What follows belongs to an exercise in optimizing a design on an open flow for small area; a production flow would make more cautious choices.
Function was checked by simulation only, so behaviour that the tests miss may differ from the original.
Not every run is shown, and edits may drop behaviour that the tests do not exercise.
No activity file was given, so power comes from the tool's default toggle rates.

$ cat config.mk
export PLATFORM = sky130hd
export DESIGN_NAME = datapath
export DESIGN_NICKNAME = datapath
export VERILOG_FILES = /design/flow/design.v
export SDC_FILE = /design/flow/constraint.sdc
export NUM_CORES = 4
export LEC_CHECK = 0
export CAP_MARGIN = 20
export CORE_MARGIN = 2
export CORE_UTILIZATION = 45
export PLACE_DENSITY = 0.6
export SLEW_MARGIN = 20
$ cat design.v
localparam XLEN = 32;
localparam REG_ADDR_LEN = 5;
localparam PC_SEL_LEN   = 3,
           PC_PLUS_FOUR = 3'd0,
           PC_BRANCH    = 3'd1,
           PC_JAL       = 3'd2,
           PC_JALR      = 3'd3;
localparam ALU_OP_LEN = 4,
           ALU_ADD    = 4'd0,
           ALU_SLL    = 4'd1,
           ALU_XOR    = 4'd2,
           ALU_OR     = 4'd3,
           ALU_AND    = 4'd4,
           ALU_SRL    = 4'd5,
           ALU_SEQ    = 4'd6,
           ALU_SNE    = 4'd7,
           ALU_SUB    = 4'd8,
           ALU_SRA    = 4'd9,
           ALU_SLT    = 4'd10,
           ALU_SGE    = 4'd11,
           ALU_SLTU   = 4'd12,
           ALU_SGEU   = 4'd13;
localparam SRCA_SEL_LEN = 2,
           SRCA_RS1     = 2'd0,
           SRCA_PC      = 2'd1,
           SRCA_ZERO    = 2'd2;
localparam SRCB_SEL_LEN = 3,
           SRCB_RS2     = 3'd0,
           SRCB_IMM_I   = 3'd1,
           SRCB_IMM_S   = 3'd2,
           SRCB_IMM_U   = 3'd3,
           SRCB_IMM_J   = 3'd4,
           SRCB_FOUR    = 3'd5,
           SRCB_ZERO    = 3'd6;
localparam MEM_TYPE_LEN = 3,
           MEM_B        = 3'b000,
           MEM_H        = 3'b001,
           MEM_W        = 3'b010,
           MEM_D        = 3'b011,
           MEM_BU       = 3'b100,
           MEM_HU       = 3'b101,
           MEM_WU       = 3'b110;
localparam WB_SEL_LEN = 2,
           WB_ALU     = 2'd0,
           WB_MEM     = 2'd1,
           WB_CSR     = 2'd2;
localparam RV_NOP     = 32'b0010011,
           RV_INVALID = 32'b0;
localparam CSR_SEL_LEN     = 1,
           CSR_SEL_RS1     = 1'd0,
           CSR_SEL_IMM     = 1'd1;
localparam CSR_COUNTER_LEN   = 64,
           CSR_ADDR_LEN      = 12,
           CSR_ADDR_CYCLE    = 12'hC00,
           CSR_ADDR_TIME     = 12'hC01,
           CSR_ADDR_INSTRET  = 12'hC02,
           CSR_ADDR_CYCLEH   = 12'hC80,
           CSR_ADDR_TIMEH    = 12'hC81,
           CSR_ADDR_INSTRETH = 12'hC82;
localparam CSR_CMD_LEN = 2,
           CSR_READ    = 2'd0,
           CSR_WRITE   = 2'd1,
           CSR_SET     = 2'd2,
           CSR_CLEAR   = 2'd3;
localparam RV_LOAD     = 7'b0000011,
           RV_STORE    = 7'b0100011,
           RV_MADD     = 7'b1000011,
           RV_BRANCH   = 7'b1100011,
           RV_LOAD_FP  = 7'b0000111,
           RV_STORE_FP = 7'b0100111,
           RV_MSUB     = 7'b1000111,
           RV_JALR     = 7'b1100111,
           RV_CUSTOM_0 = 7'b0001011,
           RV_CUSTOM_1 = 7'b0101011,
           RV_NMSUB    = 7'b1001011,
           RV_MISC_MEM = 7'b0001111,
           RV_AMO      = 7'b0101111,
           RV_NMADD    = 7'b1001111,
           RV_JAL      = 7'b1101111,
           RV_OP_IMM   = 7'b0010011,
           RV_OP       = 7'b0110011,
           RV_OP_FP    = 7'b1010011,
           RV_SYSTEM   = 7'b1110011,
           RV_AUIPC    = 7'b0010111,
           RV_LUI      = 7'b0110111,
           RV_CUSTOM_2 = 7'b1011011,
           RV_CUSTOM_3 = 7'b1111011;
localparam RV_FUNCT3_ADD_SUB = 0,
           RV_FUNCT3_SLL = 1,
           RV_FUNCT3_SLT = 2,
           RV_FUNCT3_SLTU = 3,
           RV_FUNCT3_XOR = 4,
           RV_FUNCT3_SRA_SRL = 5,
           RV_FUNCT3_OR = 6,
           RV_FUNCT3_AND = 7;
localparam RV_FUNCT3_BEQ = 0,
           RV_FUNCT3_BNE = 1,
           RV_FUNCT3_BLT = 4,
           RV_FUNCT3_BGE = 5,
           RV_FUNCT3_BLTU = 6,
           RV_FUNCT3_BGEU = 7;
localparam RV_FUNCT3_FENCE = 0,
           RV_FUNCT3_FENCE_I = 1;
localparam RV_FUNCT3_PRIV = 0,
           RV_FUNCT3_CSRRW = 1,
           RV_FUNCT3_CSRRS = 2,
           RV_FUNCT3_CSRRC = 3,
           RV_FUNCT3_CSRRWI = 5,
           RV_FUNCT3_CSRRSI = 6,
           RV_FUNCT3_CSRRCI = 7;
localparam RV_FUNCT12_ECALL = 12'b000000000000,
           RV_FUNCT12_EBREAK = 12'b000000000001,
           RV_FUNCT12_ERET = 12'b000100000000,
           RV_FUNCT12_WFI = 12'b000100000010;
localparam RV_FUNCT7_MUL_DIV = 7'd1,
           RV_FUNCT3_MUL = 3'd0,
           RV_FUNCT3_MULH = 3'd1,
           RV_FUNCT3_MULHSU = 3'd2,
           RV_FUNCT3_MULHU = 3'd3,
           RV_FUNCT3_DIV = 3'd4,
           RV_FUNCT3_DIVU = 3'd5,
           RV_FUNCT3_REM = 3'd6,
           RV_FUNCT3_REMU = 3'd7;
module control (
  input reset,
  input [XLEN-1:0] inst,
  output reg [ALU_OP_LEN-1:0] alu_op,
  output reg [SRCA_SEL_LEN-1:0] alu_srca,
  output reg [SRCB_SEL_LEN-1:0] alu_srcb,
  output wire [MEM_TYPE_LEN-1:0] dmem_type,
  output reg dmem_we,
  output reg reg_we,
  output reg [WB_SEL_LEN-1:0] wb_sel,
  output reg [CSR_CMD_LEN-1:0] csr_cmd,
  output reg [CSR_SEL_LEN-1:0] csr_sel,
  output reg [PC_SEL_LEN-1:0] pc_sel,
  output reg error
);
localparam XLEN = 32;
localparam REG_ADDR_LEN = 5;
localparam PC_SEL_LEN   = 3,
           PC_PLUS_FOUR = 3'd0,
           PC_BRANCH    = 3'd1,
           PC_JAL       = 3'd2,
           PC_JALR      = 3'd3;
localparam ALU_OP_LEN = 4,
           ALU_ADD    = 4'd0,
           ALU_SLL    = 4'd1,
           ALU_XOR    = 4'd2,
           ALU_OR     = 4'd3,
           ALU_AND    = 4'd4,
           ALU_SRL    = 4'd5,
           ALU_SEQ    = 4'd6,
           ALU_SNE    = 4'd7,
           ALU_SUB    = 4'd8,
           ALU_SRA    = 4'd9,
           ALU_SLT    = 4'd10,
           ALU_SGE    = 4'd11,
           ALU_SLTU   = 4'd12,
           ALU_SGEU   = 4'd13;
localparam SRCA_SEL_LEN = 2,
           SRCA_RS1     = 2'd0,
           SRCA_PC      = 2'd1,
           SRCA_ZERO    = 2'd2;
localparam SRCB_SEL_LEN = 3,
           SRCB_RS2     = 3'd0,
           SRCB_IMM_I   = 3'd1,
           SRCB_IMM_S   = 3'd2,
           SRCB_IMM_U   = 3'd3,
           SRCB_IMM_J   = 3'd4,
           SRCB_FOUR    = 3'd5,
           SRCB_ZERO    = 3'd6;
localparam MEM_TYPE_LEN = 3,
           MEM_B        = 3'b000,
           MEM_H        = 3'b001,
           MEM_W        = 3'b010,
           MEM_D        = 3'b011,
           MEM_BU       = 3'b100,
           MEM_HU       = 3'b101,
           MEM_WU       = 3'b110;
localparam WB_SEL_LEN = 2,
           WB_ALU     = 2'd0,
           WB_MEM     = 2'd1,
           WB_CSR     = 2'd2;
localparam RV_NOP     = 32'b0010011,
           RV_INVALID = 32'b0;
localparam CSR_SEL_LEN     = 1,
           CSR_SEL_RS1     = 1'd0,
           CSR_SEL_IMM     = 1'd1;
localparam CSR_COUNTER_LEN   = 64,
           CSR_ADDR_LEN      = 12,
           CSR_ADDR_CYCLE    = 12'hC00,
           CSR_ADDR_TIME     = 12'hC01,
           CSR_ADDR_INSTRET  = 12'hC02,
           CSR_ADDR_CYCLEH   = 12'hC80,
           CSR_ADDR_TIMEH    = 12'hC81,
           CSR_ADDR_INSTRETH = 12'hC82;
localparam CSR_CMD_LEN = 2,
           CSR_READ    = 2'd0,
           CSR_WRITE   = 2'd1,
           CSR_SET     = 2'd2,
           CSR_CLEAR   = 2'd3;
localparam RV_LOAD     = 7'b0000011,
           RV_STORE    = 7'b0100011,
           RV_MADD     = 7'b1000011,
           RV_BRANCH   = 7'b1100011,
           RV_LOAD_FP  = 7'b0000111,
           RV_STORE_FP = 7'b0100111,
           RV_MSUB     = 7'b1000111,
           RV_JALR     = 7'b1100111,
           RV_CUSTOM_0 = 7'b0001011,
           RV_CUSTOM_1 = 7'b0101011,
           RV_NMSUB    = 7'b1001011,
           RV_MISC_MEM = 7'b0001111,
           RV_AMO      = 7'b0101111,
           RV_NMADD    = 7'b1001111,
           RV_JAL      = 7'b1101111,
           RV_OP_IMM   = 7'b0010011,
           RV_OP       = 7'b0110011,
           RV_OP_FP    = 7'b1010011,
           RV_SYSTEM   = 7'b1110011,
           RV_AUIPC    = 7'b0010111,
           RV_LUI      = 7'b0110111,
           RV_CUSTOM_2 = 7'b1011011,
           RV_CUSTOM_3 = 7'b1111011;
localparam RV_FUNCT3_ADD_SUB = 0,
           RV_FUNCT3_SLL = 1,
           RV_FUNCT3_SLT = 2,
           RV_FUNCT3_SLTU = 3,
           RV_FUNCT3_XOR = 4,
           RV_FUNCT3_SRA_SRL = 5,
           RV_FUNCT3_OR = 6,
           RV_FUNCT3_AND = 7;
localparam RV_FUNCT3_BEQ = 0,
           RV_FUNCT3_BNE = 1,
           RV_FUNCT3_BLT = 4,
           RV_FUNCT3_BGE = 5,
           RV_FUNCT3_BLTU = 6,
           RV_FUNCT3_BGEU = 7;
localparam RV_FUNCT3_FENCE = 0,
           RV_FUNCT3_FENCE_I = 1;
localparam RV_FUNCT3_PRIV = 0,
           RV_FUNCT3_CSRRW = 1,
           RV_FUNCT3_CSRRS = 2,
           RV_FUNCT3_CSRRC = 3,
           RV_FUNCT3_CSRRWI = 5,
           RV_FUNCT3_CSRRSI = 6,
           RV_FUNCT3_CSRRCI = 7;
localparam RV_FUNCT12_ECALL = 12'b000000000000,
           RV_FUNCT12_EBREAK = 12'b000000000001,
           RV_FUNCT12_ERET = 12'b000100000000,
           RV_FUNCT12_WFI = 12'b000100000010;
localparam RV_FUNCT7_MUL_DIV = 7'd1,
           RV_FUNCT3_MUL = 3'd0,
           RV_FUNCT3_MULH = 3'd1,
           RV_FUNCT3_MULHSU = 3'd2,
           RV_FUNCT3_MULHU = 3'd3,
           RV_FUNCT3_DIV = 3'd4,
           RV_FUNCT3_DIVU = 3'd5,
           RV_FUNCT3_REM = 3'd6,
           RV_FUNCT3_REMU = 3'd7;
  wire [6:0] opcode = inst[6:0];
  wire [2:0] funct3 = inst[14:12];
  wire [6:0] funct7 = inst[31:25];
  wire [REG_ADDR_LEN-1:0] rs1_addr = inst[19:15];
  reg [ALU_OP_LEN-1:0] alu_op_arith;
  always @(*) begin
    alu_op = ALU_ADD;
    alu_srca = SRCA_RS1;
    alu_srcb = SRCB_IMM_I;
    dmem_we = 1'b0;
    reg_we = 1'b0;
    wb_sel = WB_ALU;
    csr_sel = CSR_SEL_RS1;
    csr_cmd = CSR_READ;
    pc_sel = PC_PLUS_FOUR;
    error = 1'b0;
    case (opcode)
      RV_LOAD: begin
        reg_we = 1'b1;
        wb_sel = WB_MEM;
      end
      RV_STORE: begin
        alu_srcb = SRCB_IMM_S;
        dmem_we = 1'b1;
      end
      RV_BRANCH: begin
        alu_srcb = SRCB_RS2;
        pc_sel = PC_BRANCH;
        case (funct3)
          RV_FUNCT3_BEQ: alu_op = ALU_SEQ;
          RV_FUNCT3_BNE: alu_op = ALU_SNE;
          RV_FUNCT3_BLT: alu_op = ALU_SLT;
          RV_FUNCT3_BLTU: alu_op = ALU_SLTU;
          RV_FUNCT3_BGE: alu_op = ALU_SGE;
          RV_FUNCT3_BGEU: alu_op = ALU_SGEU;
          default: begin
            error = 1'b1;
          end
        endcase
      end
      RV_JAL: begin
        pc_sel = PC_JAL;
        alu_srca = SRCA_PC;
        alu_srcb = SRCB_FOUR;
        reg_we = 1'b1;
      end
      RV_JALR: begin
        if (funct3 != 0) begin
          error = 1'b1;
        end
        pc_sel = PC_JALR;
        alu_srca = SRCA_PC;
        alu_srcb = SRCB_FOUR;
        reg_we = 1'b1;
      end
      RV_OP_IMM: begin
        alu_op = alu_op_arith;
        reg_we = 1'b1;
      end
      RV_OP: begin
        alu_op = alu_op_arith;
        alu_srcb = SRCB_RS2;
        reg_we = 1'b1;
      end
      RV_SYSTEM: begin
        wb_sel = WB_CSR;
        reg_we = 1'b1;
        case (funct3)
          RV_FUNCT3_CSRRW: begin
            csr_cmd = CSR_WRITE;
          end
          RV_FUNCT3_CSRRS: begin
            csr_cmd = CSR_SET;
          end
          RV_FUNCT3_CSRRC: begin
            csr_cmd = CSR_CLEAR;
          end
          RV_FUNCT3_CSRRWI: begin
            csr_cmd = CSR_WRITE;
            csr_sel = CSR_SEL_IMM;
          end
          RV_FUNCT3_CSRRSI: begin
            csr_cmd = CSR_SET;
            csr_sel = CSR_SEL_IMM;
          end
          RV_FUNCT3_CSRRCI: begin
            csr_cmd = CSR_CLEAR;
            csr_sel = CSR_SEL_IMM;
          end
          default: error = 1'b1;
        endcase
        if (rs1_addr == 0) csr_cmd = CSR_READ;
      end
      RV_AUIPC: begin
        alu_srca = SRCA_PC;
        alu_srcb = SRCB_IMM_U;
        reg_we = 1'b1;
      end
      RV_LUI: begin
        alu_srca = SRCA_ZERO;
        alu_srcb = SRCB_IMM_U;
        reg_we = 1'b1;
      end
      default: begin
        error = 1'b1;
      end
    endcase
  end
  always @(*) begin
    case (funct3)
      RV_FUNCT3_ADD_SUB: begin
        if ((opcode == RV_OP) && (funct7[5] != 0)) begin
          alu_op_arith = ALU_SUB;
        end else begin
          alu_op_arith = ALU_ADD;
        end
      end
      RV_FUNCT3_SLL: alu_op_arith = ALU_SLL;
      RV_FUNCT3_SLT: alu_op_arith = ALU_SLT;
      RV_FUNCT3_SLTU: alu_op_arith = ALU_SLTU;
      RV_FUNCT3_XOR: alu_op_arith = ALU_XOR;
      RV_FUNCT3_OR: alu_op_arith = ALU_OR;
      RV_FUNCT3_AND: alu_op_arith = ALU_AND;
      RV_FUNCT3_SRA_SRL: begin
        if (funct7[5] != 0) alu_op_arith = ALU_SRA;
        else alu_op_arith = ALU_SRL;
      end
      default: alu_op_arith = ALU_ADD;
    endcase
  end
  assign dmem_type = funct3;
endmodule
module alu (
  input [ALU_OP_LEN-1:0] op,
  input [XLEN-1:0] srca,
  input [XLEN-1:0] srcb,
  output reg [XLEN-1:0] out
);
localparam XLEN = 32;
localparam REG_ADDR_LEN = 5;
localparam PC_SEL_LEN   = 3,
           PC_PLUS_FOUR = 3'd0,
           PC_BRANCH    = 3'd1,
           PC_JAL       = 3'd2,
           PC_JALR      = 3'd3;
localparam ALU_OP_LEN = 4,
           ALU_ADD    = 4'd0,
           ALU_SLL    = 4'd1,
           ALU_XOR    = 4'd2,
           ALU_OR     = 4'd3,
           ALU_AND    = 4'd4,
           ALU_SRL    = 4'd5,
           ALU_SEQ    = 4'd6,
           ALU_SNE    = 4'd7,
           ALU_SUB    = 4'd8,
           ALU_SRA    = 4'd9,
           ALU_SLT    = 4'd10,
           ALU_SGE    = 4'd11,
           ALU_SLTU   = 4'd12,
           ALU_SGEU   = 4'd13;
localparam SRCA_SEL_LEN = 2,
           SRCA_RS1     = 2'd0,
           SRCA_PC      = 2'd1,
           SRCA_ZERO    = 2'd2;
localparam SRCB_SEL_LEN = 3,
           SRCB_RS2     = 3'd0,
           SRCB_IMM_I   = 3'd1,
           SRCB_IMM_S   = 3'd2,
           SRCB_IMM_U   = 3'd3,
           SRCB_IMM_J   = 3'd4,
           SRCB_FOUR    = 3'd5,
           SRCB_ZERO    = 3'd6;
localparam MEM_TYPE_LEN = 3,
           MEM_B        = 3'b000,
           MEM_H        = 3'b001,
           MEM_W        = 3'b010,
           MEM_D        = 3'b011,
           MEM_BU       = 3'b100,
           MEM_HU       = 3'b101,
           MEM_WU       = 3'b110;
localparam WB_SEL_LEN = 2,
           WB_ALU     = 2'd0,
           WB_MEM     = 2'd1,
           WB_CSR     = 2'd2;
localparam RV_NOP     = 32'b0010011,
           RV_INVALID = 32'b0;
localparam CSR_SEL_LEN     = 1,
           CSR_SEL_RS1     = 1'd0,
           CSR_SEL_IMM     = 1'd1;
localparam CSR_COUNTER_LEN   = 64,
           CSR_ADDR_LEN      = 12,
           CSR_ADDR_CYCLE    = 12'hC00,
           CSR_ADDR_TIME     = 12'hC01,
           CSR_ADDR_INSTRET  = 12'hC02,
           CSR_ADDR_CYCLEH   = 12'hC80,
           CSR_ADDR_TIMEH    = 12'hC81,
           CSR_ADDR_INSTRETH = 12'hC82;
localparam CSR_CMD_LEN = 2,
           CSR_READ    = 2'd0,
           CSR_WRITE   = 2'd1,
           CSR_SET     = 2'd2,
           CSR_CLEAR   = 2'd3;
  localparam SHAMT_WIDTH = 5;
  wire [SHAMT_WIDTH-1:0] shamt;
  assign shamt = srcb[SHAMT_WIDTH-1:0];
  always @(*) begin
    case (op)
      ALU_ADD : out = srca + srcb;
      ALU_SLL : out = srca << shamt;
      ALU_XOR : out = srca ^ srcb;
      ALU_OR : out = srca | srcb;
      ALU_AND : out = srca & srcb;
      ALU_SRL : out = srca >> shamt;
      ALU_SEQ : out = {31'b0, srca == srcb};
      ALU_SNE : out = {31'b0, srca != srcb};
      ALU_SUB : out = srca - srcb;
      ALU_SRA : out = $signed(srca) >>> shamt;
      ALU_SLT : out = {31'b0, $signed(srca) < $signed(srcb)};
      ALU_SGE : out = {31'b0, $signed(srca) >= $signed(srcb)};
      ALU_SLTU : out = {31'b0, srca < srcb};
      ALU_SGEU : out = {31'b0, srca >= srcb};
      default : out = 0;
    endcase
  end
endmodule
module alu_src_mux (
  input [SRCA_SEL_LEN-1:0] srca_sel,
  input [SRCB_SEL_LEN-1:0] srcb_sel,
  input [XLEN-1:0] rs1,
  input [XLEN-1:0] rs2,
  input [XLEN-1:0] pc,
  input [XLEN-1:0] imm_i,
  input [XLEN-1:0] imm_s,
  input [XLEN-1:0] imm_u,
  input [XLEN-1:0] imm_j,
  output reg [XLEN-1:0] srca,
  output reg [XLEN-1:0] srcb
);
localparam XLEN = 32;
localparam REG_ADDR_LEN = 5;
localparam PC_SEL_LEN   = 3,
           PC_PLUS_FOUR = 3'd0,
           PC_BRANCH    = 3'd1,
           PC_JAL       = 3'd2,
           PC_JALR      = 3'd3;
localparam ALU_OP_LEN = 4,
           ALU_ADD    = 4'd0,
           ALU_SLL    = 4'd1,
           ALU_XOR    = 4'd2,
           ALU_OR     = 4'd3,
           ALU_AND    = 4'd4,
           ALU_SRL    = 4'd5,
           ALU_SEQ    = 4'd6,
           ALU_SNE    = 4'd7,
           ALU_SUB    = 4'd8,
           ALU_SRA    = 4'd9,
           ALU_SLT    = 4'd10,
           ALU_SGE    = 4'd11,
           ALU_SLTU   = 4'd12,
           ALU_SGEU   = 4'd13;
localparam SRCA_SEL_LEN = 2,
           SRCA_RS1     = 2'd0,
           SRCA_PC      = 2'd1,
           SRCA_ZERO    = 2'd2;
localparam SRCB_SEL_LEN = 3,
           SRCB_RS2     = 3'd0,
           SRCB_IMM_I   = 3'd1,
           SRCB_IMM_S   = 3'd2,
           SRCB_IMM_U   = 3'd3,
           SRCB_IMM_J   = 3'd4,
           SRCB_FOUR    = 3'd5,
           SRCB_ZERO    = 3'd6;
localparam MEM_TYPE_LEN = 3,
           MEM_B        = 3'b000,
           MEM_H        = 3'b001,
           MEM_W        = 3'b010,
           MEM_D        = 3'b011,
           MEM_BU       = 3'b100,
           MEM_HU       = 3'b101,
           MEM_WU       = 3'b110;
localparam WB_SEL_LEN = 2,
           WB_ALU     = 2'd0,
           WB_MEM     = 2'd1,
           WB_CSR     = 2'd2;
localparam RV_NOP     = 32'b0010011,
           RV_INVALID = 32'b0;
localparam CSR_SEL_LEN     = 1,
           CSR_SEL_RS1     = 1'd0,
           CSR_SEL_IMM     = 1'd1;
localparam CSR_COUNTER_LEN   = 64,
           CSR_ADDR_LEN      = 12,
           CSR_ADDR_CYCLE    = 12'hC00,
           CSR_ADDR_TIME     = 12'hC01,
           CSR_ADDR_INSTRET  = 12'hC02,
           CSR_ADDR_CYCLEH   = 12'hC80,
           CSR_ADDR_TIMEH    = 12'hC81,
           CSR_ADDR_INSTRETH = 12'hC82;
localparam CSR_CMD_LEN = 2,
           CSR_READ    = 2'd0,
           CSR_WRITE   = 2'd1,
           CSR_SET     = 2'd2,
           CSR_CLEAR   = 2'd3;
  always @(*) begin
    case (srca_sel)
      SRCA_RS1: srca = rs1;
      SRCA_PC: srca = pc;
      default: srca = 0;
    endcase
  end
  always @(*) begin
    case (srcb_sel)
      SRCB_RS2: srcb = rs2;
      SRCB_IMM_I: srcb = imm_i;
      SRCB_IMM_S: srcb = imm_s;
      SRCB_IMM_U: srcb = imm_u;
      SRCB_IMM_J: srcb = imm_j;
      SRCB_FOUR: srcb = 4;
      default: srcb = 0;
    endcase
  end
endmodule
module csr (
  input clk,
  input reset,
  input [CSR_CMD_LEN-1:0] cmd,
  input [CSR_ADDR_LEN-1:0] addr,
  input [XLEN-1:0] wdata,
  output reg [XLEN-1:0] rdata
);
localparam XLEN = 32;
localparam REG_ADDR_LEN = 5;
localparam PC_SEL_LEN   = 3,
           PC_PLUS_FOUR = 3'd0,
           PC_BRANCH    = 3'd1,
           PC_JAL       = 3'd2,
           PC_JALR      = 3'd3;
localparam ALU_OP_LEN = 4,
           ALU_ADD    = 4'd0,
           ALU_SLL    = 4'd1,
           ALU_XOR    = 4'd2,
           ALU_OR     = 4'd3,
           ALU_AND    = 4'd4,
           ALU_SRL    = 4'd5,
           ALU_SEQ    = 4'd6,
           ALU_SNE    = 4'd7,
           ALU_SUB    = 4'd8,
           ALU_SRA    = 4'd9,
           ALU_SLT    = 4'd10,
           ALU_SGE    = 4'd11,
           ALU_SLTU   = 4'd12,
           ALU_SGEU   = 4'd13;
localparam SRCA_SEL_LEN = 2,
           SRCA_RS1     = 2'd0,
           SRCA_PC      = 2'd1,
           SRCA_ZERO    = 2'd2;
localparam SRCB_SEL_LEN = 3,
           SRCB_RS2     = 3'd0,
           SRCB_IMM_I   = 3'd1,
           SRCB_IMM_S   = 3'd2,
           SRCB_IMM_U   = 3'd3,
           SRCB_IMM_J   = 3'd4,
           SRCB_FOUR    = 3'd5,
           SRCB_ZERO    = 3'd6;
localparam MEM_TYPE_LEN = 3,
           MEM_B        = 3'b000,
           MEM_H        = 3'b001,
           MEM_W        = 3'b010,
           MEM_D        = 3'b011,
           MEM_BU       = 3'b100,
           MEM_HU       = 3'b101,
           MEM_WU       = 3'b110;
localparam WB_SEL_LEN = 2,
           WB_ALU     = 2'd0,
           WB_MEM     = 2'd1,
           WB_CSR     = 2'd2;
localparam RV_NOP     = 32'b0010011,
           RV_INVALID = 32'b0;
localparam CSR_SEL_LEN     = 1,
           CSR_SEL_RS1     = 1'd0,
           CSR_SEL_IMM     = 1'd1;
localparam CSR_COUNTER_LEN   = 64,
           CSR_ADDR_LEN      = 12,
           CSR_ADDR_CYCLE    = 12'hC00,
           CSR_ADDR_TIME     = 12'hC01,
           CSR_ADDR_INSTRET  = 12'hC02,
           CSR_ADDR_CYCLEH   = 12'hC80,
           CSR_ADDR_TIMEH    = 12'hC81,
           CSR_ADDR_INSTRETH = 12'hC82;
localparam CSR_CMD_LEN = 2,
           CSR_READ    = 2'd0,
           CSR_WRITE   = 2'd1,
           CSR_SET     = 2'd2,
           CSR_CLEAR   = 2'd3;
  reg [CSR_COUNTER_LEN-1:0] cycle_cnt;
  reg [CSR_COUNTER_LEN-1:0] time_cnt;
  reg [CSR_COUNTER_LEN-1:0] instret;
  reg [XLEN-1:0] to_write;
  reg we;
  always @(*) begin
    case (cmd)
      CSR_WRITE: begin
        we = 1'b1;
        to_write = wdata;
      end
      CSR_SET: begin
        we = 1'b1;
        to_write = rdata | wdata;
      end
      CSR_CLEAR: begin
        we = 1'b1;
        to_write = rdata & ~wdata;
      end
      default: begin
        we = 1'b0;
        to_write = wdata;
      end
    endcase
  end
  always @(*) begin
    case (addr)
      CSR_ADDR_CYCLE: rdata = cycle_cnt[0 +: XLEN];
      CSR_ADDR_TIME: rdata = time_cnt[0 +: XLEN];
      CSR_ADDR_INSTRET: rdata = instret[0 +: XLEN];
      CSR_ADDR_CYCLEH: rdata = cycle_cnt[XLEN +: XLEN];
      CSR_ADDR_TIMEH: rdata = time_cnt[XLEN +: XLEN];
      CSR_ADDR_INSTRETH: rdata = instret[XLEN +: XLEN];
      default: rdata = 0;
    endcase
  end
  always @(posedge clk) begin
    if (reset) begin
      cycle_cnt <= 0;
      time_cnt <= 0;
      instret <= 0;
    end else begin
      cycle_cnt <= cycle_cnt + 1;
      time_cnt <= time_cnt + 1;
      instret <= instret + 1;
      if (we) begin
        case (addr)
          CSR_ADDR_CYCLE: cycle_cnt[0 +: XLEN] <= to_write;
          CSR_ADDR_TIME: time_cnt[0 +: XLEN] <= to_write;
          CSR_ADDR_INSTRET: instret[0 +: XLEN] <= to_write;
          CSR_ADDR_CYCLEH: cycle_cnt[XLEN +: XLEN] <= to_write;
          CSR_ADDR_TIMEH: time_cnt[XLEN +: XLEN] <= to_write;
          CSR_ADDR_INSTRETH: instret[XLEN +: XLEN] <= to_write;
          default: ;
        endcase
      end  
    end  
  end  
endmodule
module mem_load (
  input [XLEN-1:0] addr,
  input [XLEN-1:0] data,
  input [MEM_TYPE_LEN-1:0] load_type,
  output reg [XLEN-1:0] to_load
);
localparam XLEN = 32;
localparam REG_ADDR_LEN = 5;
localparam PC_SEL_LEN   = 3,
           PC_PLUS_FOUR = 3'd0,
           PC_BRANCH    = 3'd1,
           PC_JAL       = 3'd2,
           PC_JALR      = 3'd3;
localparam ALU_OP_LEN = 4,
           ALU_ADD    = 4'd0,
           ALU_SLL    = 4'd1,
           ALU_XOR    = 4'd2,
           ALU_OR     = 4'd3,
           ALU_AND    = 4'd4,
           ALU_SRL    = 4'd5,
           ALU_SEQ    = 4'd6,
           ALU_SNE    = 4'd7,
           ALU_SUB    = 4'd8,
           ALU_SRA    = 4'd9,
           ALU_SLT    = 4'd10,
           ALU_SGE    = 4'd11,
           ALU_SLTU   = 4'd12,
           ALU_SGEU   = 4'd13;
localparam SRCA_SEL_LEN = 2,
           SRCA_RS1     = 2'd0,
           SRCA_PC      = 2'd1,
           SRCA_ZERO    = 2'd2;
localparam SRCB_SEL_LEN = 3,
           SRCB_RS2     = 3'd0,
           SRCB_IMM_I   = 3'd1,
           SRCB_IMM_S   = 3'd2,
           SRCB_IMM_U   = 3'd3,
           SRCB_IMM_J   = 3'd4,
           SRCB_FOUR    = 3'd5,
           SRCB_ZERO    = 3'd6;
localparam MEM_TYPE_LEN = 3,
           MEM_B        = 3'b000,
           MEM_H        = 3'b001,
           MEM_W        = 3'b010,
           MEM_D        = 3'b011,
           MEM_BU       = 3'b100,
           MEM_HU       = 3'b101,
           MEM_WU       = 3'b110;
localparam WB_SEL_LEN = 2,
           WB_ALU     = 2'd0,
           WB_MEM     = 2'd1,
           WB_CSR     = 2'd2;
localparam RV_NOP     = 32'b0010011,
           RV_INVALID = 32'b0;
localparam CSR_SEL_LEN     = 1,
           CSR_SEL_RS1     = 1'd0,
           CSR_SEL_IMM     = 1'd1;
localparam CSR_COUNTER_LEN   = 64,
           CSR_ADDR_LEN      = 12,
           CSR_ADDR_CYCLE    = 12'hC00,
           CSR_ADDR_TIME     = 12'hC01,
           CSR_ADDR_INSTRET  = 12'hC02,
           CSR_ADDR_CYCLEH   = 12'hC80,
           CSR_ADDR_TIMEH    = 12'hC81,
           CSR_ADDR_INSTRETH = 12'hC82;
localparam CSR_CMD_LEN = 2,
           CSR_READ    = 2'd0,
           CSR_WRITE   = 2'd1,
           CSR_SET     = 2'd2,
           CSR_CLEAR   = 2'd3;
  wire [XLEN-1:0] shifted_data = data >> {addr[1:0], 3'b0};
  wire [XLEN-1:0] b_data = (shifted_data & 32'hFF);
  wire [XLEN-1:0] h_data = (shifted_data & 32'hFFFF);
  wire [XLEN-1:0] b_extend = ({{32{shifted_data[7]}}} & ~(32'hFF));
  wire [XLEN-1:0] h_extend = ({{32{shifted_data[15]}}} & ~(32'hFFFF));
  always @(*) begin
    case (load_type)
      MEM_B: to_load = b_data | b_extend;
      MEM_H: to_load = h_data | h_extend;
      MEM_BU: to_load = b_data;
      MEM_HU: to_load = h_data;
      default : to_load = shifted_data;
    endcase
  end
endmodule
module pc_mux (
  input [XLEN-1:0] pc_in,
  input [PC_SEL_LEN-1:0] sel,
  input branch,
  input [XLEN-1:0] imm_i,
  input [XLEN-1:0] imm_b,
  input [XLEN-1:0] imm_j,
  input [XLEN-1:0] rs1_data,
  output [XLEN-1:0] pc_out
);
localparam XLEN = 32;
localparam REG_ADDR_LEN = 5;
localparam PC_SEL_LEN   = 3,
           PC_PLUS_FOUR = 3'd0,
           PC_BRANCH    = 3'd1,
           PC_JAL       = 3'd2,
           PC_JALR      = 3'd3;
localparam ALU_OP_LEN = 4,
           ALU_ADD    = 4'd0,
           ALU_SLL    = 4'd1,
           ALU_XOR    = 4'd2,
           ALU_OR     = 4'd3,
           ALU_AND    = 4'd4,
           ALU_SRL    = 4'd5,
           ALU_SEQ    = 4'd6,
           ALU_SNE    = 4'd7,
           ALU_SUB    = 4'd8,
           ALU_SRA    = 4'd9,
           ALU_SLT    = 4'd10,
           ALU_SGE    = 4'd11,
           ALU_SLTU   = 4'd12,
           ALU_SGEU   = 4'd13;
localparam SRCA_SEL_LEN = 2,
           SRCA_RS1     = 2'd0,
           SRCA_PC      = 2'd1,
           SRCA_ZERO    = 2'd2;
localparam SRCB_SEL_LEN = 3,
           SRCB_RS2     = 3'd0,
           SRCB_IMM_I   = 3'd1,
           SRCB_IMM_S   = 3'd2,
           SRCB_IMM_U   = 3'd3,
           SRCB_IMM_J   = 3'd4,
           SRCB_FOUR    = 3'd5,
           SRCB_ZERO    = 3'd6;
localparam MEM_TYPE_LEN = 3,
           MEM_B        = 3'b000,
           MEM_H        = 3'b001,
           MEM_W        = 3'b010,
           MEM_D        = 3'b011,
           MEM_BU       = 3'b100,
           MEM_HU       = 3'b101,
           MEM_WU       = 3'b110;
localparam WB_SEL_LEN = 2,
           WB_ALU     = 2'd0,
           WB_MEM     = 2'd1,
           WB_CSR     = 2'd2;
localparam RV_NOP     = 32'b0010011,
           RV_INVALID = 32'b0;
localparam CSR_SEL_LEN     = 1,
           CSR_SEL_RS1     = 1'd0,
           CSR_SEL_IMM     = 1'd1;
localparam CSR_COUNTER_LEN   = 64,
           CSR_ADDR_LEN      = 12,
           CSR_ADDR_CYCLE    = 12'hC00,
           CSR_ADDR_TIME     = 12'hC01,
           CSR_ADDR_INSTRET  = 12'hC02,
           CSR_ADDR_CYCLEH   = 12'hC80,
           CSR_ADDR_TIMEH    = 12'hC81,
           CSR_ADDR_INSTRETH = 12'hC82;
localparam CSR_CMD_LEN = 2,
           CSR_READ    = 2'd0,
           CSR_WRITE   = 2'd1,
           CSR_SET     = 2'd2,
           CSR_CLEAR   = 2'd3;
  reg [XLEN-1:0] base;
  reg [XLEN-1:0] offset;
  always @(*) begin
    base = pc_in;
    offset = 32'h4;
    case (sel)
      PC_JAL: begin
        base = pc_in;
        offset = imm_j;
      end
      PC_JALR: begin
        base = rs1_data;
        offset = imm_i & ~(32'b1);
      end
      PC_BRANCH: begin
        if (branch) begin
          base = pc_in;
          offset = imm_b;
        end
      end
    endcase
  end
  assign pc_out = base + offset;
endmodule
module regfile #(
  parameter STACK_ADDR = ~(32'h0)
)(
  input clk,
  input reset,
  input[REG_ADDR_LEN-1:0] ra1, ra2, wa,
  input we,
  input [XLEN-1:0] wdata,
  output[XLEN-1:0] rd1,
  output[XLEN-1:0] rd2
);
localparam XLEN = 32;
localparam REG_ADDR_LEN = 5;
localparam PC_SEL_LEN   = 3,
           PC_PLUS_FOUR = 3'd0,
           PC_BRANCH    = 3'd1,
           PC_JAL       = 3'd2,
           PC_JALR      = 3'd3;
localparam ALU_OP_LEN = 4,
           ALU_ADD    = 4'd0,
           ALU_SLL    = 4'd1,
           ALU_XOR    = 4'd2,
           ALU_OR     = 4'd3,
           ALU_AND    = 4'd4,
           ALU_SRL    = 4'd5,
           ALU_SEQ    = 4'd6,
           ALU_SNE    = 4'd7,
           ALU_SUB    = 4'd8,
           ALU_SRA    = 4'd9,
           ALU_SLT    = 4'd10,
           ALU_SGE    = 4'd11,
           ALU_SLTU   = 4'd12,
           ALU_SGEU   = 4'd13;
localparam SRCA_SEL_LEN = 2,
           SRCA_RS1     = 2'd0,
           SRCA_PC      = 2'd1,
           SRCA_ZERO    = 2'd2;
localparam SRCB_SEL_LEN = 3,
           SRCB_RS2     = 3'd0,
           SRCB_IMM_I   = 3'd1,
           SRCB_IMM_S   = 3'd2,
           SRCB_IMM_U   = 3'd3,
           SRCB_IMM_J   = 3'd4,
           SRCB_FOUR    = 3'd5,
           SRCB_ZERO    = 3'd6;
localparam MEM_TYPE_LEN = 3,
           MEM_B        = 3'b000,
           MEM_H        = 3'b001,
           MEM_W        = 3'b010,
           MEM_D        = 3'b011,
           MEM_BU       = 3'b100,
           MEM_HU       = 3'b101,
           MEM_WU       = 3'b110;
localparam WB_SEL_LEN = 2,
           WB_ALU     = 2'd0,
           WB_MEM     = 2'd1,
           WB_CSR     = 2'd2;
localparam RV_NOP     = 32'b0010011,
           RV_INVALID = 32'b0;
localparam CSR_SEL_LEN     = 1,
           CSR_SEL_RS1     = 1'd0,
           CSR_SEL_IMM     = 1'd1;
localparam CSR_COUNTER_LEN   = 64,
           CSR_ADDR_LEN      = 12,
           CSR_ADDR_CYCLE    = 12'hC00,
           CSR_ADDR_TIME     = 12'hC01,
           CSR_ADDR_INSTRET  = 12'hC02,
           CSR_ADDR_CYCLEH   = 12'hC80,
           CSR_ADDR_TIMEH    = 12'hC81,
           CSR_ADDR_INSTRETH = 12'hC82;
localparam CSR_CMD_LEN = 2,
           CSR_READ    = 2'd0,
           CSR_WRITE   = 2'd1,
           CSR_SET     = 2'd2,
           CSR_CLEAR   = 2'd3;
  localparam REG_RA = 2;
  reg [XLEN-1:0] regs[XLEN-1:0];
  assign rd1 = (ra1 != 0) ? regs[ra1] : 0;
  assign rd2 = (ra2 != 0) ? regs[ra2] : 0;
  always @(posedge clk) begin
    if (reset) begin
      regs[REG_RA] <= STACK_ADDR;
    end else if (we && wa != 0) begin
      regs[wa] <= wdata;
    end
  end
endmodule
module datapath #(
  parameter ENABLE_COUNTERS = 1,
  parameter PC_START        = 32'h0,
  parameter STACK_ADDR      = ~(32'h0)
)(
  input clk,
  input reset,
  input [XLEN-1:0] imem_rdata,
  input [XLEN-1:0] dmem_rdata,
  output [XLEN-1:0] imem_addr,
  output [XLEN-1:0] dmem_addr,
  output [XLEN-1:0] dmem_wdata,
  output reg [XLEN-1:0] dmem_wmask,
  output dmem_we,
  output error
);
localparam XLEN = 32;
localparam REG_ADDR_LEN = 5;
localparam PC_SEL_LEN   = 3,
           PC_PLUS_FOUR = 3'd0,
           PC_BRANCH    = 3'd1,
           PC_JAL       = 3'd2,
           PC_JALR      = 3'd3;
localparam ALU_OP_LEN = 4,
           ALU_ADD    = 4'd0,
           ALU_SLL    = 4'd1,
           ALU_XOR    = 4'd2,
           ALU_OR     = 4'd3,
           ALU_AND    = 4'd4,
           ALU_SRL    = 4'd5,
           ALU_SEQ    = 4'd6,
           ALU_SNE    = 4'd7,
           ALU_SUB    = 4'd8,
           ALU_SRA    = 4'd9,
           ALU_SLT    = 4'd10,
           ALU_SGE    = 4'd11,
           ALU_SLTU   = 4'd12,
           ALU_SGEU   = 4'd13;
localparam SRCA_SEL_LEN = 2,
           SRCA_RS1     = 2'd0,
           SRCA_PC      = 2'd1,
           SRCA_ZERO    = 2'd2;
localparam SRCB_SEL_LEN = 3,
           SRCB_RS2     = 3'd0,
           SRCB_IMM_I   = 3'd1,
           SRCB_IMM_S   = 3'd2,
           SRCB_IMM_U   = 3'd3,
           SRCB_IMM_J   = 3'd4,
           SRCB_FOUR    = 3'd5,
           SRCB_ZERO    = 3'd6;
localparam MEM_TYPE_LEN = 3,
           MEM_B        = 3'b000,
           MEM_H        = 3'b001,
           MEM_W        = 3'b010,
           MEM_D        = 3'b011,
           MEM_BU       = 3'b100,
           MEM_HU       = 3'b101,
           MEM_WU       = 3'b110;
localparam WB_SEL_LEN = 2,
           WB_ALU     = 2'd0,
           WB_MEM     = 2'd1,
           WB_CSR     = 2'd2;
localparam RV_NOP     = 32'b0010011,
           RV_INVALID = 32'b0;
localparam CSR_SEL_LEN     = 1,
           CSR_SEL_RS1     = 1'd0,
           CSR_SEL_IMM     = 1'd1;
localparam CSR_COUNTER_LEN   = 64,
           CSR_ADDR_LEN      = 12,
           CSR_ADDR_CYCLE    = 12'hC00,
           CSR_ADDR_TIME     = 12'hC01,
           CSR_ADDR_INSTRET  = 12'hC02,
           CSR_ADDR_CYCLEH   = 12'hC80,
           CSR_ADDR_TIMEH    = 12'hC81,
           CSR_ADDR_INSTRETH = 12'hC82;
localparam CSR_CMD_LEN = 2,
           CSR_READ    = 2'd0,
           CSR_WRITE   = 2'd1,
           CSR_SET     = 2'd2,
           CSR_CLEAR   = 2'd3;
  wire branch;
  wire [PC_SEL_LEN-1:0] pc_sel;
  wire [XLEN-1:0] pc_next;
  reg [XLEN-1:0] pc;
  reg [XLEN-1:0] inst;
  wire [XLEN-1:0] imm_i = {{21{inst[31]}}, inst[30:20]};
  wire [XLEN-1:0] imm_s = {{21{inst[31]}}, inst[30:25], inst[11:7]};
  wire [XLEN-1:0] imm_b = {{20{inst[31]}}, inst[7], inst[30:25], inst[11:8], 1'b0};
  wire [XLEN-1:0] imm_u = {inst[31:12], 12'b0};
  wire [XLEN-1:0] imm_j = {{12{inst[31]}}, inst[19:12], inst[20], inst[30:21], 1'b0};
  wire [XLEN-1:0] rs1_data;
  wire [XLEN-1:0] rs2_data;
  wire [ALU_OP_LEN-1:0] alu_op;
  wire [SRCA_SEL_LEN-1:0] srca_sel;
  wire [SRCB_SEL_LEN-1:0] srcb_sel;
  wire [MEM_TYPE_LEN-1:0] dmem_type;
  wire reg_we;
  wire [WB_SEL_LEN-1:0] wb_sel;
  reg [XLEN-1:0] reg_wdata;
  wire [CSR_CMD_LEN-1:0] csr_cmd;
  wire [CSR_SEL_LEN-1:0] csr_sel;
  wire [XLEN-1:0] csr_rdata;
  control control (
    .reset(reset),
    .inst(inst),
    .alu_op(alu_op),
    .alu_srca(srca_sel),
    .alu_srcb(srcb_sel),
    .dmem_type(dmem_type),
    .dmem_we(dmem_we),
    .reg_we(reg_we),
    .wb_sel(wb_sel),
    .csr_cmd(csr_cmd),
    .csr_sel(csr_sel),
    .pc_sel(pc_sel),
    .error()
  );
  pc_mux pc_mux (
    .pc_in(pc),
    .sel(pc_sel),
    .branch(branch),
    .imm_i(imm_i),
    .imm_b(imm_b),
    .imm_j(imm_j),
    .rs1_data(rs1_data),
    .pc_out(pc_next)
  );
  assign imem_addr = pc;
  wire [XLEN-1:0] inst_raw = reset ? RV_NOP : imem_rdata;
  wire dec_error;
  reg error_q;
  control decode_check (
    .reset(reset),
    .inst(inst_raw),
    .alu_op(),
    .alu_srca(),
    .alu_srcb(),
    .dmem_type(),
    .dmem_we(),
    .reg_we(),
    .wb_sel(),
    .csr_cmd(),
    .csr_sel(),
    .pc_sel(),
    .error(dec_error)
  );
  assign error = ~reset & (error_q | dec_error);
  always @(posedge clk) begin
    if (reset) error_q <= 1'b0;
    else error_q <= error;
  end
  always @(*) begin
    if (reset) inst = RV_NOP;
    else if (error) inst = RV_INVALID;
    else inst = imem_rdata;
  end
  always @(posedge clk) begin
    if (reset) pc <= PC_START;
    else if (~error) pc <= pc_next;
  end
  wire [REG_ADDR_LEN-1:0] rs1_addr = inst[19:15];
  wire [REG_ADDR_LEN-1:0] rs2_addr = inst[24:20];
  wire [REG_ADDR_LEN-1:0] rd_addr = inst[11:7];
  regfile #(
    .STACK_ADDR(STACK_ADDR)
  ) regfile (
    .clk(clk),
    .reset(reset),
    .ra1(rs1_addr),
    .ra2(rs2_addr),
    .wa(rd_addr),
    .we(reg_we),
    .wdata(reg_wdata),
    .rd1(rs1_data),
    .rd2(rs2_data)
  );
  wire [XLEN-1:0] alu_srca;
  wire [XLEN-1:0] alu_srcb;
  alu_src_mux alu_src_mux (
    .srca_sel(srca_sel),
    .srcb_sel(srcb_sel),
    .rs1(rs1_data),
    .rs2(rs2_data),
    .pc(pc),
    .imm_i(imm_i),
    .imm_s(imm_s),
    .imm_u(imm_u),
    .imm_j(imm_j),
    .srca(alu_srca),
    .srcb(alu_srcb)
  );
  wire [XLEN-1:0] alu_out;
  assign branch = alu_out[0];
  alu alu (
    .op(alu_op),
    .srca(alu_srca),
    .srcb(alu_srcb),
    .out(alu_out)
  );
  wire [XLEN-1:0] load_data;
  mem_load mem_load (
    .addr(alu_out),
    .data(dmem_rdata),
    .load_type(dmem_type),
    .to_load(load_data)
  );
  assign dmem_addr = alu_out;
  assign dmem_wdata = rs2_data;
  always @(*) begin
    case (dmem_type)
      MEM_B:   dmem_wmask = 32'hFF;
      MEM_H:   dmem_wmask = 32'hFFFF;
      default: dmem_wmask = ~(32'h0);
    endcase
  end
  always @(*) begin
    case (wb_sel)
      WB_MEM: reg_wdata = load_data;
      WB_CSR: reg_wdata = csr_rdata;
      default: reg_wdata = alu_out;
    endcase
  end
  generate
  if (ENABLE_COUNTERS) begin
    wire [CSR_ADDR_LEN-1:0] csr_addr = inst[31:20];
    wire [XLEN-1:0] csr_imm = {{(XLEN - 5){1'b0}}, inst[19:15]};
    wire [XLEN-1:0] csr_wdata = (csr_sel == CSR_SEL_IMM) ? csr_imm : rs1_data;
    csr csr (
      .clk(clk),
      .reset(reset),
      .cmd(csr_cmd),
      .addr(csr_addr),
      .wdata(csr_wdata),
      .rdata(csr_rdata)
    );
  end else begin
    assign csr_rdata = 0;
  end
  endgenerate
endmodule
$ cat run.sh
#!/bin/bash
# synth_recipe.tcl (not shown) runs the flow's synth.tcl, then flattens the netlist and writes it again
# the make line also repeats each setting of config.mk as NAME=value (left out here)
make -C /OpenROAD-flow-scripts/flow DESIGN_CONFIG=/design/flow/config.mk WORK_HOME=/design/flow/orfs CLKGATE_MAP_FILE= SYNTH_SCRIPT=/design/flow/synth_recipe.tcl finish
$ cat constraint.sdc
create_clock -name core_clock -period 13.0 [get_ports {clk}]
set_input_delay 2.6000 -clock core_clock [delete_from_list [all_inputs] [get_ports {clk}]]
set_output_delay 2.6000 -clock core_clock [all_outputs]
set_load 0.01 [all_outputs]
==> flow_results.org, run 1 <==
** Die
- After floorplanning, the core was divided into 149 placement rows.
- Number of tap cells added at floorplan :: 2189
- Starting density of the core :: a little under half
- In this run the count of I/O pins placed on the die edge is 196.

** Layout
- The biggest slice of the area belongs to multi-input gates.
- Number of buffers outside the clock class in the layout :: 1378
- Register ranked first by flip-flop count :: regfile.regs
- Proportion of cell area occupied by registers :: 37.4%
- In the final layout, the share of cells above drive strength 1 is 20.1%.
- Across the whole layout, storage elements account for approximately 35000 µm².
- Flip-flop and latch count :: approximately 1200
- Count of non-CTS inverters in the layout :: 141

** Pwr
- For this design the ratio of total power to cell area is 104 nW/µm².
- P_seq :: 4.22 mW
- Per report_power, the combinational group accounts for a little over an eighth of the total.
- Comb pwr :: 1.25 mW
- The worst-case IR drop observed on VDD is 0.158 mV.
- Power share of the sequential group :: 44.0%
- Internal power comes to 7.02 mW.

** Routing
- Violation count after the first detailed-routing iteration :: 14100
- Number of detailed-route iterations in the first pass :: 9
- Using the TritonRoute via totals, the vias-per-cell ratio works out to 7.10.
- For this run, design rule violations remaining after detail routing come to 0.

** Synth
- Summing the areas of all fa, ha and maj instances in the mapped netlist gives 2.31% of the synthesized area.
- Top cells by count, synth :: sky130_fd_sc_hd__edfxtp_1 (1001), sky130_fd_sc_hd__nand2_1 (929), sky130_fd_sc_hd__nor2_1 (889)
- Each instance of the synthesized netlist takes up on average 9.51 µm².
- EDFF count, synth :: 1001
- Post-synth cell types :: about 120
- Of all cell types, the one taking the most synthesized area is sky130_fd_sc_hd__edfxtp_1.
- In the post-synthesis netlist, the cell with the most instances is sky130_fd_sc_hd__edfxtp_1.
- The cell area that synthesis handed to floorplanning was between 70000 and 80000 µm².
- Summing the areas of all compound-gate instances in the mapped netlist gives 22.2% of the synthesized area.
- The share of synthesized area in the top cell type comes to 40.3%.
- Sequential elements use a little under half of the synthesized area.
- The most used flip-flop cell after synthesis is sky130_fd_sc_hd__edfxtp_1.
- Simple-Gate Fraction of Synth Area :: 15.8%
- After synthesis, the cell types taking the most area are sky130_fd_sc_hd__edfxtp_1 (40%), sky130_fd_sc_hd__dfxtp_1 (6.0%), sky130_fd_sc_hd__nand2_1 (4.7%).

** Worst setup path
- Critical path's slowest cell :: sky130_fd_sc_hd__clkdlybuf4s50_1
- In this run the critical register-to-register path is captured at pc[31]$_SDFFE_PP0N_.
- The critical path contains buffers and inverters numbering 12 combined.
- In this design, the critical path's most frequently occurring cell is sky130_fd_sc_hd__buf_4.
- Of all nets on the critical path, the largest fanout is 10.
- For the worst flop-to-flop path, the logic depth is 43.

** CTS
- In this run the post-CTS setup repair buffer count came out at 0.
- TritonCTS built the clock tree.
- Buffers inserted to repair hold after CTS numbered 0.
- The longest clock path from root to sink contains 3 buffers.
- In this run, post-CTS repair resized a total of 27 instances.
- Clock latency on the worst-skew pair, taken at its later pin, is 840 ps.

** Status
- Status :: timing/DRC/antenna clean

** STA
- Least-Margin Pin Slew :: ~1200 ps
- Number of failing setup endpoints in the final timing report :: 0
- Final hold analysis gives a worst-case slack of 551 ps.
- Fin. Hold Viols :: 0
- In the finished design, the share of the clock period the worst path needs comes to a little over nine tenths.

** GRT
- Remaining global-route overflow :: 0
- Number of global-route vias before repair :: 72300

** Worst hold path
- The worst hold path passes through 2 cells.
- The tightest min-delay check is of the flip-flop to flip-flop type.

** Placed design
- In this run the tool buffered the top-level ports with between 150 and 200 buffer cells.
- At the placement stage, the worst setup path has a slack of -600 ps.

** Flow run
- Across the run, the number of max-cap violations was 0.
==> run 1: metal layers <==
layer	part of all wire, %	up-vias	global-route usage [%]
li1	-	31600	-
met1	35	38100	61.6
met2	41	7076	69.6
met3	15	1827	17.6
met4	9.0	34	35.4
met5	0.059	-	0
==> run 1: per-stage QoR <==
step	util [%]	power (mW)	area [µm²]	TNS, ps	cells
global placement	52.9	5.47	87200	-3200	10800
global route	56.0	9.72	92300	-51.2	11000
CTS	55.8	9.50	91900	0	11000
finish	56.0	9.59	92300	0	11100
floorplan	-	4.82	74600	0	7852
detailed placement	52.9	5.47	87200	-3180	10800
==> run 1: worst max path at each step <==
stage          cells past startpoint           start  slack [ps]                  end
2_1_floorplan                     53  imem_rdata[13]         580  pc[31]$_SDFFE_PP0N_
3_3_place_gp                      38   imem_rdata[2]        -730        dmem_addr[31]
3_5_place_dp                      38   imem_rdata[2]        -600        dmem_addr[31]
4_1_cts                           38  imem_rdata[14]           7        dmem_addr[31]
5_1_grt                           34  imem_rdata[14]         -50        dmem_addr[28]
6_report                          33  imem_rdata[14]         230        dmem_addr[27]
Run 1, selected gate families:
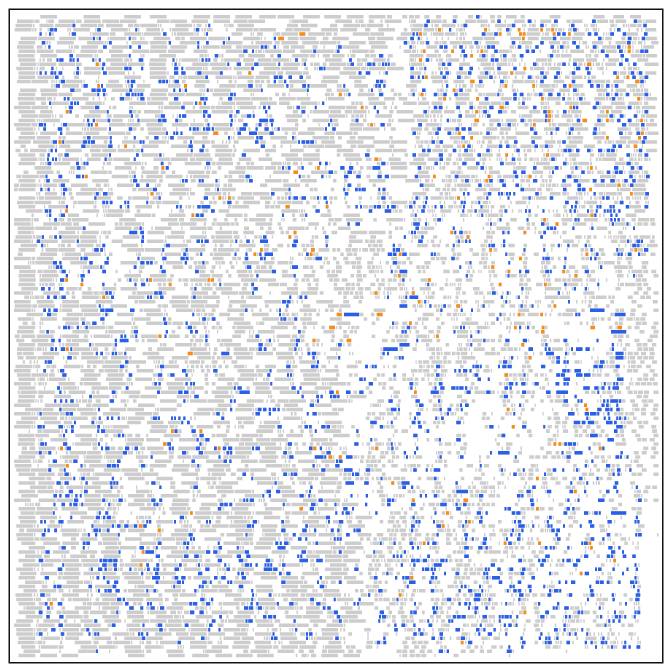
Blue shows aoi and oai cells, cells 2125, where widely spread. Orange shows and/or cells, cells 196, where widely spread.
fraction of standard cell area in multi-input logic: 40.8%
final non-filler cell total: 11100
most common cell after layout, fill and taps aside: sky130_fd_sc_hd__buf_4

Run 1, the metal 2 layer:
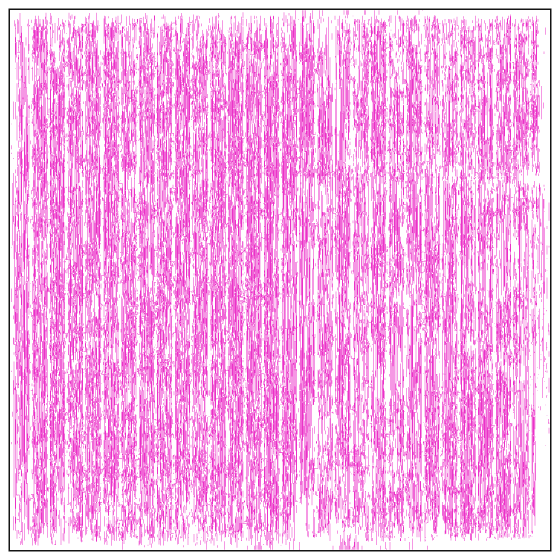
The wires run mostly vertical. The layer carries 174 mm of wire. The longest straight run is 136 µm. The layer holds 41% of the routed length. 7421 nets have wire on it.
global routing met2 resource utilization: 69.6%
total number of vias: 78600
Routed WL: 428000 µm

Run 1, clock network drawn from the DEF:
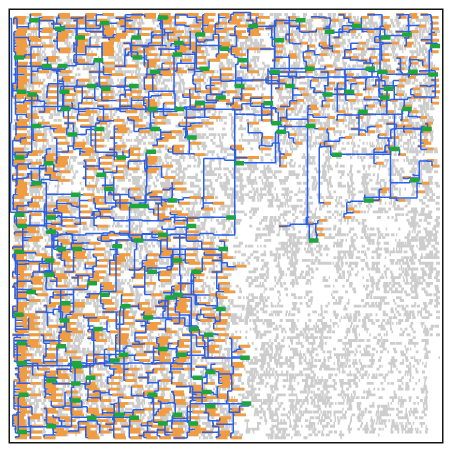
Orange shows flip-flops, count 1226. Green shows clock-net drivers, count 139. Blue shows clock wires, length 16500 µm.
Position of the flops: widely spread.

Run 1, pin map:
Pins as bars across the die edge, other pins in gray.
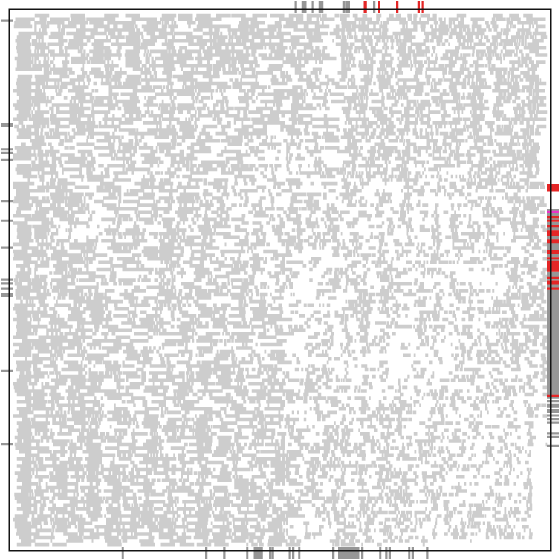
Magenta shows error, pins 1, direction output, edge right. Red shows imem_addr, pins 32, direction output, edge 26 right, 6 top.
All pins by edge: 121 right, 41 bottom, 18 top, 16 left.

--- run 2 (changed files replaced; the others as in run 1) ---
removed: run.sh
==> design.v <==
module csr (
  input clk,
  input reset,
  input [11:0] addr,
  input we,                
  input [1:0] op,          
  input [31:0] wdata,
  output [31:0] rdata
);
  reg [63:0] cnt0, cnt1, cnt2;
  wire base = (addr[11:8] == 4'hC) && (addr[6:2] == 5'b0);
  wire hi = addr[7];
  wire [5:0] s;
  assign s[0] = base & (addr[1:0] == 2'd0) & ~hi;
  assign s[1] = base & (addr[1:0] == 2'd0) &  hi;
  assign s[2] = base & (addr[1:0] == 2'd1) & ~hi;
  assign s[3] = base & (addr[1:0] == 2'd1) &  hi;
  assign s[4] = base & (addr[1:0] == 2'd2) & ~hi;
  assign s[5] = base & (addr[1:0] == 2'd2) &  hi;
  genvar i;
  generate
    for (i = 0; i < 32; i = i + 1) begin : rd
      wire nl, nh;
      aoi222 ul (.a0(cnt0[i]), .s0(s[0]), .a1(cnt1[i]), .s1(s[2]),
                 .a2(cnt2[i]), .s2(s[4]), .y(nl));
      aoi222 uh (.a0(cnt0[32 + i]), .s0(s[1]), .a1(cnt1[32 + i]), .s1(s[3]),
                 .a2(cnt2[32 + i]), .s2(s[5]), .y(nh));
      assign rdata[i] = ~(nl & nh);
    end
  endgenerate
  wire op_wr = (op == 2'd1);
  wire op_set = (op == 2'd2);
  wire op_clr = (op == 2'd3);
  wire [31:0] tw = ({32{op_wr}} & wdata) | ({32{op_set}} & (rdata | wdata))
                 | ({32{op_clr}} & rdata & ~wdata);
  wire [31:0] tw_r = tw & {32{~reset}};
  wire [5:0] ld = {6{reset}} | ({6{we}} & s);
  wire [63:0] inc0, inc1, inc2;
  cnt_inc i0 (.q(cnt0), .s(inc0));
  cnt_inc i1 (.q(cnt1), .s(inc1));
  cnt_inc i2 (.q(cnt2), .s(inc2));
  wire [63:0] d0, d1, d2;
  wire [5:0] nld = ~ld;
  generate
    for (i = 0; i < 32; i = i + 1) begin : m
      ao22 l0 (.a0(inc0[i]), .s0(nld[0]), .a1(tw_r[i]), .s1(ld[0]), .y(d0[i]));
      ao22 h0 (.a0(inc0[32 + i]), .s0(nld[1]), .a1(tw_r[i]), .s1(ld[1]), .y(d0[32 + i]));
      ao22 l1 (.a0(inc1[i]), .s0(nld[2]), .a1(tw_r[i]), .s1(ld[2]), .y(d1[i]));
      ao22 h1 (.a0(inc1[32 + i]), .s0(nld[3]), .a1(tw_r[i]), .s1(ld[3]), .y(d1[32 + i]));
      ao22 l2 (.a0(inc2[i]), .s0(nld[4]), .a1(tw_r[i]), .s1(ld[4]), .y(d2[i]));
      ao22 h2 (.a0(inc2[32 + i]), .s0(nld[5]), .a1(tw_r[i]), .s1(ld[5]), .y(d2[32 + i]));
    end
  endgenerate
  always @(posedge clk) begin
    cnt0 <= d0;
    cnt1 <= d1;
    cnt2 <= d2;
  end
endmodule
module cnt_inc (
  input [63:0] q,
  output [63:0] s
);
  wire [64:0] c;
  assign c[0] = 1'b1;
  assign c[32] = &q[31:0];
  genvar i;
  generate
    for (i = 0; i < 64; i = i + 1) begin : b
      assign s[i] = q[i] ^ c[i];
      if (i != 31) assign c[i + 1] = q[i] & c[i];
    end
  endgenerate
endmodule
module ao22 (
  input a0,
  input s0,
  input a1,
  input s1,
  output y
);
  assign y = (a0 & s0) | (a1 & s1);
endmodule
module regfile (
  input clk,
  input reset,
  input [4:0] ra1,
  input [4:0] ra2,
  input [31:0] wsel,       
  input [31:0] wdata,
  output [31:0] rd1,
  output [31:0] rd2
);
  wire [32*32-1:0] q;
  assign q[31:0] = 32'b0;
  genvar i;
  generate
    for (i = 1; i < 32; i = i + 1) begin : r
      reg [31:0] x;
      if (i == 2) begin : sp
        always @(posedge clk)
          if (reset) x <= 32'hFFFFFFFF;
          else if (wsel[i]) x <= wdata;
      end else begin : gp
        always @(posedge clk)
          if (wsel[i]) x <= wdata;
      end
      assign q[32*i +: 32] = x;
    end
  endgenerate
  wire [31:0] s1, s2;
  generate
    for (i = 0; i < 32; i = i + 1) begin : dec
      assign s1[i] = (i != 0) && (ra1 == i);
      assign s2[i] = (i != 0) && (ra2 == i);
    end
  endgenerate
  rf_read p1 (.q(q), .s(s1), .y(rd1));
  rf_read p2 (.q(q), .s(s2), .y(rd2));
endmodule
module rf_read (
  input [32*32-1:0] q,
  input [31:0] s,
  output [31:0] y
);
  genvar b, g;
  generate
    for (b = 0; b < 32; b = b + 1) begin : bt
      wire [10:0] n;
      for (g = 0; g < 10; g = g + 1) begin : grp
        aoi222 u (.a0(q[32*(3*g+1)+b]), .s0(s[3*g+1]),
                  .a1(q[32*(3*g+2)+b]), .s1(s[3*g+2]),
                  .a2(q[32*(3*g+3)+b]), .s2(s[3*g+3]), .y(n[g]));
      end
      assign n[10] = ~(q[32*31+b] & s[31]);
      assign y[b] = ~(n[0] & n[1] & n[2] & n[3]) | ~(n[4] & n[5] & n[6] & n[7]) |
                    ~(n[8] & n[9] & n[10]);
    end
  endgenerate
endmodule
module aoi222 (
  input a0, s0, a1, s1, a2, s2,
  output y
);
  assign y = ~((a0 & s0) | (a1 & s1) | (a2 & s2));
endmodule
module datapath (
  input clk,
  input reset,
  input [31:0] imem_rdata,
  input [31:0] dmem_rdata,
  output [31:0] imem_addr,
  output [31:0] dmem_addr,
  output [31:0] dmem_wdata,
  output [31:0] dmem_wmask,
  output dmem_we,
  output error
);
  wire [31:0] inst = imem_rdata;
  wire [4:0] o = inst[6:2];
  wire [2:0] f3 = inst[14:12];
  wire opc_ok = (inst[1:0] == 2'b11) && (
                (o == 5'b00000) || (o == 5'b01000) || (o == 5'b11000) ||
                (o == 5'b11011) || (o == 5'b11001) || (o == 5'b00100) ||
                (o == 5'b01100) || (o == 5'b11100) || (o == 5'b00101) ||
                (o == 5'b01101));
  wire illegal = ~opc_ok
               | ((o == 5'b11000) & (f3[2:1] == 2'b01))
               | ((o == 5'b11001) & (f3 != 3'd0))
               | ((o == 5'b11100) & (f3[1:0] == 2'b00));
  reg error_q;
  assign error = ~reset & (error_q | illegal);
  always @(posedge clk) begin
    if (reset) error_q <= 1'b0;
    else error_q <= error;
  end
  wire valid = ~reset & ~error_q & ~illegal;
  wire d_branch = o[4] & ~o[2] & ~o[0];
  wire d_jal    = o[4] & o[1];
  wire d_jalr   = o[4] & ~o[1] & o[0];
  wire d_system = o[4] & o[2];
  wire d_load   = ~o[4] & ~o[2] & ~o[3];
  wire d_store  = ~o[4] & ~o[2] & o[3];
  wire d_op     = ~o[4] & o[2] & ~o[0] & o[3];
  wire d_auipc  = ~o[4] & o[0] & ~o[3];
  wire d_lui    = ~o[4] & o[0] & o[3];
  wire d_arith  = ~o[4] & o[2] & ~o[0];        
  wire d_jump   = o[4] & o[0];                 
  wire [4:0] rs1 = inst[19:15];
  wire [4:0] rs2 = inst[24:20];
  wire [4:0] rd  = inst[11:7];
  wire rd_we = valid & ~d_branch & ~d_store;
  wire [31:0] wsel;
  genvar gi;
  generate
    for (gi = 0; gi < 32; gi = gi + 1) begin : wdec
      assign wsel[gi] = (gi != 0) && rd_we && (rd == gi);
    end
  endgenerate
  wire [31:0] rs1_data, rs2_data;
  wire [31:0] wb;
  regfile regfile (
    .clk(clk), .reset(reset),
    .ra1(rs1), .ra2(rs2),
    .wsel(wsel), .wdata(wb),
    .rd1(rs1_data), .rd2(rs2_data)
  );
  reg [31:0] pc;
  assign imem_addr = pc;
  wire a_pc = d_auipc | d_jal;
  wire a_rs1 = ~a_pc;
  wire sign = inst[31];
  wire imm_u = d_auipc | d_lui;
  wire [31:0] imm;
  assign imm[31:20] = imm_u ? inst[31:20] : {12{sign}};
  assign imm[19:12] = (imm_u | d_jal) ? inst[19:12] : {8{sign}};
  assign imm[11]    = imm_u ? 1'b0 : (d_jal ? inst[20] : sign);
  assign imm[10:5]  = imm_u ? 6'b0 : inst[30:25];
  assign imm[4:1]   = imm_u ? 4'b0 : (d_store ? inst[11:8] : inst[24:21]);
  assign imm[0]     = (imm_u | d_jal | d_jalr) ? 1'b0 : (d_store ? inst[7] : inst[20]);
  wire b_rs2 = d_op | d_branch;
  wire b_imm = ~b_rs2;
  wire [31:0] a, b;
  generate
    for (gi = 0; gi < 32; gi = gi + 1) begin : opnd
      ao22 ua (.a0(rs1_data[gi]), .s0(a_rs1), .a1(pc[gi]), .s1(a_pc), .y(a[gi]));
      ao22 ub (.a0(rs2_data[gi]), .s0(b_rs2), .a1(imm[gi]), .s1(b_imm), .y(b[gi]));
    end
  endgenerate
  wire sub = d_branch | (d_arith & (f3[2:1] == 2'b01)) | (d_op & (f3 == 3'd0) & inst[30]);
  wire [31:0] sum, p, g;
  wire cout;
  alu_add alu_add (.a(a), .b(b), .sub(sub), .sum(sum), .cout(cout), .p(p), .g(g));
  wire ltu = ~cout;
  wire lts = (a[31] ^ b[31]) ? a[31] : ltu;
  wire eq = &p;
  wire [31:0] sh_r, sh_l;
  shifter shifter (.a(a), .shamt(b[4:0]), .left(~f3[2]), .arith(inst[30]),
                   .r(sh_r), .l(sh_l));
  wire cond = f3[2] ? (f3[1] ? ltu : lts) : eq;
  wire taken = d_branch & (cond ^ f3[0]);
  wire [31:0] pc4, target;
  pc_inc pc_inc (.pc(pc), .y(pc4));
  br_target br_target (.pc(pc), .off({inst[31], inst[7], inst[30:25], inst[11:8]}), .y(target));
  wire s_j = d_jump;
  wire s_t = ~d_jump & taken;
  wire s_4 = ~d_jump & ~taken;
  wire [31:0] pc_d;
  generate
    for (gi = 0; gi < 32; gi = gi + 1) begin : npc
      wire n;
      aoi222 u (.a0(sum[gi]), .s0(s_j), .a1(target[gi]), .s1(s_t), .a2(pc4[gi]), .s2(s_4), .y(n));
      assign pc_d[gi] = ~(n | reset);
    end
  endgenerate
  always @(posedge clk) begin
    if (reset | valid) pc <= pc_d;
  end
  assign dmem_addr = sum;
  assign dmem_wdata = rs2_data;
  assign dmem_we = valid & d_store;
  assign dmem_wmask = {{16{f3[1] | f3[2]}}, {8{f3[1] | f3[2] | f3[0]}}, 8'hFF};
  wire [31:0] ld;
  ld_align ld_align (.d(dmem_rdata), .ba(sum[1:0]), .f3(f3), .y(ld));
  wire [31:0] csr_rdata;
  csr csr (
    .clk(clk), .reset(reset),
    .addr(inst[31:20]),
    .we(valid & d_system & (rs1 != 5'd0)),
    .op(f3[1:0]),
    .wdata(f3[2] ? {27'b0, rs1} : rs1_data),
    .rdata(csr_rdata)
  );
  wire w_sum  = d_auipc | (d_arith & (f3 == 3'd0));
  wire w_imm  = d_lui;
  wire w_p    = d_arith & ((f3 == 3'd4) | (f3 == 3'd6));    
  wire w_g    = d_arith & ((f3 == 3'd7) | (f3 == 3'd6));    
  wire w_shr  = d_arith & (f3 == 3'd5);
  wire w_shl  = d_arith & (f3 == 3'd1);
  wire w_link = d_jump;
  wire w_ld   = d_load;
  wire w_csr  = d_system;
  wire slt    = (f3 == 3'd2) ? lts : (f3 == 3'd3) ? ltu : 1'b0;
  generate
    for (gi = 0; gi < 32; gi = gi + 1) begin : wbm
      wire n0, n1, n2;
      aoi222 u0 (.a0(sum[gi]), .s0(w_sum), .a1(p[gi]), .s1(w_p), .a2(g[gi]), .s2(w_g), .y(n0));
      aoi222 u1 (.a0(sh_r[gi]), .s0(w_shr), .a1(sh_l[gi]), .s1(w_shl), .a2(pc4[gi]), .s2(w_link), .y(n1));
      if (gi == 0) begin : b0
        aoi222 u2 (.a0(ld[gi]), .s0(w_ld), .a1(csr_rdata[gi]), .s1(w_csr), .a2(slt), .s2(d_arith), .y(n2));
      end else begin : bn
        aoi222 u2 (.a0(ld[gi]), .s0(w_ld), .a1(csr_rdata[gi]), .s1(w_csr), .a2(b[gi]), .s2(w_imm), .y(n2));
      end
      assign wb[gi] = ~(n0 & n1 & n2);
    end
  endgenerate
endmodule
module alu_add (
  input [31:0] a,
  input [31:0] b,
  input sub,
  output [31:0] sum,
  output cout,
  output [31:0] p,
  output [31:0] g
);
  wire [31:0] bx = b ^ {32{sub}};
  assign p = a ^ bx;
  assign g = a & bx;
  wire [31:0] G [0:9];
  wire [31:0] P [0:9];
  assign G[0] = {g[31:1], g[0] | (p[0] & sub)};
  assign P[0] = p;
  genvar l, i;
  generate
    for (l = 1; l <= 5; l = l + 1) begin : up
      for (i = 0; i < 32; i = i + 1) begin : n
        if (((i + 1) % (1 << l)) == 0) begin : c
          assign G[l][i] = G[l-1][i] | (P[l-1][i] & G[l-1][i - (1 << (l-1))]);
          assign P[l][i] = P[l-1][i] & P[l-1][i - (1 << (l-1))];
        end else begin : t
          assign G[l][i] = G[l-1][i];
          assign P[l][i] = P[l-1][i];
        end
      end
    end
    for (l = 4; l >= 1; l = l - 1) begin : dn
      for (i = 0; i < 32; i = i + 1) begin : n
        if ((((i + 1) % (1 << l)) == (1 << (l-1))) && (i >= (1 << l))) begin : c
          assign G[10-l][i] = G[9-l][i] | (P[9-l][i] & G[9-l][i - (1 << (l-1))]);
          assign P[10-l][i] = P[9-l][i] & P[9-l][i - (1 << (l-1))];
        end else begin : t
          assign G[10-l][i] = G[9-l][i];
          assign P[10-l][i] = P[9-l][i];
        end
      end
    end
  endgenerate
  wire [31:0] c = {G[9][30:0], sub};
  assign sum = p ^ c;
  assign cout = G[9][31];
endmodule
module pc_inc (
  input [31:0] pc,
  output [31:0] y
);
  wire [32:0] c;
  assign c[2] = 1'b1;
  assign y[1:0] = pc[1:0];
  genvar i;
  generate
    for (i = 2; i < 32; i = i + 1) begin : b
      assign y[i] = pc[i] ^ c[i];
      assign c[i + 1] = pc[i] & c[i];
    end
  endgenerate
endmodule
module br_target (
  input [31:0] pc,
  input [11:0] off,
  output [31:0] y
);
  wire s = off[11];
  wire [13:0] c;
  assign c[1] = 1'b0;
  assign y[0] = pc[0];
  genvar i;
  generate
    for (i = 1; i <= 12; i = i + 1) begin : lo
      wire x = pc[i] ^ off[i - 1];
      assign y[i] = x ^ c[i];
      assign c[i + 1] = (pc[i] & off[i - 1]) | (x & c[i]);
    end
  endgenerate
  wire up = c[13] & ~s;
  wire dn = ~c[13] & s;
  wire [19:0] im, dm;
  assign im[0] = 1'b1;
  assign dm[0] = 1'b1;
  generate
    for (i = 0; i < 19; i = i + 1) begin : hi
      assign y[13 + i] = pc[13 + i] ^ ((up & im[i]) | (dn & dm[i]));
      assign im[i + 1] = im[i] & pc[13 + i];
      assign dm[i + 1] = dm[i] & ~pc[13 + i];
    end
  endgenerate
endmodule
module shifter (
  input [31:0] a,
  input [4:0] shamt,
  input left,
  input arith,
  output [31:0] r,
  output [31:0] l
);
  wire fill = ~left & arith & a[31];
  wire [31:0] s0, s1, s2, s3, s4, s5;
  genvar i;
  generate
    for (i = 0; i < 32; i = i + 1) begin : lv
      mxi m0 (.a(a[i]), .b(a[31 - i]), .s(left), .y(s0[i]));
      if (i < 16) begin : g1
        mxi m1 (.a(s0[i]), .b(s0[i + 16]), .s(shamt[4]), .y(s1[i]));
      end else begin : f1
        mxi m1 (.a(s0[i]), .b(~fill), .s(shamt[4]), .y(s1[i]));
      end
      if (i < 24) begin : g2
        mxi m2 (.a(s1[i]), .b(s1[i + 8]), .s(shamt[3]), .y(s2[i]));
      end else begin : f2
        mxi m2 (.a(s1[i]), .b(fill), .s(shamt[3]), .y(s2[i]));
      end
      if (i < 28) begin : g3
        mxi m3 (.a(s2[i]), .b(s2[i + 4]), .s(shamt[2]), .y(s3[i]));
      end else begin : f3
        mxi m3 (.a(s2[i]), .b(~fill), .s(shamt[2]), .y(s3[i]));
      end
      if (i < 30) begin : g4
        mxi m4 (.a(s3[i]), .b(s3[i + 2]), .s(shamt[1]), .y(s4[i]));
      end else begin : f4
        mxi m4 (.a(s3[i]), .b(fill), .s(shamt[1]), .y(s4[i]));
      end
      if (i < 31) begin : g5
        mxi m5 (.a(s4[i]), .b(s4[i + 1]), .s(shamt[0]), .y(s5[i]));
      end else begin : f5
        mxi m5 (.a(s4[i]), .b(~fill), .s(shamt[0]), .y(s5[i]));
      end
      assign l[i] = s5[31 - i];
    end
  endgenerate
  assign r = s5;
endmodule
module mxi (
  input a,
  input b,
  input s,
  output y
);
  assign y = ~(s ? b : a);
endmodule
module ld_align (
  input [31:0] d,
  input [1:0] ba,
  input [2:0] f3,
  output [31:0] y
);
  wire [31:0] sh = d >> {ba, 3'b0};
  wire ld_b = (f3[1:0] == 2'b00);
  wire ld_h = (f3[1:0] == 2'b01);
  wire ld_s = ~f3[2];
  assign y[7:0] = sh[7:0];
  assign y[15:8] = ld_b ? {8{ld_s & sh[7]}} : sh[15:8];
  assign y[31:16] = ld_b ? {16{ld_s & sh[7]}} :
                    ld_h ? {16{ld_s & sh[15]}} : sh[31:16];
endmodule
==> flow/run.sh <==
#!/bin/bash
# Standard ORFS layout (standard.sh, standard synthesis unchanged) with
# small port buffers and no CTS dummy loads. Full tool output goes to
# flow_make.log here; ORFS's per-step logs stay under orfs/logs.
set -euo pipefail
export BUFFER_PORTS_ARGS="-buffer_cell sky130_fd_sc_hd__buf_2"
export CTS_ARGS="-sink_clustering_enable -repair_clock_nets -dont_use_dummy_load -sink_clustering_size 16 -sink_clustering_max_diameter 50 -buf_list sky130_fd_sc_hd__clkbuf_8"
bash standard.sh > flow_make.log 2>&1
==> standard.sh <==
#!/bin/bash
# synth_recipe.tcl (not shown) runs the flow's synth.tcl, then flattens the netlist and writes it again
# the make line also repeats each setting of config.mk as NAME=value (left out here)
make -C /OpenROAD-flow-scripts/flow DESIGN_CONFIG=/design/flow/config.mk WORK_HOME=/design/flow/orfs CLKGATE_MAP_FILE= SYNTH_SCRIPT=/design/flow/synth_recipe.tcl "${@:-finish}"
==> config.mk <==
export PLATFORM = sky130hd
export DESIGN_NAME = datapath
export DESIGN_NICKNAME = datapath
export VERILOG_FILES = /design/flow/design.v
export SDC_FILE = /design/flow/constraint.sdc
export NUM_CORES = 4
export LEC_CHECK = 0
export CAP_MARGIN = 20
export CELL_PAD_IN_SITES_DETAIL_PLACEMENT = 1
export CELL_PAD_IN_SITES_GLOBAL_PLACEMENT = 1
export CORE_MARGIN = 2
export CORE_UTILIZATION = 50
export CTS_BUF_LIST = sky130_fd_sc_hd__clkbuf_8
export CTS_CLUSTER_DIAMETER = 50
export CTS_CLUSTER_SIZE = 16
export PLACE_DENSITY = 0.62
export SLEW_MARGIN = 20
export SYNTH_HIERARCHICAL = 1
export SYNTH_MINIMUM_KEEP_SIZE = 0
==> flow_results.org, run 2 <==
** Pwr
- Leakage power figure :: ~24 nW
- Dividing total power by cell area gives a power density of 133 nW/µm².
- IR analysis of the VDD net gives a maximum drop of 0.103 mV.
- Total power for the finished layout comes to 8.61 mW.

** GRT
- GRT Total Usage :: 41.2%
- The number of antenna violations at the first check in global routing is 11.
- First-pass GRT wire length :: roughly 360000 µm
- The via count of the first global-routing pass was 46500.
- Entering global routing, the biggest net connects 78 pins.
- Remaining global-route overflow :: 0

** Layout
- Excluding fillers, the count of instances in the completed layout stands at 6010.
- Register ranked first by flip-flop count :: regfile.r.x
- In the final layout, the multi-input gates occupy between 20000 and 25000 µm².
- Share of cells above drive strength 1 :: 15.0%
- Leaving out fill and tap cells, the most frequent cell in the layout is sky130_fd_sc_hd__edfxtp_1.
- At the end of the flow, the number of nets in the layout was 4803.
- Fill cells in the final layout number 11400.
- The register with the most flip-flops in the layout has 992 of them.
- Area Growth Syn to Fin :: 9.20%
- After routing the design area is roughly 65000 µm².
- Commonest cells after routing, fill and taps aside :: sky130_fd_sc_hd__edfxtp_1 (992), sky130_fd_sc_hd__a222oi_1 (832), sky130_fd_sc_hd__a22o_1 (252), sky130_fd_sc_hd__ha_1 (247), sky130_fd_sc_hd__dfxtp_1 (225)
- In the final layout, flip-flops and latches occupy 34300 µm².

** Worst setup path
- Measured in cells, the most critical reg-to-reg path has a length of 37.
- Destination of the worst register-to-register timing path :: csr.cnt2[63]$_DFF_P_
- Category of the most critical setup path :: input port to output pin
- On the worst path, the slowest cell contributes a delay of 760 ps.
- STA classifies the critical path startpoint as an input port.
- Cells along the critical path :: buf_2, nand2b_1, nor2_4, buf_4, a222oi_1, nand4_1, a2111o_1, a22o_2, mux2i_1, fa_1, nand2b_1, a21oi_2, o2111ai_2, o22ai_2, a21oi_2, o21a_1, fa_1, xnor2_1, buf_2
- Worst path arrival time :: 9210 ps
- Setup crit start :: imem_rdata[21]
- Slack of the worst reg-to-reg path :: 4780 ps
- Launching point of the worst reg2reg path :: csr.cnt2[0]$_DFF_P_
- CP required :: approximately 10000 ps
- Largest fanout on the critical path :: 34
- Worst setup path end :: dmem_addr[31]
- For this design, the slowest cell found on the critical path is sky130_fd_sc_hd__nand2b_1.
- CP endpoint kind :: output pin

** CTS
- CTS tree :: yes
- Number of clock sinks :: 1217
- Latest clock arrival within the worst-skew pair :: a little under 900 ps
- Clock Root Buffer :: sky130_fd_sc_hd__clkbuf_8
- Clock-pin slew of the registers on the worst-case setup and hold paths :: 70 ps
- Count of instances resized after the clock tree is built :: 0
- Level count of the clock H-tree :: 3
- In this run the deepest clock path goes through 3 buffers.
- Buffers inserted to repair hold after CTS numbered 0.
- Buffers added to address setup during post-CTS repair amount to 0.
- Total clock buffers created by CTS :: between 100 and 150

** Worst hold path
- The startpoint identified for the worst hold timing path is csr.cnt1[0]$_DFF_P_.
- For hold timing, the worst endpoint is csr.cnt1[0]$_DFF_P_.
- Worst Hold Class :: flip-flop to flip-flop
- The worst hold path was traced through 2 stages.

** STA
- RSZ-0062 raised after global routing :: no
- Number of failing setup endpoints in the final timing report :: 0
- Worst max-slew margin expressed relative to the limit :: between 15 and 20%
- Setup total negative slack :: 0 ps
- In the finished design, the share of the clock period the worst path needs comes to 90.8%.
- Tmin final :: 11810 ps
- For this run, the top clock speed supported by timing is 84.7 MHz.
- Fin. Hold Viols :: 0
- Post-Route Hold Slack :: 529 ps
- Crit path setup slack, layout :: 1190 ps
- Largest clock skew in the final design :: 137 ps
- At the pin with the least slew margin, the transition time is 1240 ps.
- Final Max Tran Viols :: 0

** Synth
- After synthesis, the mean cell area works out to 14.3 µm².
- In the synthesized netlist, the number of instances is 4154.
- Number of warnings reported in the yosys synthesis log :: 10
- The synthesized netlist occupies a cell area of 59300 µm².

** Die
- The core region is about 120000 µm².
- The die covers 121000 µm².
- After floorplanning, the core was divided into 126 placement rows.
- Num ports :: 196
- The initial utilization of the core area, before any placement, comes to 50.3%.

** Placed design
- Count of placed standard cells including taps :: 5878
- At the end of routability-driven placement, the weighted congestion stood at slightly above 1.
- The wire-length estimate of the detail-placed layout is between 150000 and 200000 µm.
- At the placement stage, the worst setup path has a slack of approximately 1400 ps.
- The placed instances occupy a cell area of 63100 µm².

** Routing
- After detailed routing, the number of remaining DRC violations is 0.
- For this block, the via count after detailed routing is between 40000 and 50000.
- Dividing the detail-routed wire length by the instance count gives 42.9 µm.
- The detailed router finished its first iteration with 10400 violations.
- The detail route stage leaves a number of antenna-violating nets equal to 0.
- Vias per cell :: 7.98
- For this block, the routed nets add up to 258000 µm of wire.
- The first detailed-routing pass took 14 iterations.

** Status
- The run finished with no timing, DRC or antenna violations.

** Flow run
- Max-cap violations :: 0
[run 2: final cells by class]
cell class | count | area share [%]
diodes | 13 | 0.0502
clock buffers | 117 | 2.49
inverters | 40 | 0.232
multi-input cells | 2751 | 38.1
flip-flops and latches | 1217 | 52.9
well taps | 1536 | 2.97
repair buffers | 336 | 3.24
[run 2: critical path: cells and delay by family]
| kind | cells | cell delay, ps |
|---|---|---|
| buf+inv | 3 | 810 |
| fa+ha+maj | 2 | 830 |
| simple gates | 4 | 1520 |
| compound gates | 8 | 2860 |
| xor+xnor | 1 | 340 |
| mux | 1 | 240 |
[run 2: metal layers]
layer | up-vias | global-route usage, % | wire [µm]
met3 | 589 | 9.66 | 32000
met2 | 3647 | 63.2 | 114000
li1 | 19400 | - | -
met5 | - | 1.80 | 47
met1 | 24300 | 52.8 | 93200
met4 | 6 | 25.3 | 18400
[run 2: power breakdown]
part           total (mW)  switching, mW  internal [mW]
Clock                2.05           1.25          0.792
Combinational        2.04           1.48          0.565
Sequential           4.53         0.0709           4.45
Run 2, routing congestion map:
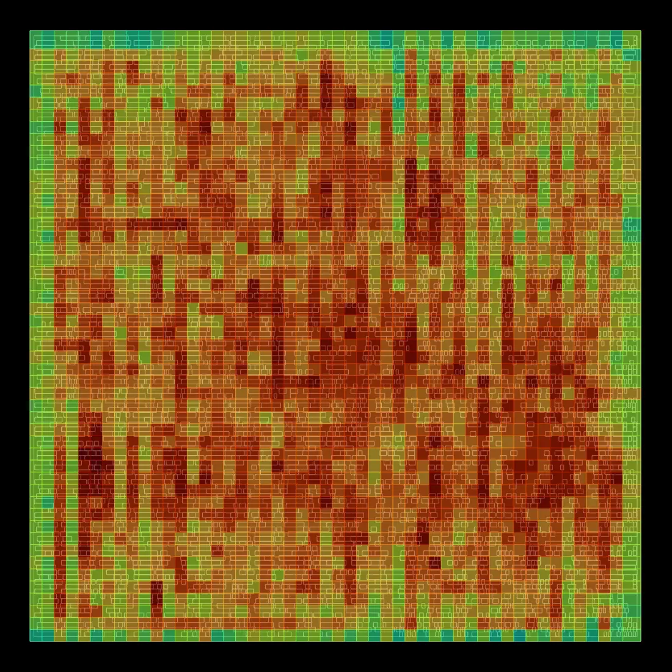
Final Util: 54.9%
grt met1 use: 52.8%
met3 GRT Util: 9.66%

Run 2, clock network drawn from the DEF:
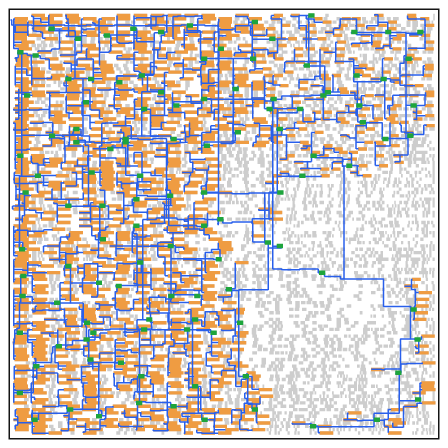
Blue shows clock wires, length 14000 µm. Orange shows flip-flops, count 1217. Green shows clock-net drivers, count 117.
Position of the flops: widely spread.

Run 2, pin map:
Pins as bars across the die edge, other pins in gray.
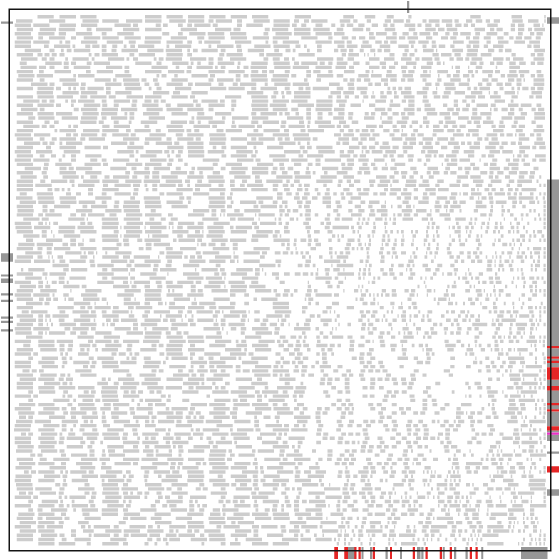
Red shows imem_addr, pins 32, direction output, edge 18 right, 14 bottom. Magenta shows error, pins 1, direction output, edge right.
All pins by edge: 134 right, 48 bottom, 13 left, 1 top.
Port Buf Inserts: 187
x dimension of the die: 348 µm

==> run 2 -> run 3 <==
==> run.sh (new file) <==
#!/bin/bash
# synth_recipe.tcl (not shown) runs the flow's synth.tcl, then flattens the netlist and writes it again
# the make line also repeats each setting of config.mk as NAME=value (left out here)
make -C /OpenROAD-flow-scripts/flow DESIGN_CONFIG=/design/flow/config.mk WORK_HOME=/design/flow/orfs CLKGATE_MAP_FILE= SYNTH_SCRIPT=/design/flow/synth_recipe.tcl finish
removed: flow/run.sh
removed: standard.sh
==> flow_results.org, run 3 <==
** Status
- The flow ran to the end and the layout has no timing, DRC or antenna violations.

** Worst setup path
- Slack of the worst reg-to-reg path :: between 4000 and 5000 ps
- CP required :: 10400 ps
- Largest fanout on the critical path :: 22
- Startpoint kind of the worst setup timing path :: input port
- The startpoint identified for the worst register-to-register timing path is csr.cnt2[0]$_DFF_P_.
- Cells along the critical path :: clkdlybuf4s50_1, or3b_1, nor2_4, buf_4, a222oi_1, nand4_1, a2111o_1, a22o_2, xor2_1, ha_1, nand2b_1, a21oi_2, o2111ai_2, a21oi_1, nor2b_1, fa_1, xnor2_1, clkdlybuf4s50_1
- Reg2reg path depth :: 37
- The cell that appears most often on the critical path is sky130_fd_sc_hd__clkdlybuf4s50_1.
- Worst path arrival time :: 9890 ps
- The worst register-to-register path ends at csr.cnt2[63]$_DFF_P_.
- Critical path's slowest cell :: sky130_fd_sc_hd__clkdlybuf4s50_1
- The worst setup path is captured at an output pin.
- Worst path max stage delay :: 1050 ps
- The setup path with the least slack is of type input port to output pin.

** Worst hold path
- The path with the worst hold slack has its endpoint at csr.cnt2[0]$_DFF_P_.
- Beginning of the worst hold path :: csr.cnt2[0]$_DFF_P_
- Counting instances, the worst hold path has a depth of 2.
- In this run the worst hold path is classified as flip-flop to flip-flop.

** GRT
- Antenna violations before repair :: 10
- Summed over all layers, the global routing overflow is 0.
- First-pass GRT wire length :: 358000 µm
- Number of global-route vias before repair :: 47300
- Across every metal layer, demand over resource in global routing totals 41.4%.
- Largest net degree at the start of global routing :: 78

** Layout
- Flip-flop count of the largest register after layout :: 992
- The design has 1217 sequential cells.
- Counting the fill cells in the layout gives around 11000.
- Non-clock inverters in the final layout number 40.
- Across the whole layout, multi-input logic makes up a little over a third of the cell area.
- Cell group occupying the most layout area :: sequential cells
- Fin area :: 67200 µm²
- Summing all multi-input logic gate instances after layout gives 24600 µm².
- In the layout the commonest cells are sky130_fd_sc_hd__edfxtp_1 (992), sky130_fd_sc_hd__a222oi_1 (832), sky130_fd_sc_hd__a22o_1 (252), sky130_fd_sc_hd__ha_1 (247), sky130_fd_sc_hd__dfxtp_1 (225).
- Share of cells above drive strength 1 :: 13.1%
- Most common cell after layout, fill and taps aside :: sky130_fd_sc_hd__edfxtp_1
- Number of buffers outside the clock class in the layout :: between 300 and 400
- Clk cell area share :: 4.06%
- From synthesis to final layout, the design area changed by 13.2%.
- Counting the clock-network buffers in the layout gives 126.
- Final non-filler cell total :: a little over 6000
- 8 antenna diodes ended up in the layout.
- Counting flops per register, the top entry is regfile.r.x.
- In the final layout, flip-flops and latches take up just over 50% of the cell area.
- The layout contains a multi-input combinational cell count of ~2800.
- In the final layout, flip-flops and latches occupy ~34000 µm².
- Number of nets at the end of the flow :: 4852
- In the final layout, non-clock buffers account for 5.13% of the cell area.

** Placed design
- At the end of routability-driven placement, the weighted congestion stood at around 1.0.
- Post-detailed-placement half-perimeter wirelength :: between 150000 and 200000 µm
- Port Buf Inserts :: roughly 190
- Summing all placed instances gives a cell area of 64300 µm².
- Count of placed standard cells including taps :: 5922
- At the placement stage, the worst setup path has a slack of 895 ps.

** CTS
- Total clock buffers created by CTS :: 120
- Buffers inserted to repair hold after CTS numbered 0.
- CTS saw 1217 sinks.
- The H-tree generated during clock tree synthesis spans 3 levels.
- The clock reaches the later pin of the worst-skew pair after 910 ps.
- Post-CTS timing repair inserted 0 buffers for setup.
- Clock-pin slew of the registers on the worst-case setup and hold paths :: 90 ps
- The clock passes through at most 3 buffers.
- CTS tree :: yes
- Count of instances resized after the clock tree is built :: 0
- The tree is rooted in a sky130_fd_sc_hd__clkbuf_8.

** Pwr
- The design draws approximately 9.4 mW.
- Net Switching :: 3.08 mW
- Power share of the sequential group :: 48.1%
- Net switching is roughly 33% of the power.
- Comb pwr :: 2.17 mW
- P_seq :: roughly 4.5 mW
- Internal cell power :: approximately 6.3 mW
- Max rail drop VDD :: 0.134 mV
- Leakage power figure :: 24.3 nW
- Power density normalized to cell area :: 140 nW/µm²
- Combinational group share of total power :: a little under a quarter
- The dominant power group in this design is sequential cells.
- Per report_power, the Clock row totals roughly 2.7 mW.
- Of the total power, the clock network draws slightly below 30%.

** Routing
- DRC violation count after routing :: 0
- Number of detailed-route iterations in the first pass :: 15
- Total number of vias :: just under 50000
- The detailed router finished its first iteration with a little over 10000 violations.
- The count of nets left with antenna violations once routing finished came out at 0.
- In the routed layout, each cell is associated on average with a via count of approximately 7.9.

** Synth
- Count of mapped cells out of synthesis :: ~4200
- Cell area after synthesis :: 59300 µm²
- Post-synthesis area per instance :: 14.3 µm²
- The Yosys step of the flow raised 10 warnings.

** STA
- The number of hold-slack violations in the final timing report is 0.
- Worst max-slew margin expressed relative to the limit :: ~16%
- In the post-route analysis, the smallest setup slack over all paths is 507 ps.
- The tightest hold path in the finished design has a slack of 545 ps.
- Final Max Tran Viols :: 0
- Timing-limited maximum frequency :: around 80 MHz
- For the pin with the worst max-slew slack, the measured transition is 1260 ps.
- Setup repair after global routing left no endpoint under its margin.
- Tmin final :: 12490 ps
- Period utilization :: approximately 96%
- Setup violations remaining at the end of the flow were counted as 0.
- Largest clock skew in the final design :: roughly 72 ps
- In the final timing run, aggregate negative setup slack is 0 ps.

** Die
- Starting density of the core :: roughly 50%
- X dimension of the die :: about 350 µm
- After floorplanning, the core was sized to cover 118000 µm².
- Num ports :: 196
- The die covers 121000 µm².
- Row generation in the floorplan step produced 126 rows.
- Height of the die :: about 350 µm
- The flow inserted between 1500 and 2000 tap cells.

** Flow run
- Across the run, the number of max-cap violations was 0.
==> run 3: layer usage <==
| layer | share of wire, % | vias up | track usage (%) |
|---|---|---|---|
| li1 | - | 19600 | - |
| met1 | 36 | 24600 | 53.0 |
| met2 | 44 | 3758 | 62.9 |
| met3 | 12 | 769 | 10.0 |
| met4 | 7.8 | 6 | 26.7 |
| met5 | 0.076 | - | 1.16 |
==> run 3: worst max path at each step <==
stage              startpoint            end  slack, ps  cells past startpoint
6_report       imem_rdata[20]  dmem_addr[13]        510                     18
3_5_place_dp   imem_rdata[20]  dmem_addr[27]        900                     19
4_1_cts        imem_rdata[20]  dmem_addr[27]        830                     19
3_3_place_gp   imem_rdata[20]  dmem_addr[23]        970                     18
2_1_floorplan  imem_rdata[20]  dmem_addr[27]       2200                     17
5_1_grt        imem_rdata[24]  dmem_addr[15]        580                     19
==> run 3: worst max-delay path, delay by kind of cell <==
kind | cells | cell delay [ps]
xor+xnor | 2 | 1140
simple gates | 5 | 1950
buf+inv | 3 | 2130
compound gates | 6 | 1430
fa+ha+maj | 2 | 620
Run 3, clock network drawn from the DEF:
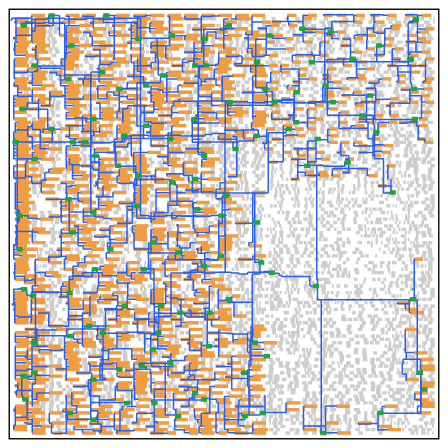
Green shows clock-net drivers, count 120. Orange shows flip-flops, count 1217. Blue shows clock wires, length 14600 µm.
There are 121 routed clock nets.

Run 3, the metal 2 layer:
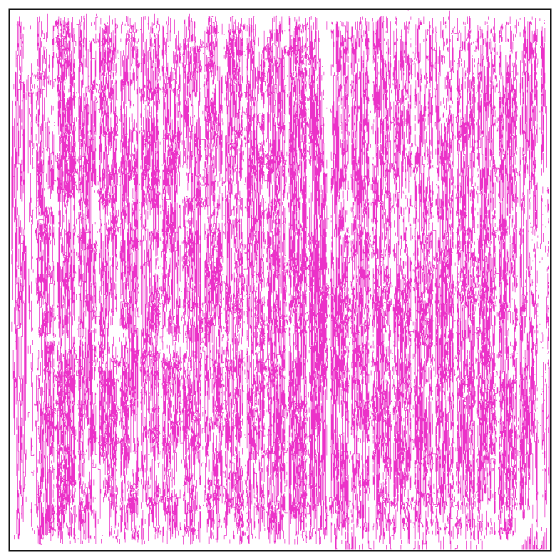
4509 nets have wire on it. The wires run mostly vertical.
Routed WL: 259000 µm
global routing met2 resource utilization: 62.9%

Run 3, routing congestion map:
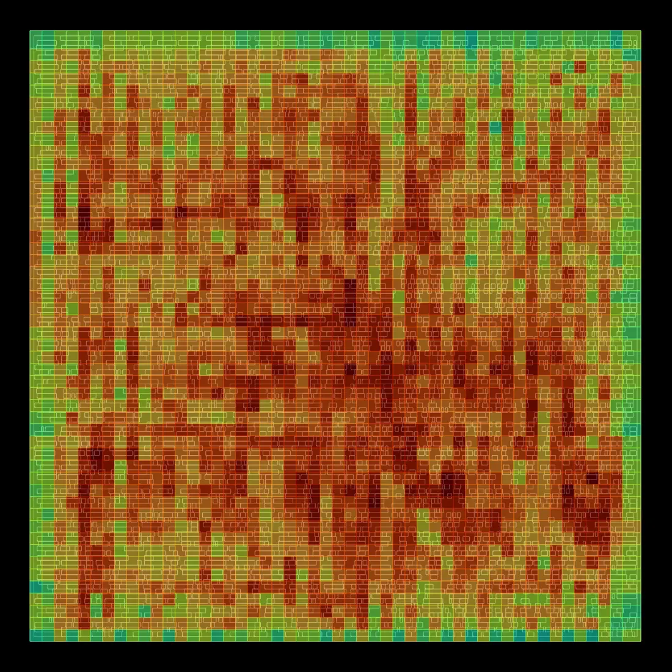
grt met1 use: 53.0%
layer carrying the most global-route usage: met2
Final Util: 57.0%
routed length per placed instance: 42.1 µm
met3 GRT Util: 10.0%

==> run 3 -> run 4 <==
--- a/design.v
+++ b/design.v
@@ -28,12 +28,14 @@
       assign rdata[i] = ~(nl & nh);
     end
   endgenerate
-  wire op_wr = (op == 2'd1);
-  wire op_set = (op == 2'd2);
-  wire op_clr = (op == 2'd3);
-  wire [31:0] tw = ({32{op_wr}} & wdata) | ({32{op_set}} & (rdata | wdata))
-                 | ({32{op_clr}} & rdata & ~wdata);
-  wire [31:0] tw_r = tw & {32{~reset}};
+  wire ne_w = reset | ~(op == 2'd1 | op == 2'd2);
+  wire e_r = ~reset & op[1];
+  wire [31:0] tw_r;
+  generate
+    for (i = 0; i < 32; i = i + 1) begin : t
+      mxi u (.a(~(rdata[i] & e_r)), .b(ne_w), .s(wdata[i]), .y(tw_r[i]));
+    end
+  endgenerate
   wire [5:0] ld = {6{reset}} | ({6{we}} & s);
   wire [63:0] inc0, inc1, inc2;
   cnt_inc i0 (.q(cnt0), .s(inc0));
@@ -443,12 +445,34 @@
   input [2:0] f3,
   output [31:0] y
 );
-  wire [31:0] sh = d >> {ba, 3'b0};
-  wire ld_b = (f3[1:0] == 2'b00);
-  wire ld_h = (f3[1:0] == 2'b01);
-  wire ld_s = ~f3[2];
-  assign y[7:0] = sh[7:0];
-  assign y[15:8] = ld_b ? {8{ld_s & sh[7]}} : sh[15:8];
-  assign y[31:16] = ld_b ? {16{ld_s & sh[7]}} :
-                    ld_h ? {16{ld_s & sh[15]}} : sh[31:16];
+  wire lb = (f3[1:0] == 2'b00);
+  wire lh = (f3[1:0] == 2'b01);
+  wire [3:0] o;                           
+  assign o[0] = (ba == 2'd0);
+  assign o[1] = (ba == 2'd1);
+  assign o[2] = (ba == 2'd2);
+  assign o[3] = (ba == 2'd3);
+  wire bsign = (o[0] & d[7]) | (o[1] & d[15]) | (o[2] & d[23]) | (o[3] & d[31]);
+  wire hsign = (o[0] & d[15]) | (o[1] & d[23]) | (o[2] & d[31]);
+  wire ext = ~f3[2] & (lb ? bsign : hsign);
+  wire x1 = lb;                           
+  wire x2 = lb | lh;                      
+  wire [2:0] m1 = o[2:0] & {3{~x1}};
+  wire [1:0] m2 = o[1:0] & {2{~x2}};
+  wire m3 = o[0] & ~x2;
+  wire e1 = ext & x1;
+  wire e2 = ext & x2;
+  genvar i;
+  generate
+    for (i = 0; i < 8; i = i + 1) begin : b
+      wire n0, n1, n2, n3;
+      aoi222 u0 (.a0(d[i]), .s0(o[0]), .a1(d[i + 8]), .s1(o[1]), .a2(d[i + 16]), .s2(o[2]), .y(n0));
+      assign y[i] = ~(n0 & ~(d[i + 24] & o[3]));
+      aoi222 u1 (.a0(d[i + 8]), .s0(m1[0]), .a1(d[i + 16]), .s1(m1[1]), .a2(d[i + 24]), .s2(m1[2]), .y(n1));
+      assign y[i + 8] = ~(n1 & ~e1);
+      aoi222 u2 (.a0(d[i + 16]), .s0(m2[0]), .a1(d[i + 24]), .s1(m2[1]), .a2(ext), .s2(x2), .y(n2));
+      assign y[i + 16] = ~n2;
+      assign y[i + 24] = (d[i + 24] & m3) | e2;
+    end
+  endgenerate
 endmodule
==> flow/run.sh (new file) <==
#!/bin/bash
# Standard ORFS layout (standard.sh, standard synthesis unchanged) with
# small port buffers and no CTS dummy loads. Full tool output goes to
# flow_make.log here; ORFS's per-step logs stay under orfs/logs.
set -euo pipefail
export BUFFER_PORTS_ARGS="-buffer_cell sky130_fd_sc_hd__buf_1"
export CTS_ARGS="-sink_clustering_enable -repair_clock_nets -dont_use_dummy_load -sink_clustering_size 16 -sink_clustering_max_diameter 50 -buf_list sky130_fd_sc_hd__clkbuf_8"
bash standard.sh > flow_make.log 2>&1
==> standard.sh (new file) <==
#!/bin/bash
# synth_recipe.tcl (not shown) runs the flow's synth.tcl, then flattens the netlist and writes it again
# the make line also repeats each setting of config.mk as NAME=value (left out here)
make -C /OpenROAD-flow-scripts/flow DESIGN_CONFIG=/design/flow/config.mk WORK_HOME=/design/flow/orfs CLKGATE_MAP_FILE= SYNTH_SCRIPT=/design/flow/synth_recipe.tcl "${@:-finish}"
removed: run.sh
==> flow_results.org, run 4 <==
** Worst setup path
- In this run the number of cells on the critical path is 19.
- CP endpoint kind :: output pin
- The signal on the critical path passes through buf_1, nand2b_1, nor2_4, a222oi_1, nand4_1, a2111o_1, a22o_2, xor2_1, inv_1, fa_1, nand2b_1, a21oi_4, o2111ai_4, o41ai_4, a2bb2oi_2, a31oi_1, fa_1, xnor2_1, buf_1.
- The number of cells on the worst reg-to-reg path is 36.
- Category of the most critical setup path :: input port to output pin
- Slack of the worst reg-to-reg path :: 4750 ps
- CP required :: 10400 ps
- Of all nets on the critical path, the largest fanout is 34.
- Critical path's slowest cell :: sky130_fd_sc_hd__nor2_4
- Worst path arrival time :: 9670 ps
- The worst setup path is launched from an input port.
- The kind of cell with the highest combined delay along the critical path is compound AO/OA/AOI/OAI gates.
- In this design, the stage delay of the slowest critical-path cell is ~1100 ps.
- The critical path contains buffers and inverters numbering 3 combined.

** Pwr
- Sequential cells account for a little over half of the total power.
- Switching fraction of total power :: 32.3%
- Final Total Pwr :: about 8.7 mW
- Summed over all cells, the static leakage comes to 23.2 nW.
- Summed over all nets, the switching power comes to between 2 and 3 mW.
- Across the VDD grid, the largest voltage drop is approximately 0.10 mV.
- Internal cell power :: 5.88 mW
- In this run the power density over the cells is 134 nW/µm².
- Combinational group share of total power :: a little under a quarter

** Die
- Std-Cell Rows :: 125
- The die covers approximately 120000 µm².
- X dimension of the die :: 347 µm
- Num ports :: a little under 200
- Height of the die :: 347 µm
- Placeable Area :: between 100000 and 150000 µm²
- For this configuration, the core starts out at a cell density of between 50% and 60%.

** STA
- Post-Route Hold Slack :: 543 ps
- Period utilization :: 94.4%
- Counting I/O delays and the setup requirement, the final critical path takes 12270 ps.
- Number of failing setup endpoints in the final timing report :: 0
- Least-Margin Pin Slew :: about 1300 ps
- Measured against its own limit, the worst slew margin works out to 10.8%.
- The number of hold-slack violations in the final timing report came to 0.
- Timing-limited maximum frequency :: 81.5 MHz
- Setup repair after global routing left no endpoint under its margin.
- The number of slew-limit violations in the final report is 0.
- In the post-route analysis, the smallest setup slack over all paths is 732 ps.
- Setup total negative slack :: 0 ps

** Synth
- Dividing the synthesized area by the synthesized cell count gives 14.5 µm².
- The mapped netlist covers 58900 µm².
- In the synthesized netlist, the number of instances is 4063.
- Yosys printed 10 warnings.

** Placed design
- Post-detailed-placement half-perimeter wirelength :: 176000 µm
- Port Buf Inserts :: 187
- Summing all placed instances gives a cell area of 62700 µm².
- At the placement stage, the worst setup path has a slack of ~1000 ps.
- Count of placed standard cells including taps :: 5821
- The congestion estimate from routability-driven global placement came to 1.06.

** Layout
- Final Util :: a little under three fifths
- The finished layout holds 5970 standard cells, fillers aside.
- From synthesis to final layout, the design area changed by 9.70%.
- Flip-flop count of the largest register after layout :: 992
- After the last flow step, the layout net total stands at 4773.
- Commonest cells after routing, fill and taps aside :: sky130_fd_sc_hd__edfxtp_1 (992), sky130_fd_sc_hd__a222oi_1 (856), sky130_fd_sc_hd__a22o_1 (252), sky130_fd_sc_hd__ha_1 (247), sky130_fd_sc_hd__mux2i_1 (231)
- In the final layout, the share of cells above drive strength 1 is 11.1%.
- More flip-flops sit in one register than any other, and that register is regfile.r.x.
- With fillers left out, the area of the finished cells amounts to 64600 µm².
- Most common cell after layout, fill and taps aside :: sky130_fd_sc_hd__edfxtp_1

** GRT
- Largest net degree at the start of global routing :: 65
- Antenna violations before repair :: 25
- Layer carrying the most global-route usage :: met2
- The via count of the first global-routing pass was about 47000.
- The first global-routing pass estimated 356000 µm of wire.
- Remaining global-route overflow :: 0
- Global routing consumed, on the met3 layer, between 10% and 20% of the routing resources.

** CTS
- Number of buffers added to fix hold violations after cts :: 0
- Count of instances resized after the clock tree is built :: 0
- The tree built by TritonCTS fans out to 1217 sinks.
- The longest clock path from root to sink contains 3 buffers.
- TritonCTS created 132 clock buffers.
- Clock Root Buffer :: sky130_fd_sc_hd__clkbuf_8
- CTS tree :: yes
- Number of setup buffers added after CTS :: 0
- The H-tree was split into 4 levels.
- Clock-pin slew was measured on the worst setup and hold paths at 80 ps.

** Routing
- Total length of routed met3 wires :: 34900 µm
- Wires add up to 256000 µm.
- Uppermost layer routed :: met5
- Across all layers, the routed design uses roughly 48000 vias.
- Met2 wire length :: 108000 µm
- In this run the remaining antenna-violating nets after routing total 0.
- After detailed routing, the number of remaining DRC violations is 0.
- For this run, the detailed router's first-pass iteration total came to 15.
- Routed length on met1 :: 96200 µm
- Dividing the detail-routed via count by the number of cells gives between 8 and 9.
- The first routing iteration left 11200 violations.

** Worst hold path
- Worst Hold Class :: flip-flop to flip-flop
- Hold-critical path depth :: 2

** Status
- Status :: timing/DRC/antenna clean

** Flow run
- Max-cap violations in this run came to 0.
run 4: area by class of cell:
| cell class | count | area (µm²) |
|---|---|---|
| flip-flops and latches | 1217 | 34300 |
| diodes | 15 | 37.5 |
| repair buffers | 365 | 2080 |
| inverters | 49 | 184 |
| clock buffers | 132 | 1820 |
| fillers | 11200 | 51900 |
| multi-input cells | 2668 | 24300 |
| well taps | 1524 | 1910 |
run 4: power by group through the flow:
stage / Sequential (mW) / Clock (mW) / Combinational [mW]
floorplan: 4.58 / 0 / 1.07
global placement: 4.60 / 0 / 1.86
detailed placement: 4.60 / 0 / 1.88
CTS: 4.52 / 2.22 / 1.89
global route: 4.52 / 2.35 / 2.02
finish: 4.52 / 2.19 / 1.97
run 4: path summary, 6_finish.rpt:
kind | start | endpoint
min | csr.cnt2[0]$_DFF_P_ | csr.cnt2[0]$_DFF_P_
max reg2reg | csr.cnt2[0]$_DFF_P_ | csr.cnt2[63]$_DFF_P_
min reg2reg | csr.cnt2[0]$_DFF_P_ | csr.cnt2[0]$_DFF_P_
max | imem_rdata[24] | dmem_addr[23]
Run 4, routing congestion map:
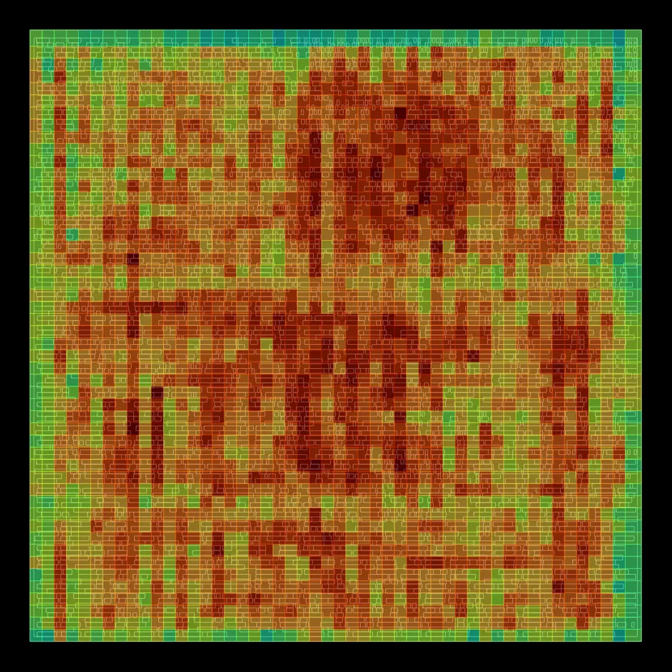
global routing met2 resource utilization: 59.2%
GRT Total Usage: 41.3%
grt met1 use: 56.2%
routed length per placed instance: 42.8 µm

Run 4, pin map:
Pins as bars across the die edge, other pins in gray.
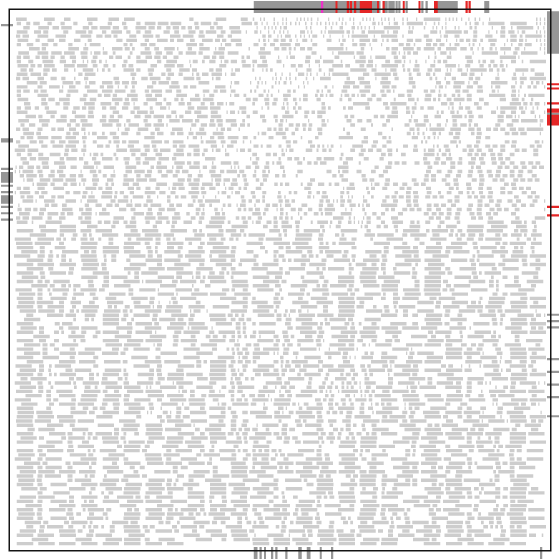
Red shows imem_addr, pins 32, direction output, edge 20 top, 12 right. Magenta shows error, pins 1, direction output, edge top.
All pins by edge: 123 top, 41 right, 18 left, 14 bottom.

Run 4, clock network drawn from the DEF:
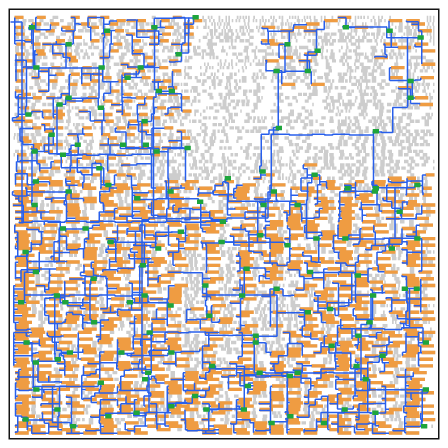
Blue shows clock wires, length 14600 µm. Orange shows flip-flops, count 1217. Green shows clock-net drivers, count 132.
There are 133 routed clock nets. Position of the flops: widely spread.
latest clock arrival within the worst-skew pair: 910 ps
power of the clock network: 2.19 mW
largest clock skew in the final design: 109 ps
Clock Power Share: 25.3%

==> run 4 -> run 5 <==
--- a/config.mk
+++ b/config.mk
@@ -5,7 +5,7 @@
 export SDC_FILE = /design/flow/constraint.sdc
 export NUM_CORES = 4
 export LEC_CHECK = 0
-export CAP_MARGIN = 20
+export CAP_MARGIN = 10
 export CELL_PAD_IN_SITES_DETAIL_PLACEMENT = 1
 export CELL_PAD_IN_SITES_GLOBAL_PLACEMENT = 1
 export CORE_MARGIN = 2
@@ -14,6 +14,6 @@
 export CTS_CLUSTER_DIAMETER = 50
 export CTS_CLUSTER_SIZE = 16
 export PLACE_DENSITY = 0.62
-export SLEW_MARGIN = 20
+export SLEW_MARGIN = 10
 export SYNTH_HIERARCHICAL = 1
 export SYNTH_MINIMUM_KEEP_SIZE = 0
==> flow_results.org, run 5 <==
** Status
- Status :: timing/DRC/antenna clean

** CTS
- TritonCTS built the clock tree.
- Number of clock sinks :: 1217
- Largest buffer count on any clock path :: 3
- Clock tree synthesis inserted a total of 132 buffers.
- Clock Root Buffer :: sky130_fd_sc_hd__clkbuf_8
- Level count of the clock H-tree :: 4
- Once the clock tree was built, the setup fixing pass inserted 0 buffers.
- After clock tree synthesis, the clock-pin slew on the worst setup and hold paths is ~90 ps.
- Latest clock arrival within the worst-skew pair :: 910 ps

** Worst setup path
- The worst setup path is of the input port to output pin kind.
- Among all stages on the critical path, the largest delay is contributed by sky130_fd_sc_hd__nor2_4.
- Startpoint kind of the worst setup timing path :: input port
- Slack of the worst reg-to-reg path :: 4740 ps
- CP required :: 10400 ps
- Largest fanout on the critical path :: 34
- Worst path arrival time :: 9680 ps
- The signal on the critical path passes through buf_1, nand2b_1, nor2_4, a222oi_1, nand4_1, a2111o_1, a22o_2, xor2_1, inv_1, fa_1, nand2b_1, a21oi_4, o2111ai_4, o41ai_4, a2bb2oi_2, a31oi_1, fa_1, xnor2_1, buf_1.
- The largest single stage delay on the critical path is roughly 1100 ps.
- The kind of cell with the highest combined delay along the critical path is compound AO/OA/AOI/OAI gates.

** Layout
- Layout fillers :: between 10000 and 15000
- The sequential cells in the finished layout cover a total of 34300 µm².
- Ranked by total area, the top cell class in this layout is sequential cells.
- Leaving out the clock tree, the finished layout contains a buffer count of 364.
- The register with the most flip-flops in the layout has 992 of them.
- Number of nets at the end of the flow :: 4772
- The fraction of final cell area spent on clock buffers and inverters in this run is 2.81%.
- Layout multi-input combinational cell count :: 2668
- Across the whole layout, multi-input logic makes up 37.6% of the cell area.
- In the final layout, the multi-input gates occupy 24300 µm².
- Commonest cells after routing, fill and taps aside :: sky130_fd_sc_hd__edfxtp_1 (992), sky130_fd_sc_hd__a222oi_1 (856), sky130_fd_sc_hd__a22o_1 (252), sky130_fd_sc_hd__ha_1 (247), sky130_fd_sc_hd__mux2i_1 (231)
- Antenna fix cells :: 12
- regfile.r.x holds more flip-flops than any other register.
- Counting the inverters off the clock network in the layout gives 49.

** GRT
- After global routing the overflow that remains totals 0.
- For this run, global-route usage on met2 was measured as 59.2%.
- In the global route stage, met1 resource usage came out at 55.7%.
- GRT Total Usage :: 41.3%
- The first global-routing pass estimated ~360000 µm of wire.
- Entering global routing, the biggest net connects 65 pins.
- Number of global-route vias before repair :: between 40000 and 50000

** Die
- Std-Cell Rows :: 125
- Height of the die :: approximately 350 µm
- Once the floorplan was initialized, standard cells occupied 50.6% of the core.
- roughly 200 I/O pins were placed.
- Area enclosed by the die boundary :: around 120000 µm²

** STA
- Fin. Hold Viols :: 0
- Number of failing setup endpoints in the final timing report :: 0
- Setup total negative slack :: 0 ps
- Tmin final :: 12280 ps
- Period utilization :: between 90% and 100%
- RSZ-0062 raised after global routing :: no
- Least-Margin Pin Slew :: between 1000 and 1500 ps
- Final Max Tran Viols :: 0
- Crit path setup slack, layout :: between 700 and 800 ps
- Derived from the worst setup path, the maximum achievable clock frequency is 81.4 MHz.

** Pwr
- Final Total Pwr :: 8.69 mW
- The internal power of the cells totals slightly below 6 mW.
- Power density normalized to cell area :: 134 nW/µm²
- Power group with the largest share :: sequential cells
- Comb pwr :: 1.97 mW
- P_seq :: approximately 4.5 mW
- Summed over all cells, the static leakage comes to 23.2 nW.
- Clock Power Share :: 25.3%
- Net Switching :: about 2.8 mW
- Power share of the sequential group :: 52.0%
- Combinational group share of total power :: approximately 23%

** Synth
- Post-synthesis area per instance :: ~15 µm²
- The Yosys step of the flow raised 10 warnings.
- Cell area after synthesis :: 58900 µm²

** Routing
- Dividing the detail-routed wire length by the instance count gives approximately 43 µm.
- Met2 wire length :: 108000 µm
- Remaining number of nets flagged by the antenna check after routing :: 0
- Violation count after the first detailed-routing iteration :: 11200
- Number of detailed-route iterations in the first pass :: 15
- Routed WL :: 256000 µm
- Vias per cell :: 8.11

** Worst hold path
- Worst Hold Class :: flip-flop to flip-flop

** Placed design
- The count of buffers added on input and output ports is 187.
- Worst slack at placement :: 976 ps
- Post-detailed-placement half-perimeter wirelength :: 176000 µm
- Placer congestion estimate :: 1.06
run 5: path summary, 6_finish.rpt:
check | depth (start not counted) | to | from
worst max-delay path | 19 | dmem_addr[23] | imem_rdata[24]
worst min-delay path | 2 | csr.cnt1[0]$_DFF_P_ | csr.cnt1[0]$_DFF_P_
worst max register to register | 36 | csr.cnt2[63]$_DFF_P_ | csr.cnt2[0]$_DFF_P_
worst min register to register | 2 | csr.cnt1[0]$_DFF_P_ | csr.cnt1[0]$_DFF_P_
run 5: worst register-to-register path, delay by kind of cell (launching register included):
family | cells | cell delay, ps
fa+ha+maj | 32 | 7130
flops | 1 | 340
simple gates | 2 | 250
compound gates | 1 | 220
xor+xnor | 1 | 160
run 5: stage by stage:
step | cells | utilization, % | hold slack [ps] | cell area, µm²
after global placement | 5821 | 53.8 | 512 | 62700
after detailed placement | 5821 | 53.8 | 521 | 62700
final | 5966 | 55.4 | 540 | 64600
after CTS | 5953 | 55.4 | 546 | 64500
after floorplan | 4070 | - | 491 | 59000
after global routing | 5955 | 55.4 | 569 | 64600
Run 5, clock network drawn from the DEF:
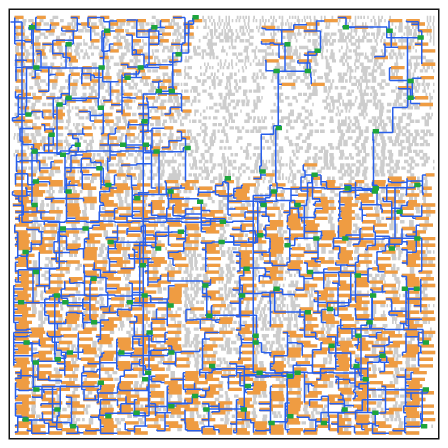
Orange shows flip-flops, count 1217. Green shows clock-net drivers, count 132. Blue shows clock wires, length 14600 µm.
There are 133 routed clock nets.
power of the clock network: 2.20 mW
largest clock skew in the final design: 104 ps

Run 5, placed standard cells:
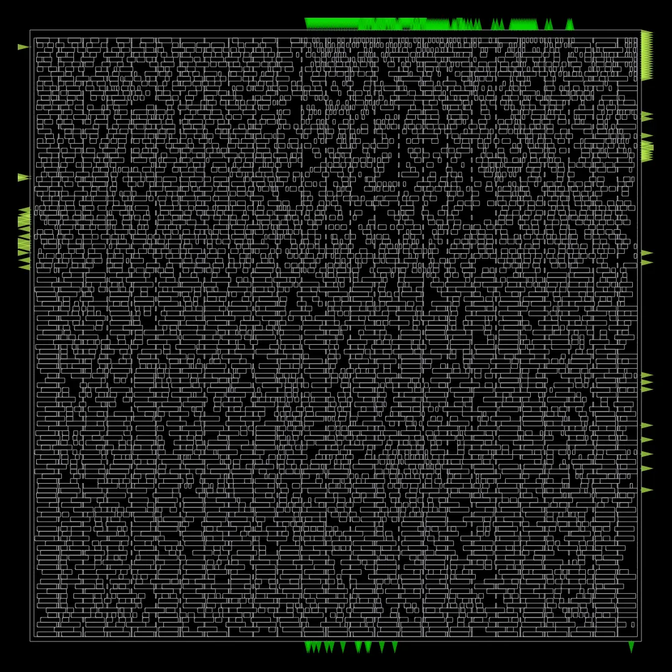
Final Util: 55.4%
number of tap cells added at floorplan: 1524
flip-flop and latch count: 1217
Placeable Area: 117000 µm²

Run 5, the metal 2 layer:
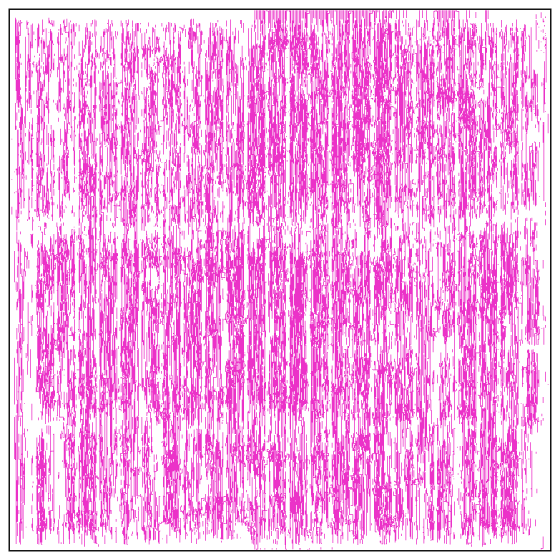
The wires run mostly vertical. The layer holds 42% of the routed length. The longest straight run is 111 µm.

==> run 5 -> run 6 <==
--- a/config.mk
+++ b/config.mk
@@ -5,7 +5,7 @@
 export SDC_FILE = /design/flow/constraint.sdc
 export NUM_CORES = 4
 export LEC_CHECK = 0
-export CAP_MARGIN = 10
+export CAP_MARGIN = 0
 export CELL_PAD_IN_SITES_DETAIL_PLACEMENT = 1
 export CELL_PAD_IN_SITES_GLOBAL_PLACEMENT = 1
 export CORE_MARGIN = 2
@@ -14,6 +14,6 @@
 export CTS_CLUSTER_DIAMETER = 50
 export CTS_CLUSTER_SIZE = 16
 export PLACE_DENSITY = 0.62
-export SLEW_MARGIN = 10
+export SLEW_MARGIN = 0
 export SYNTH_HIERARCHICAL = 1
 export SYNTH_MINIMUM_KEEP_SIZE = 0
==> flow_results.org, run 6 <==
** STA
- The number of slew-limit violations in the final report was 0.
- Crit path setup slack, layout :: 603 ps
- Fin. Hold Viols :: 0
- At the pin with the least slew margin, the transition time is 1380 ps.
- After routing, the total negative slack on setup checks comes to 0 ps.
- Timing-limited maximum frequency :: 80.7 MHz
- Setup violations remaining at the end of the flow were counted as 0.
- Setup repair after global routing left no endpoint under its margin.
- The worst pin sits at a relative slew slack of 8.06%.
- Post-Route Hold Slack :: 544 ps
- Tmin final :: 12400 ps
- Period utilization :: between 90% and 100%
- Largest clock skew in the final design :: 106 ps

** Worst setup path
- The critical path starts at imem_rdata[20].
- In this run the critical register-to-register path is captured at regfile.r[2].x[29]$_SDFFE_PP1P_.
- STA classifies the critical path startpoint as an input port.
- Worst path max stage delay :: 1150 ps
- Category of the most critical setup path :: input port to output pin
- CP endpoint kind :: output pin
- CP delay by family, top :: compound AO/OA/AOI/OAI gates
- The critical path runs through a total of 19 cells.
- The slowest stage of the critical path is the sky130_fd_sc_hd__nor2_4 cell.
- Along the worst path, the maximum fanout reaches 34.
- The startpoint identified for the worst register-to-register timing path is pc[2]$_DFFE_PP_.
- Reg2reg path depth :: 30
- Worst path buffer plus inverter count :: 3
- Data on the critical path arrives at its endpoint at approximately 10000 ps.
- Across all register-to-register paths, the minimum setup slack is ~4700 ps.
- CP required :: between 10000 and 15000 ps
- Cells along the critical path :: buf_1, nand3_1, nor2_4, a222oi_1, nand4_1, a2111o_1, a22o_2, xor2_1, inv_1, fa_1, nand2b_1, a21oi_4, o2111ai_4, o41ai_4, a2bb2oi_2, a31oi_1, fa_1, xnor2_1, buf_1
- The critical path ends at dmem_addr[23].

** Pwr
- Combinational group share of total power :: 22.6%
- Power density normalized to cell area :: 134 nW/µm²
- Clock Power Share :: 25.3%
- Net Switching :: 2.80 mW
- Internal cell power :: 5.88 mW
- Registers are responsible for 52.0% of the overall power.
- Total power for the finished layout comes to between 8 and 9 mW.
- Per report_power, the Sequential row totals ~4.5 mW.
- In this run, power in the clock network comes to 2.20 mW.
- Switching fraction of total power :: between 30% and 40%
- Leakage power figure :: 23.2 nW
- Power group with the largest share :: sequential cells
- For the combinational group, total power comes out at 1.97 mW.
- Max rail drop VDD :: 0.105 mV

** Layout
- The register with the most flip-flops in the layout has 992 of them.
- After routing the design area is 64600 µm².
- Share of cells above drive strength 1 :: 11.0%
- regfile.r.x holds more flip-flops than any other register.
- Commonest cells after routing, fill and taps aside :: sky130_fd_sc_hd__edfxtp_1 (992), sky130_fd_sc_hd__a222oi_1 (856), sky130_fd_sc_hd__a22o_1 (252), sky130_fd_sc_hd__ha_1 (247), sky130_fd_sc_hd__mux2i_1 (231)
- Area Growth Syn to Fin :: 9.62%
- The library cell used most frequently in the layout, excluding fill and tap cells, is sky130_fd_sc_hd__edfxtp_1.
- The final layout contains 4771 nets.
- The finished layout holds 5970 standard cells, fillers aside.

** Routing
- In the detailed route, the total length drawn on met3 is 34800 µm.
- Summing over every cut layer, the via total after detailed routing is 48200.
- Uppermost layer routed :: met5
- Using the TritonRoute via totals, the vias-per-cell ratio works out to 8.07.
- After detailed routing, the number of remaining DRC violations is 0.
- The count of nets left with antenna violations once routing finished came out at 0.
- Violation count after the first detailed-routing iteration :: 10800
- Wires add up to 256000 µm.
- Number of detailed-route iterations in the first pass :: 14
- Routed length on met1 :: about 96000 µm
- Summed over all nets, wire length on met2 after detailed routing comes to 108000 µm.

** Worst hold path
- The path class of the tightest hold or removal check is flip-flop to flip-flop.

** Die
- The core region is 117000 µm².
- The die is 347 µm wide.
- Starting density of the core :: around half
- The die covers about 120000 µm².
- Height of the die :: 347 µm
- Num ports :: 196
- Row generation in the floorplan step produced 125 rows.

** Placed design
- Detailed placement finished with a half-perimeter wire length of 176000 µm.
- Routability-driven placement finished with a final weighted congestion of 1.06.
- Count of placed standard cells including taps :: 5821
- After detailed placement, the total cell area comes to 62700 µm².
- Port buffering added 187 buffers.
- At the placement stage, the worst setup path has a slack of a little under 1000 ps.

** GRT
- First-pass GRT wire length :: ~360000 µm
- The number of antenna violations at the first check in global routing came to 29.
- The via count of the first global-routing pass came to 46800.
- The global routing stage identified its most utilized layer as met2.
- Met3 GRT Util :: 12.0%
- Largest net degree at the start of global routing :: 65
- Global routing finished with a remaining overflow of 0.

** CTS
- Clock Root Buffer :: sky130_fd_sc_hd__clkbuf_8
- After clock tree synthesis, the flow added hold-fix buffers numbering 0.
- Largest buffer count on any clock path :: 3
- Counting the buffers created by CTS gives roughly 130.
- The H-tree was split into 4 levels.
- The number of gates resized after CTS was 0.
- Number of clock sinks :: about 1200
- Clock latency on the worst-skew pair, taken at its later pin, is roughly 900 ps.
- Number of setup buffers added after CTS :: 0
- Clock-pin slew of the registers on the worst-case setup and hold paths :: 80 ps
- CTS tree :: yes

** Synth
- Dividing the synthesized area by the synthesized cell count gives 14.5 µm².
- Count of mapped cells out of synthesis :: 4063
- The cell area that synthesis handed to floorplanning was 58900 µm².
- The Yosys step of the flow raised 10 warnings.

** Flow run
- Max-cap violations :: 0

** Status
- Status :: timing/DRC/antenna clean
run 6: how the worst min path moves through the flow:
stage | start | endpoint | cells past startpoint
finish | csr.cnt2[0]$_DFF_P_ | csr.cnt2[0]$_DFF_P_ | 2
global route | csr.cnt0[0]$_DFF_P_ | csr.cnt0[0]$_DFF_P_ | 2
CTS | csr.cnt1[0]$_DFF_P_ | csr.cnt1[0]$_DFF_P_ | 2
detailed placement | csr.cnt1[0]$_DFF_P_ | csr.cnt1[0]$_DFF_P_ | 2
global placement | csr.cnt0[0]$_DFF_P_ | csr.cnt0[0]$_DFF_P_ | 2
floorplan | csr.cnt1[0]$_DFF_P_ | csr.cnt1[0]$_DFF_P_ | 2
run 6: worst min-delay path: stages, from the launching register on:
cell and delay (ps):
sky130_fd_sc_hd__dfxtp_1 340, sky130_fd_sc_hd__inv_1 60, sky130_fd_sc_hd__a22o_1 120
run 6: layout make-up:
cell class	instances	area, µm²
Inverter	49	184
Tap cell	1524	1910
Fill cell	11200	51900
Sequential cell	1217	34300
Clock buffer	132	1820
Multi-Input combinational cell	2668	24300
Timing Repair Buffer	363	2040
Antenna cell	17	42.5
Run 6, selected gate families:
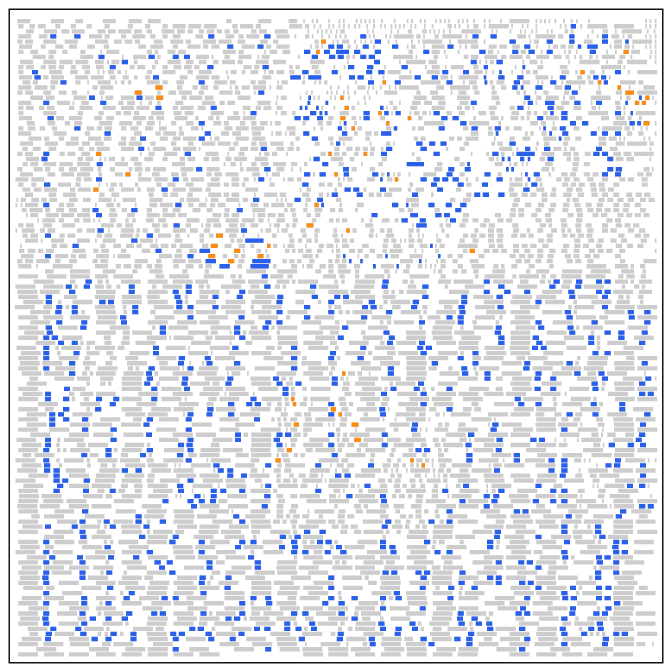
Orange shows and/or cells, cells 52. Blue shows aoi and oai cells, cells 939, where widely spread.

Run 6, clock network drawn from the DEF:
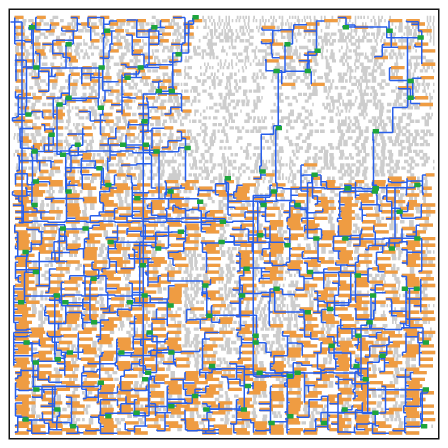
Orange shows flip-flops, count 1217. Green shows clock-net drivers, count 132. Blue shows clock wires, length 14600 µm.
There are 133 routed clock nets. Position of the flops: widely spread.

Run 6, routing congestion map:
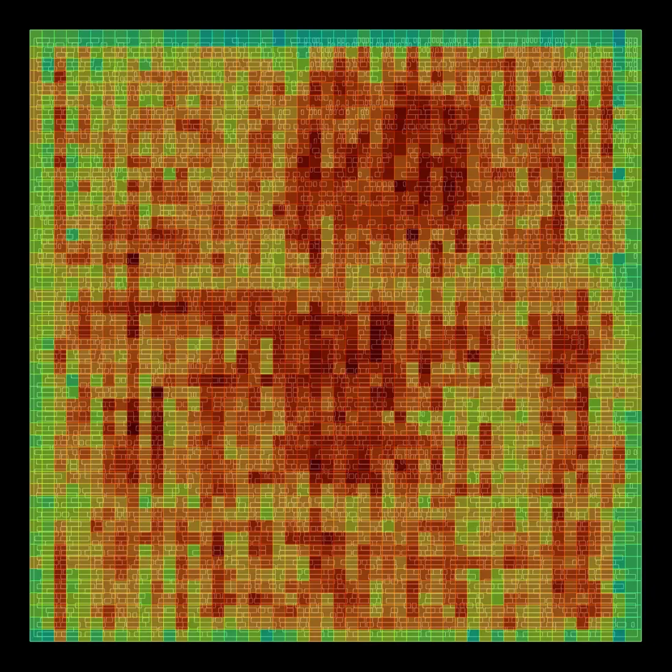
Final Util: 55.4%
routed length per placed instance: 42.8 µm
grt met1 use: 55.7%
global routing met2 resource utilization: 59.2%
GRT Total Usage: 41.3%

==> static timing again, ports no longer ideal <==
Ports are ideal in the flow. The routed layouts listed here were re-timed in OpenROAD.
Step 1, drivers: a clkbuf_16 drives clk and a buf_2 each remaining input, both assumed.
Step 2 adds t to the input delays and takes it off the output delays; t is the mean of the earliest and latest rising clock arrival at the registers after step 1. Input paths then give back, and output paths get back, about the clock's delay inside the block.
a / b / c = no drivers / after step 1 / after step 2; a / b = the first two.
run | t (ns) | setup slack, ns | hold slack, ns | worst data-port slew with drivers (ns)
run 1 | 0.907 | 0.230 / 0.195 / -0.498 | 0.551 / 0.551 / 0.551 | 0.13
run 2 | 0.894 | 1.191 / 1.162 / 1.162 | 0.529 / 0.529 / 0.529 | 0.06
run 3 | 0.952 | 0.507 / 0.472 / 0.472 | 0.545 / 0.545 / 0.545 | 0.06
run 4 | 0.938 | 0.732 / 0.594 / 0.594 | 0.543 / 0.543 / 0.543 | 0.18
run 5 | 0.934 | 0.720 / 0.570 / 0.570 | 0.540 / 0.540 / 0.540 | 0.17
run 6 | 0.932 | 0.603 / 0.508 / 0.508 | 0.544 / 0.544 / 0.544 | 0.18
Met with ideal ports but missed after step 2: setup timing in run 1. The setup slack of run 1, which loses most, moves by -0.035 ns with the drivers and by -0.728 ns with both steps.
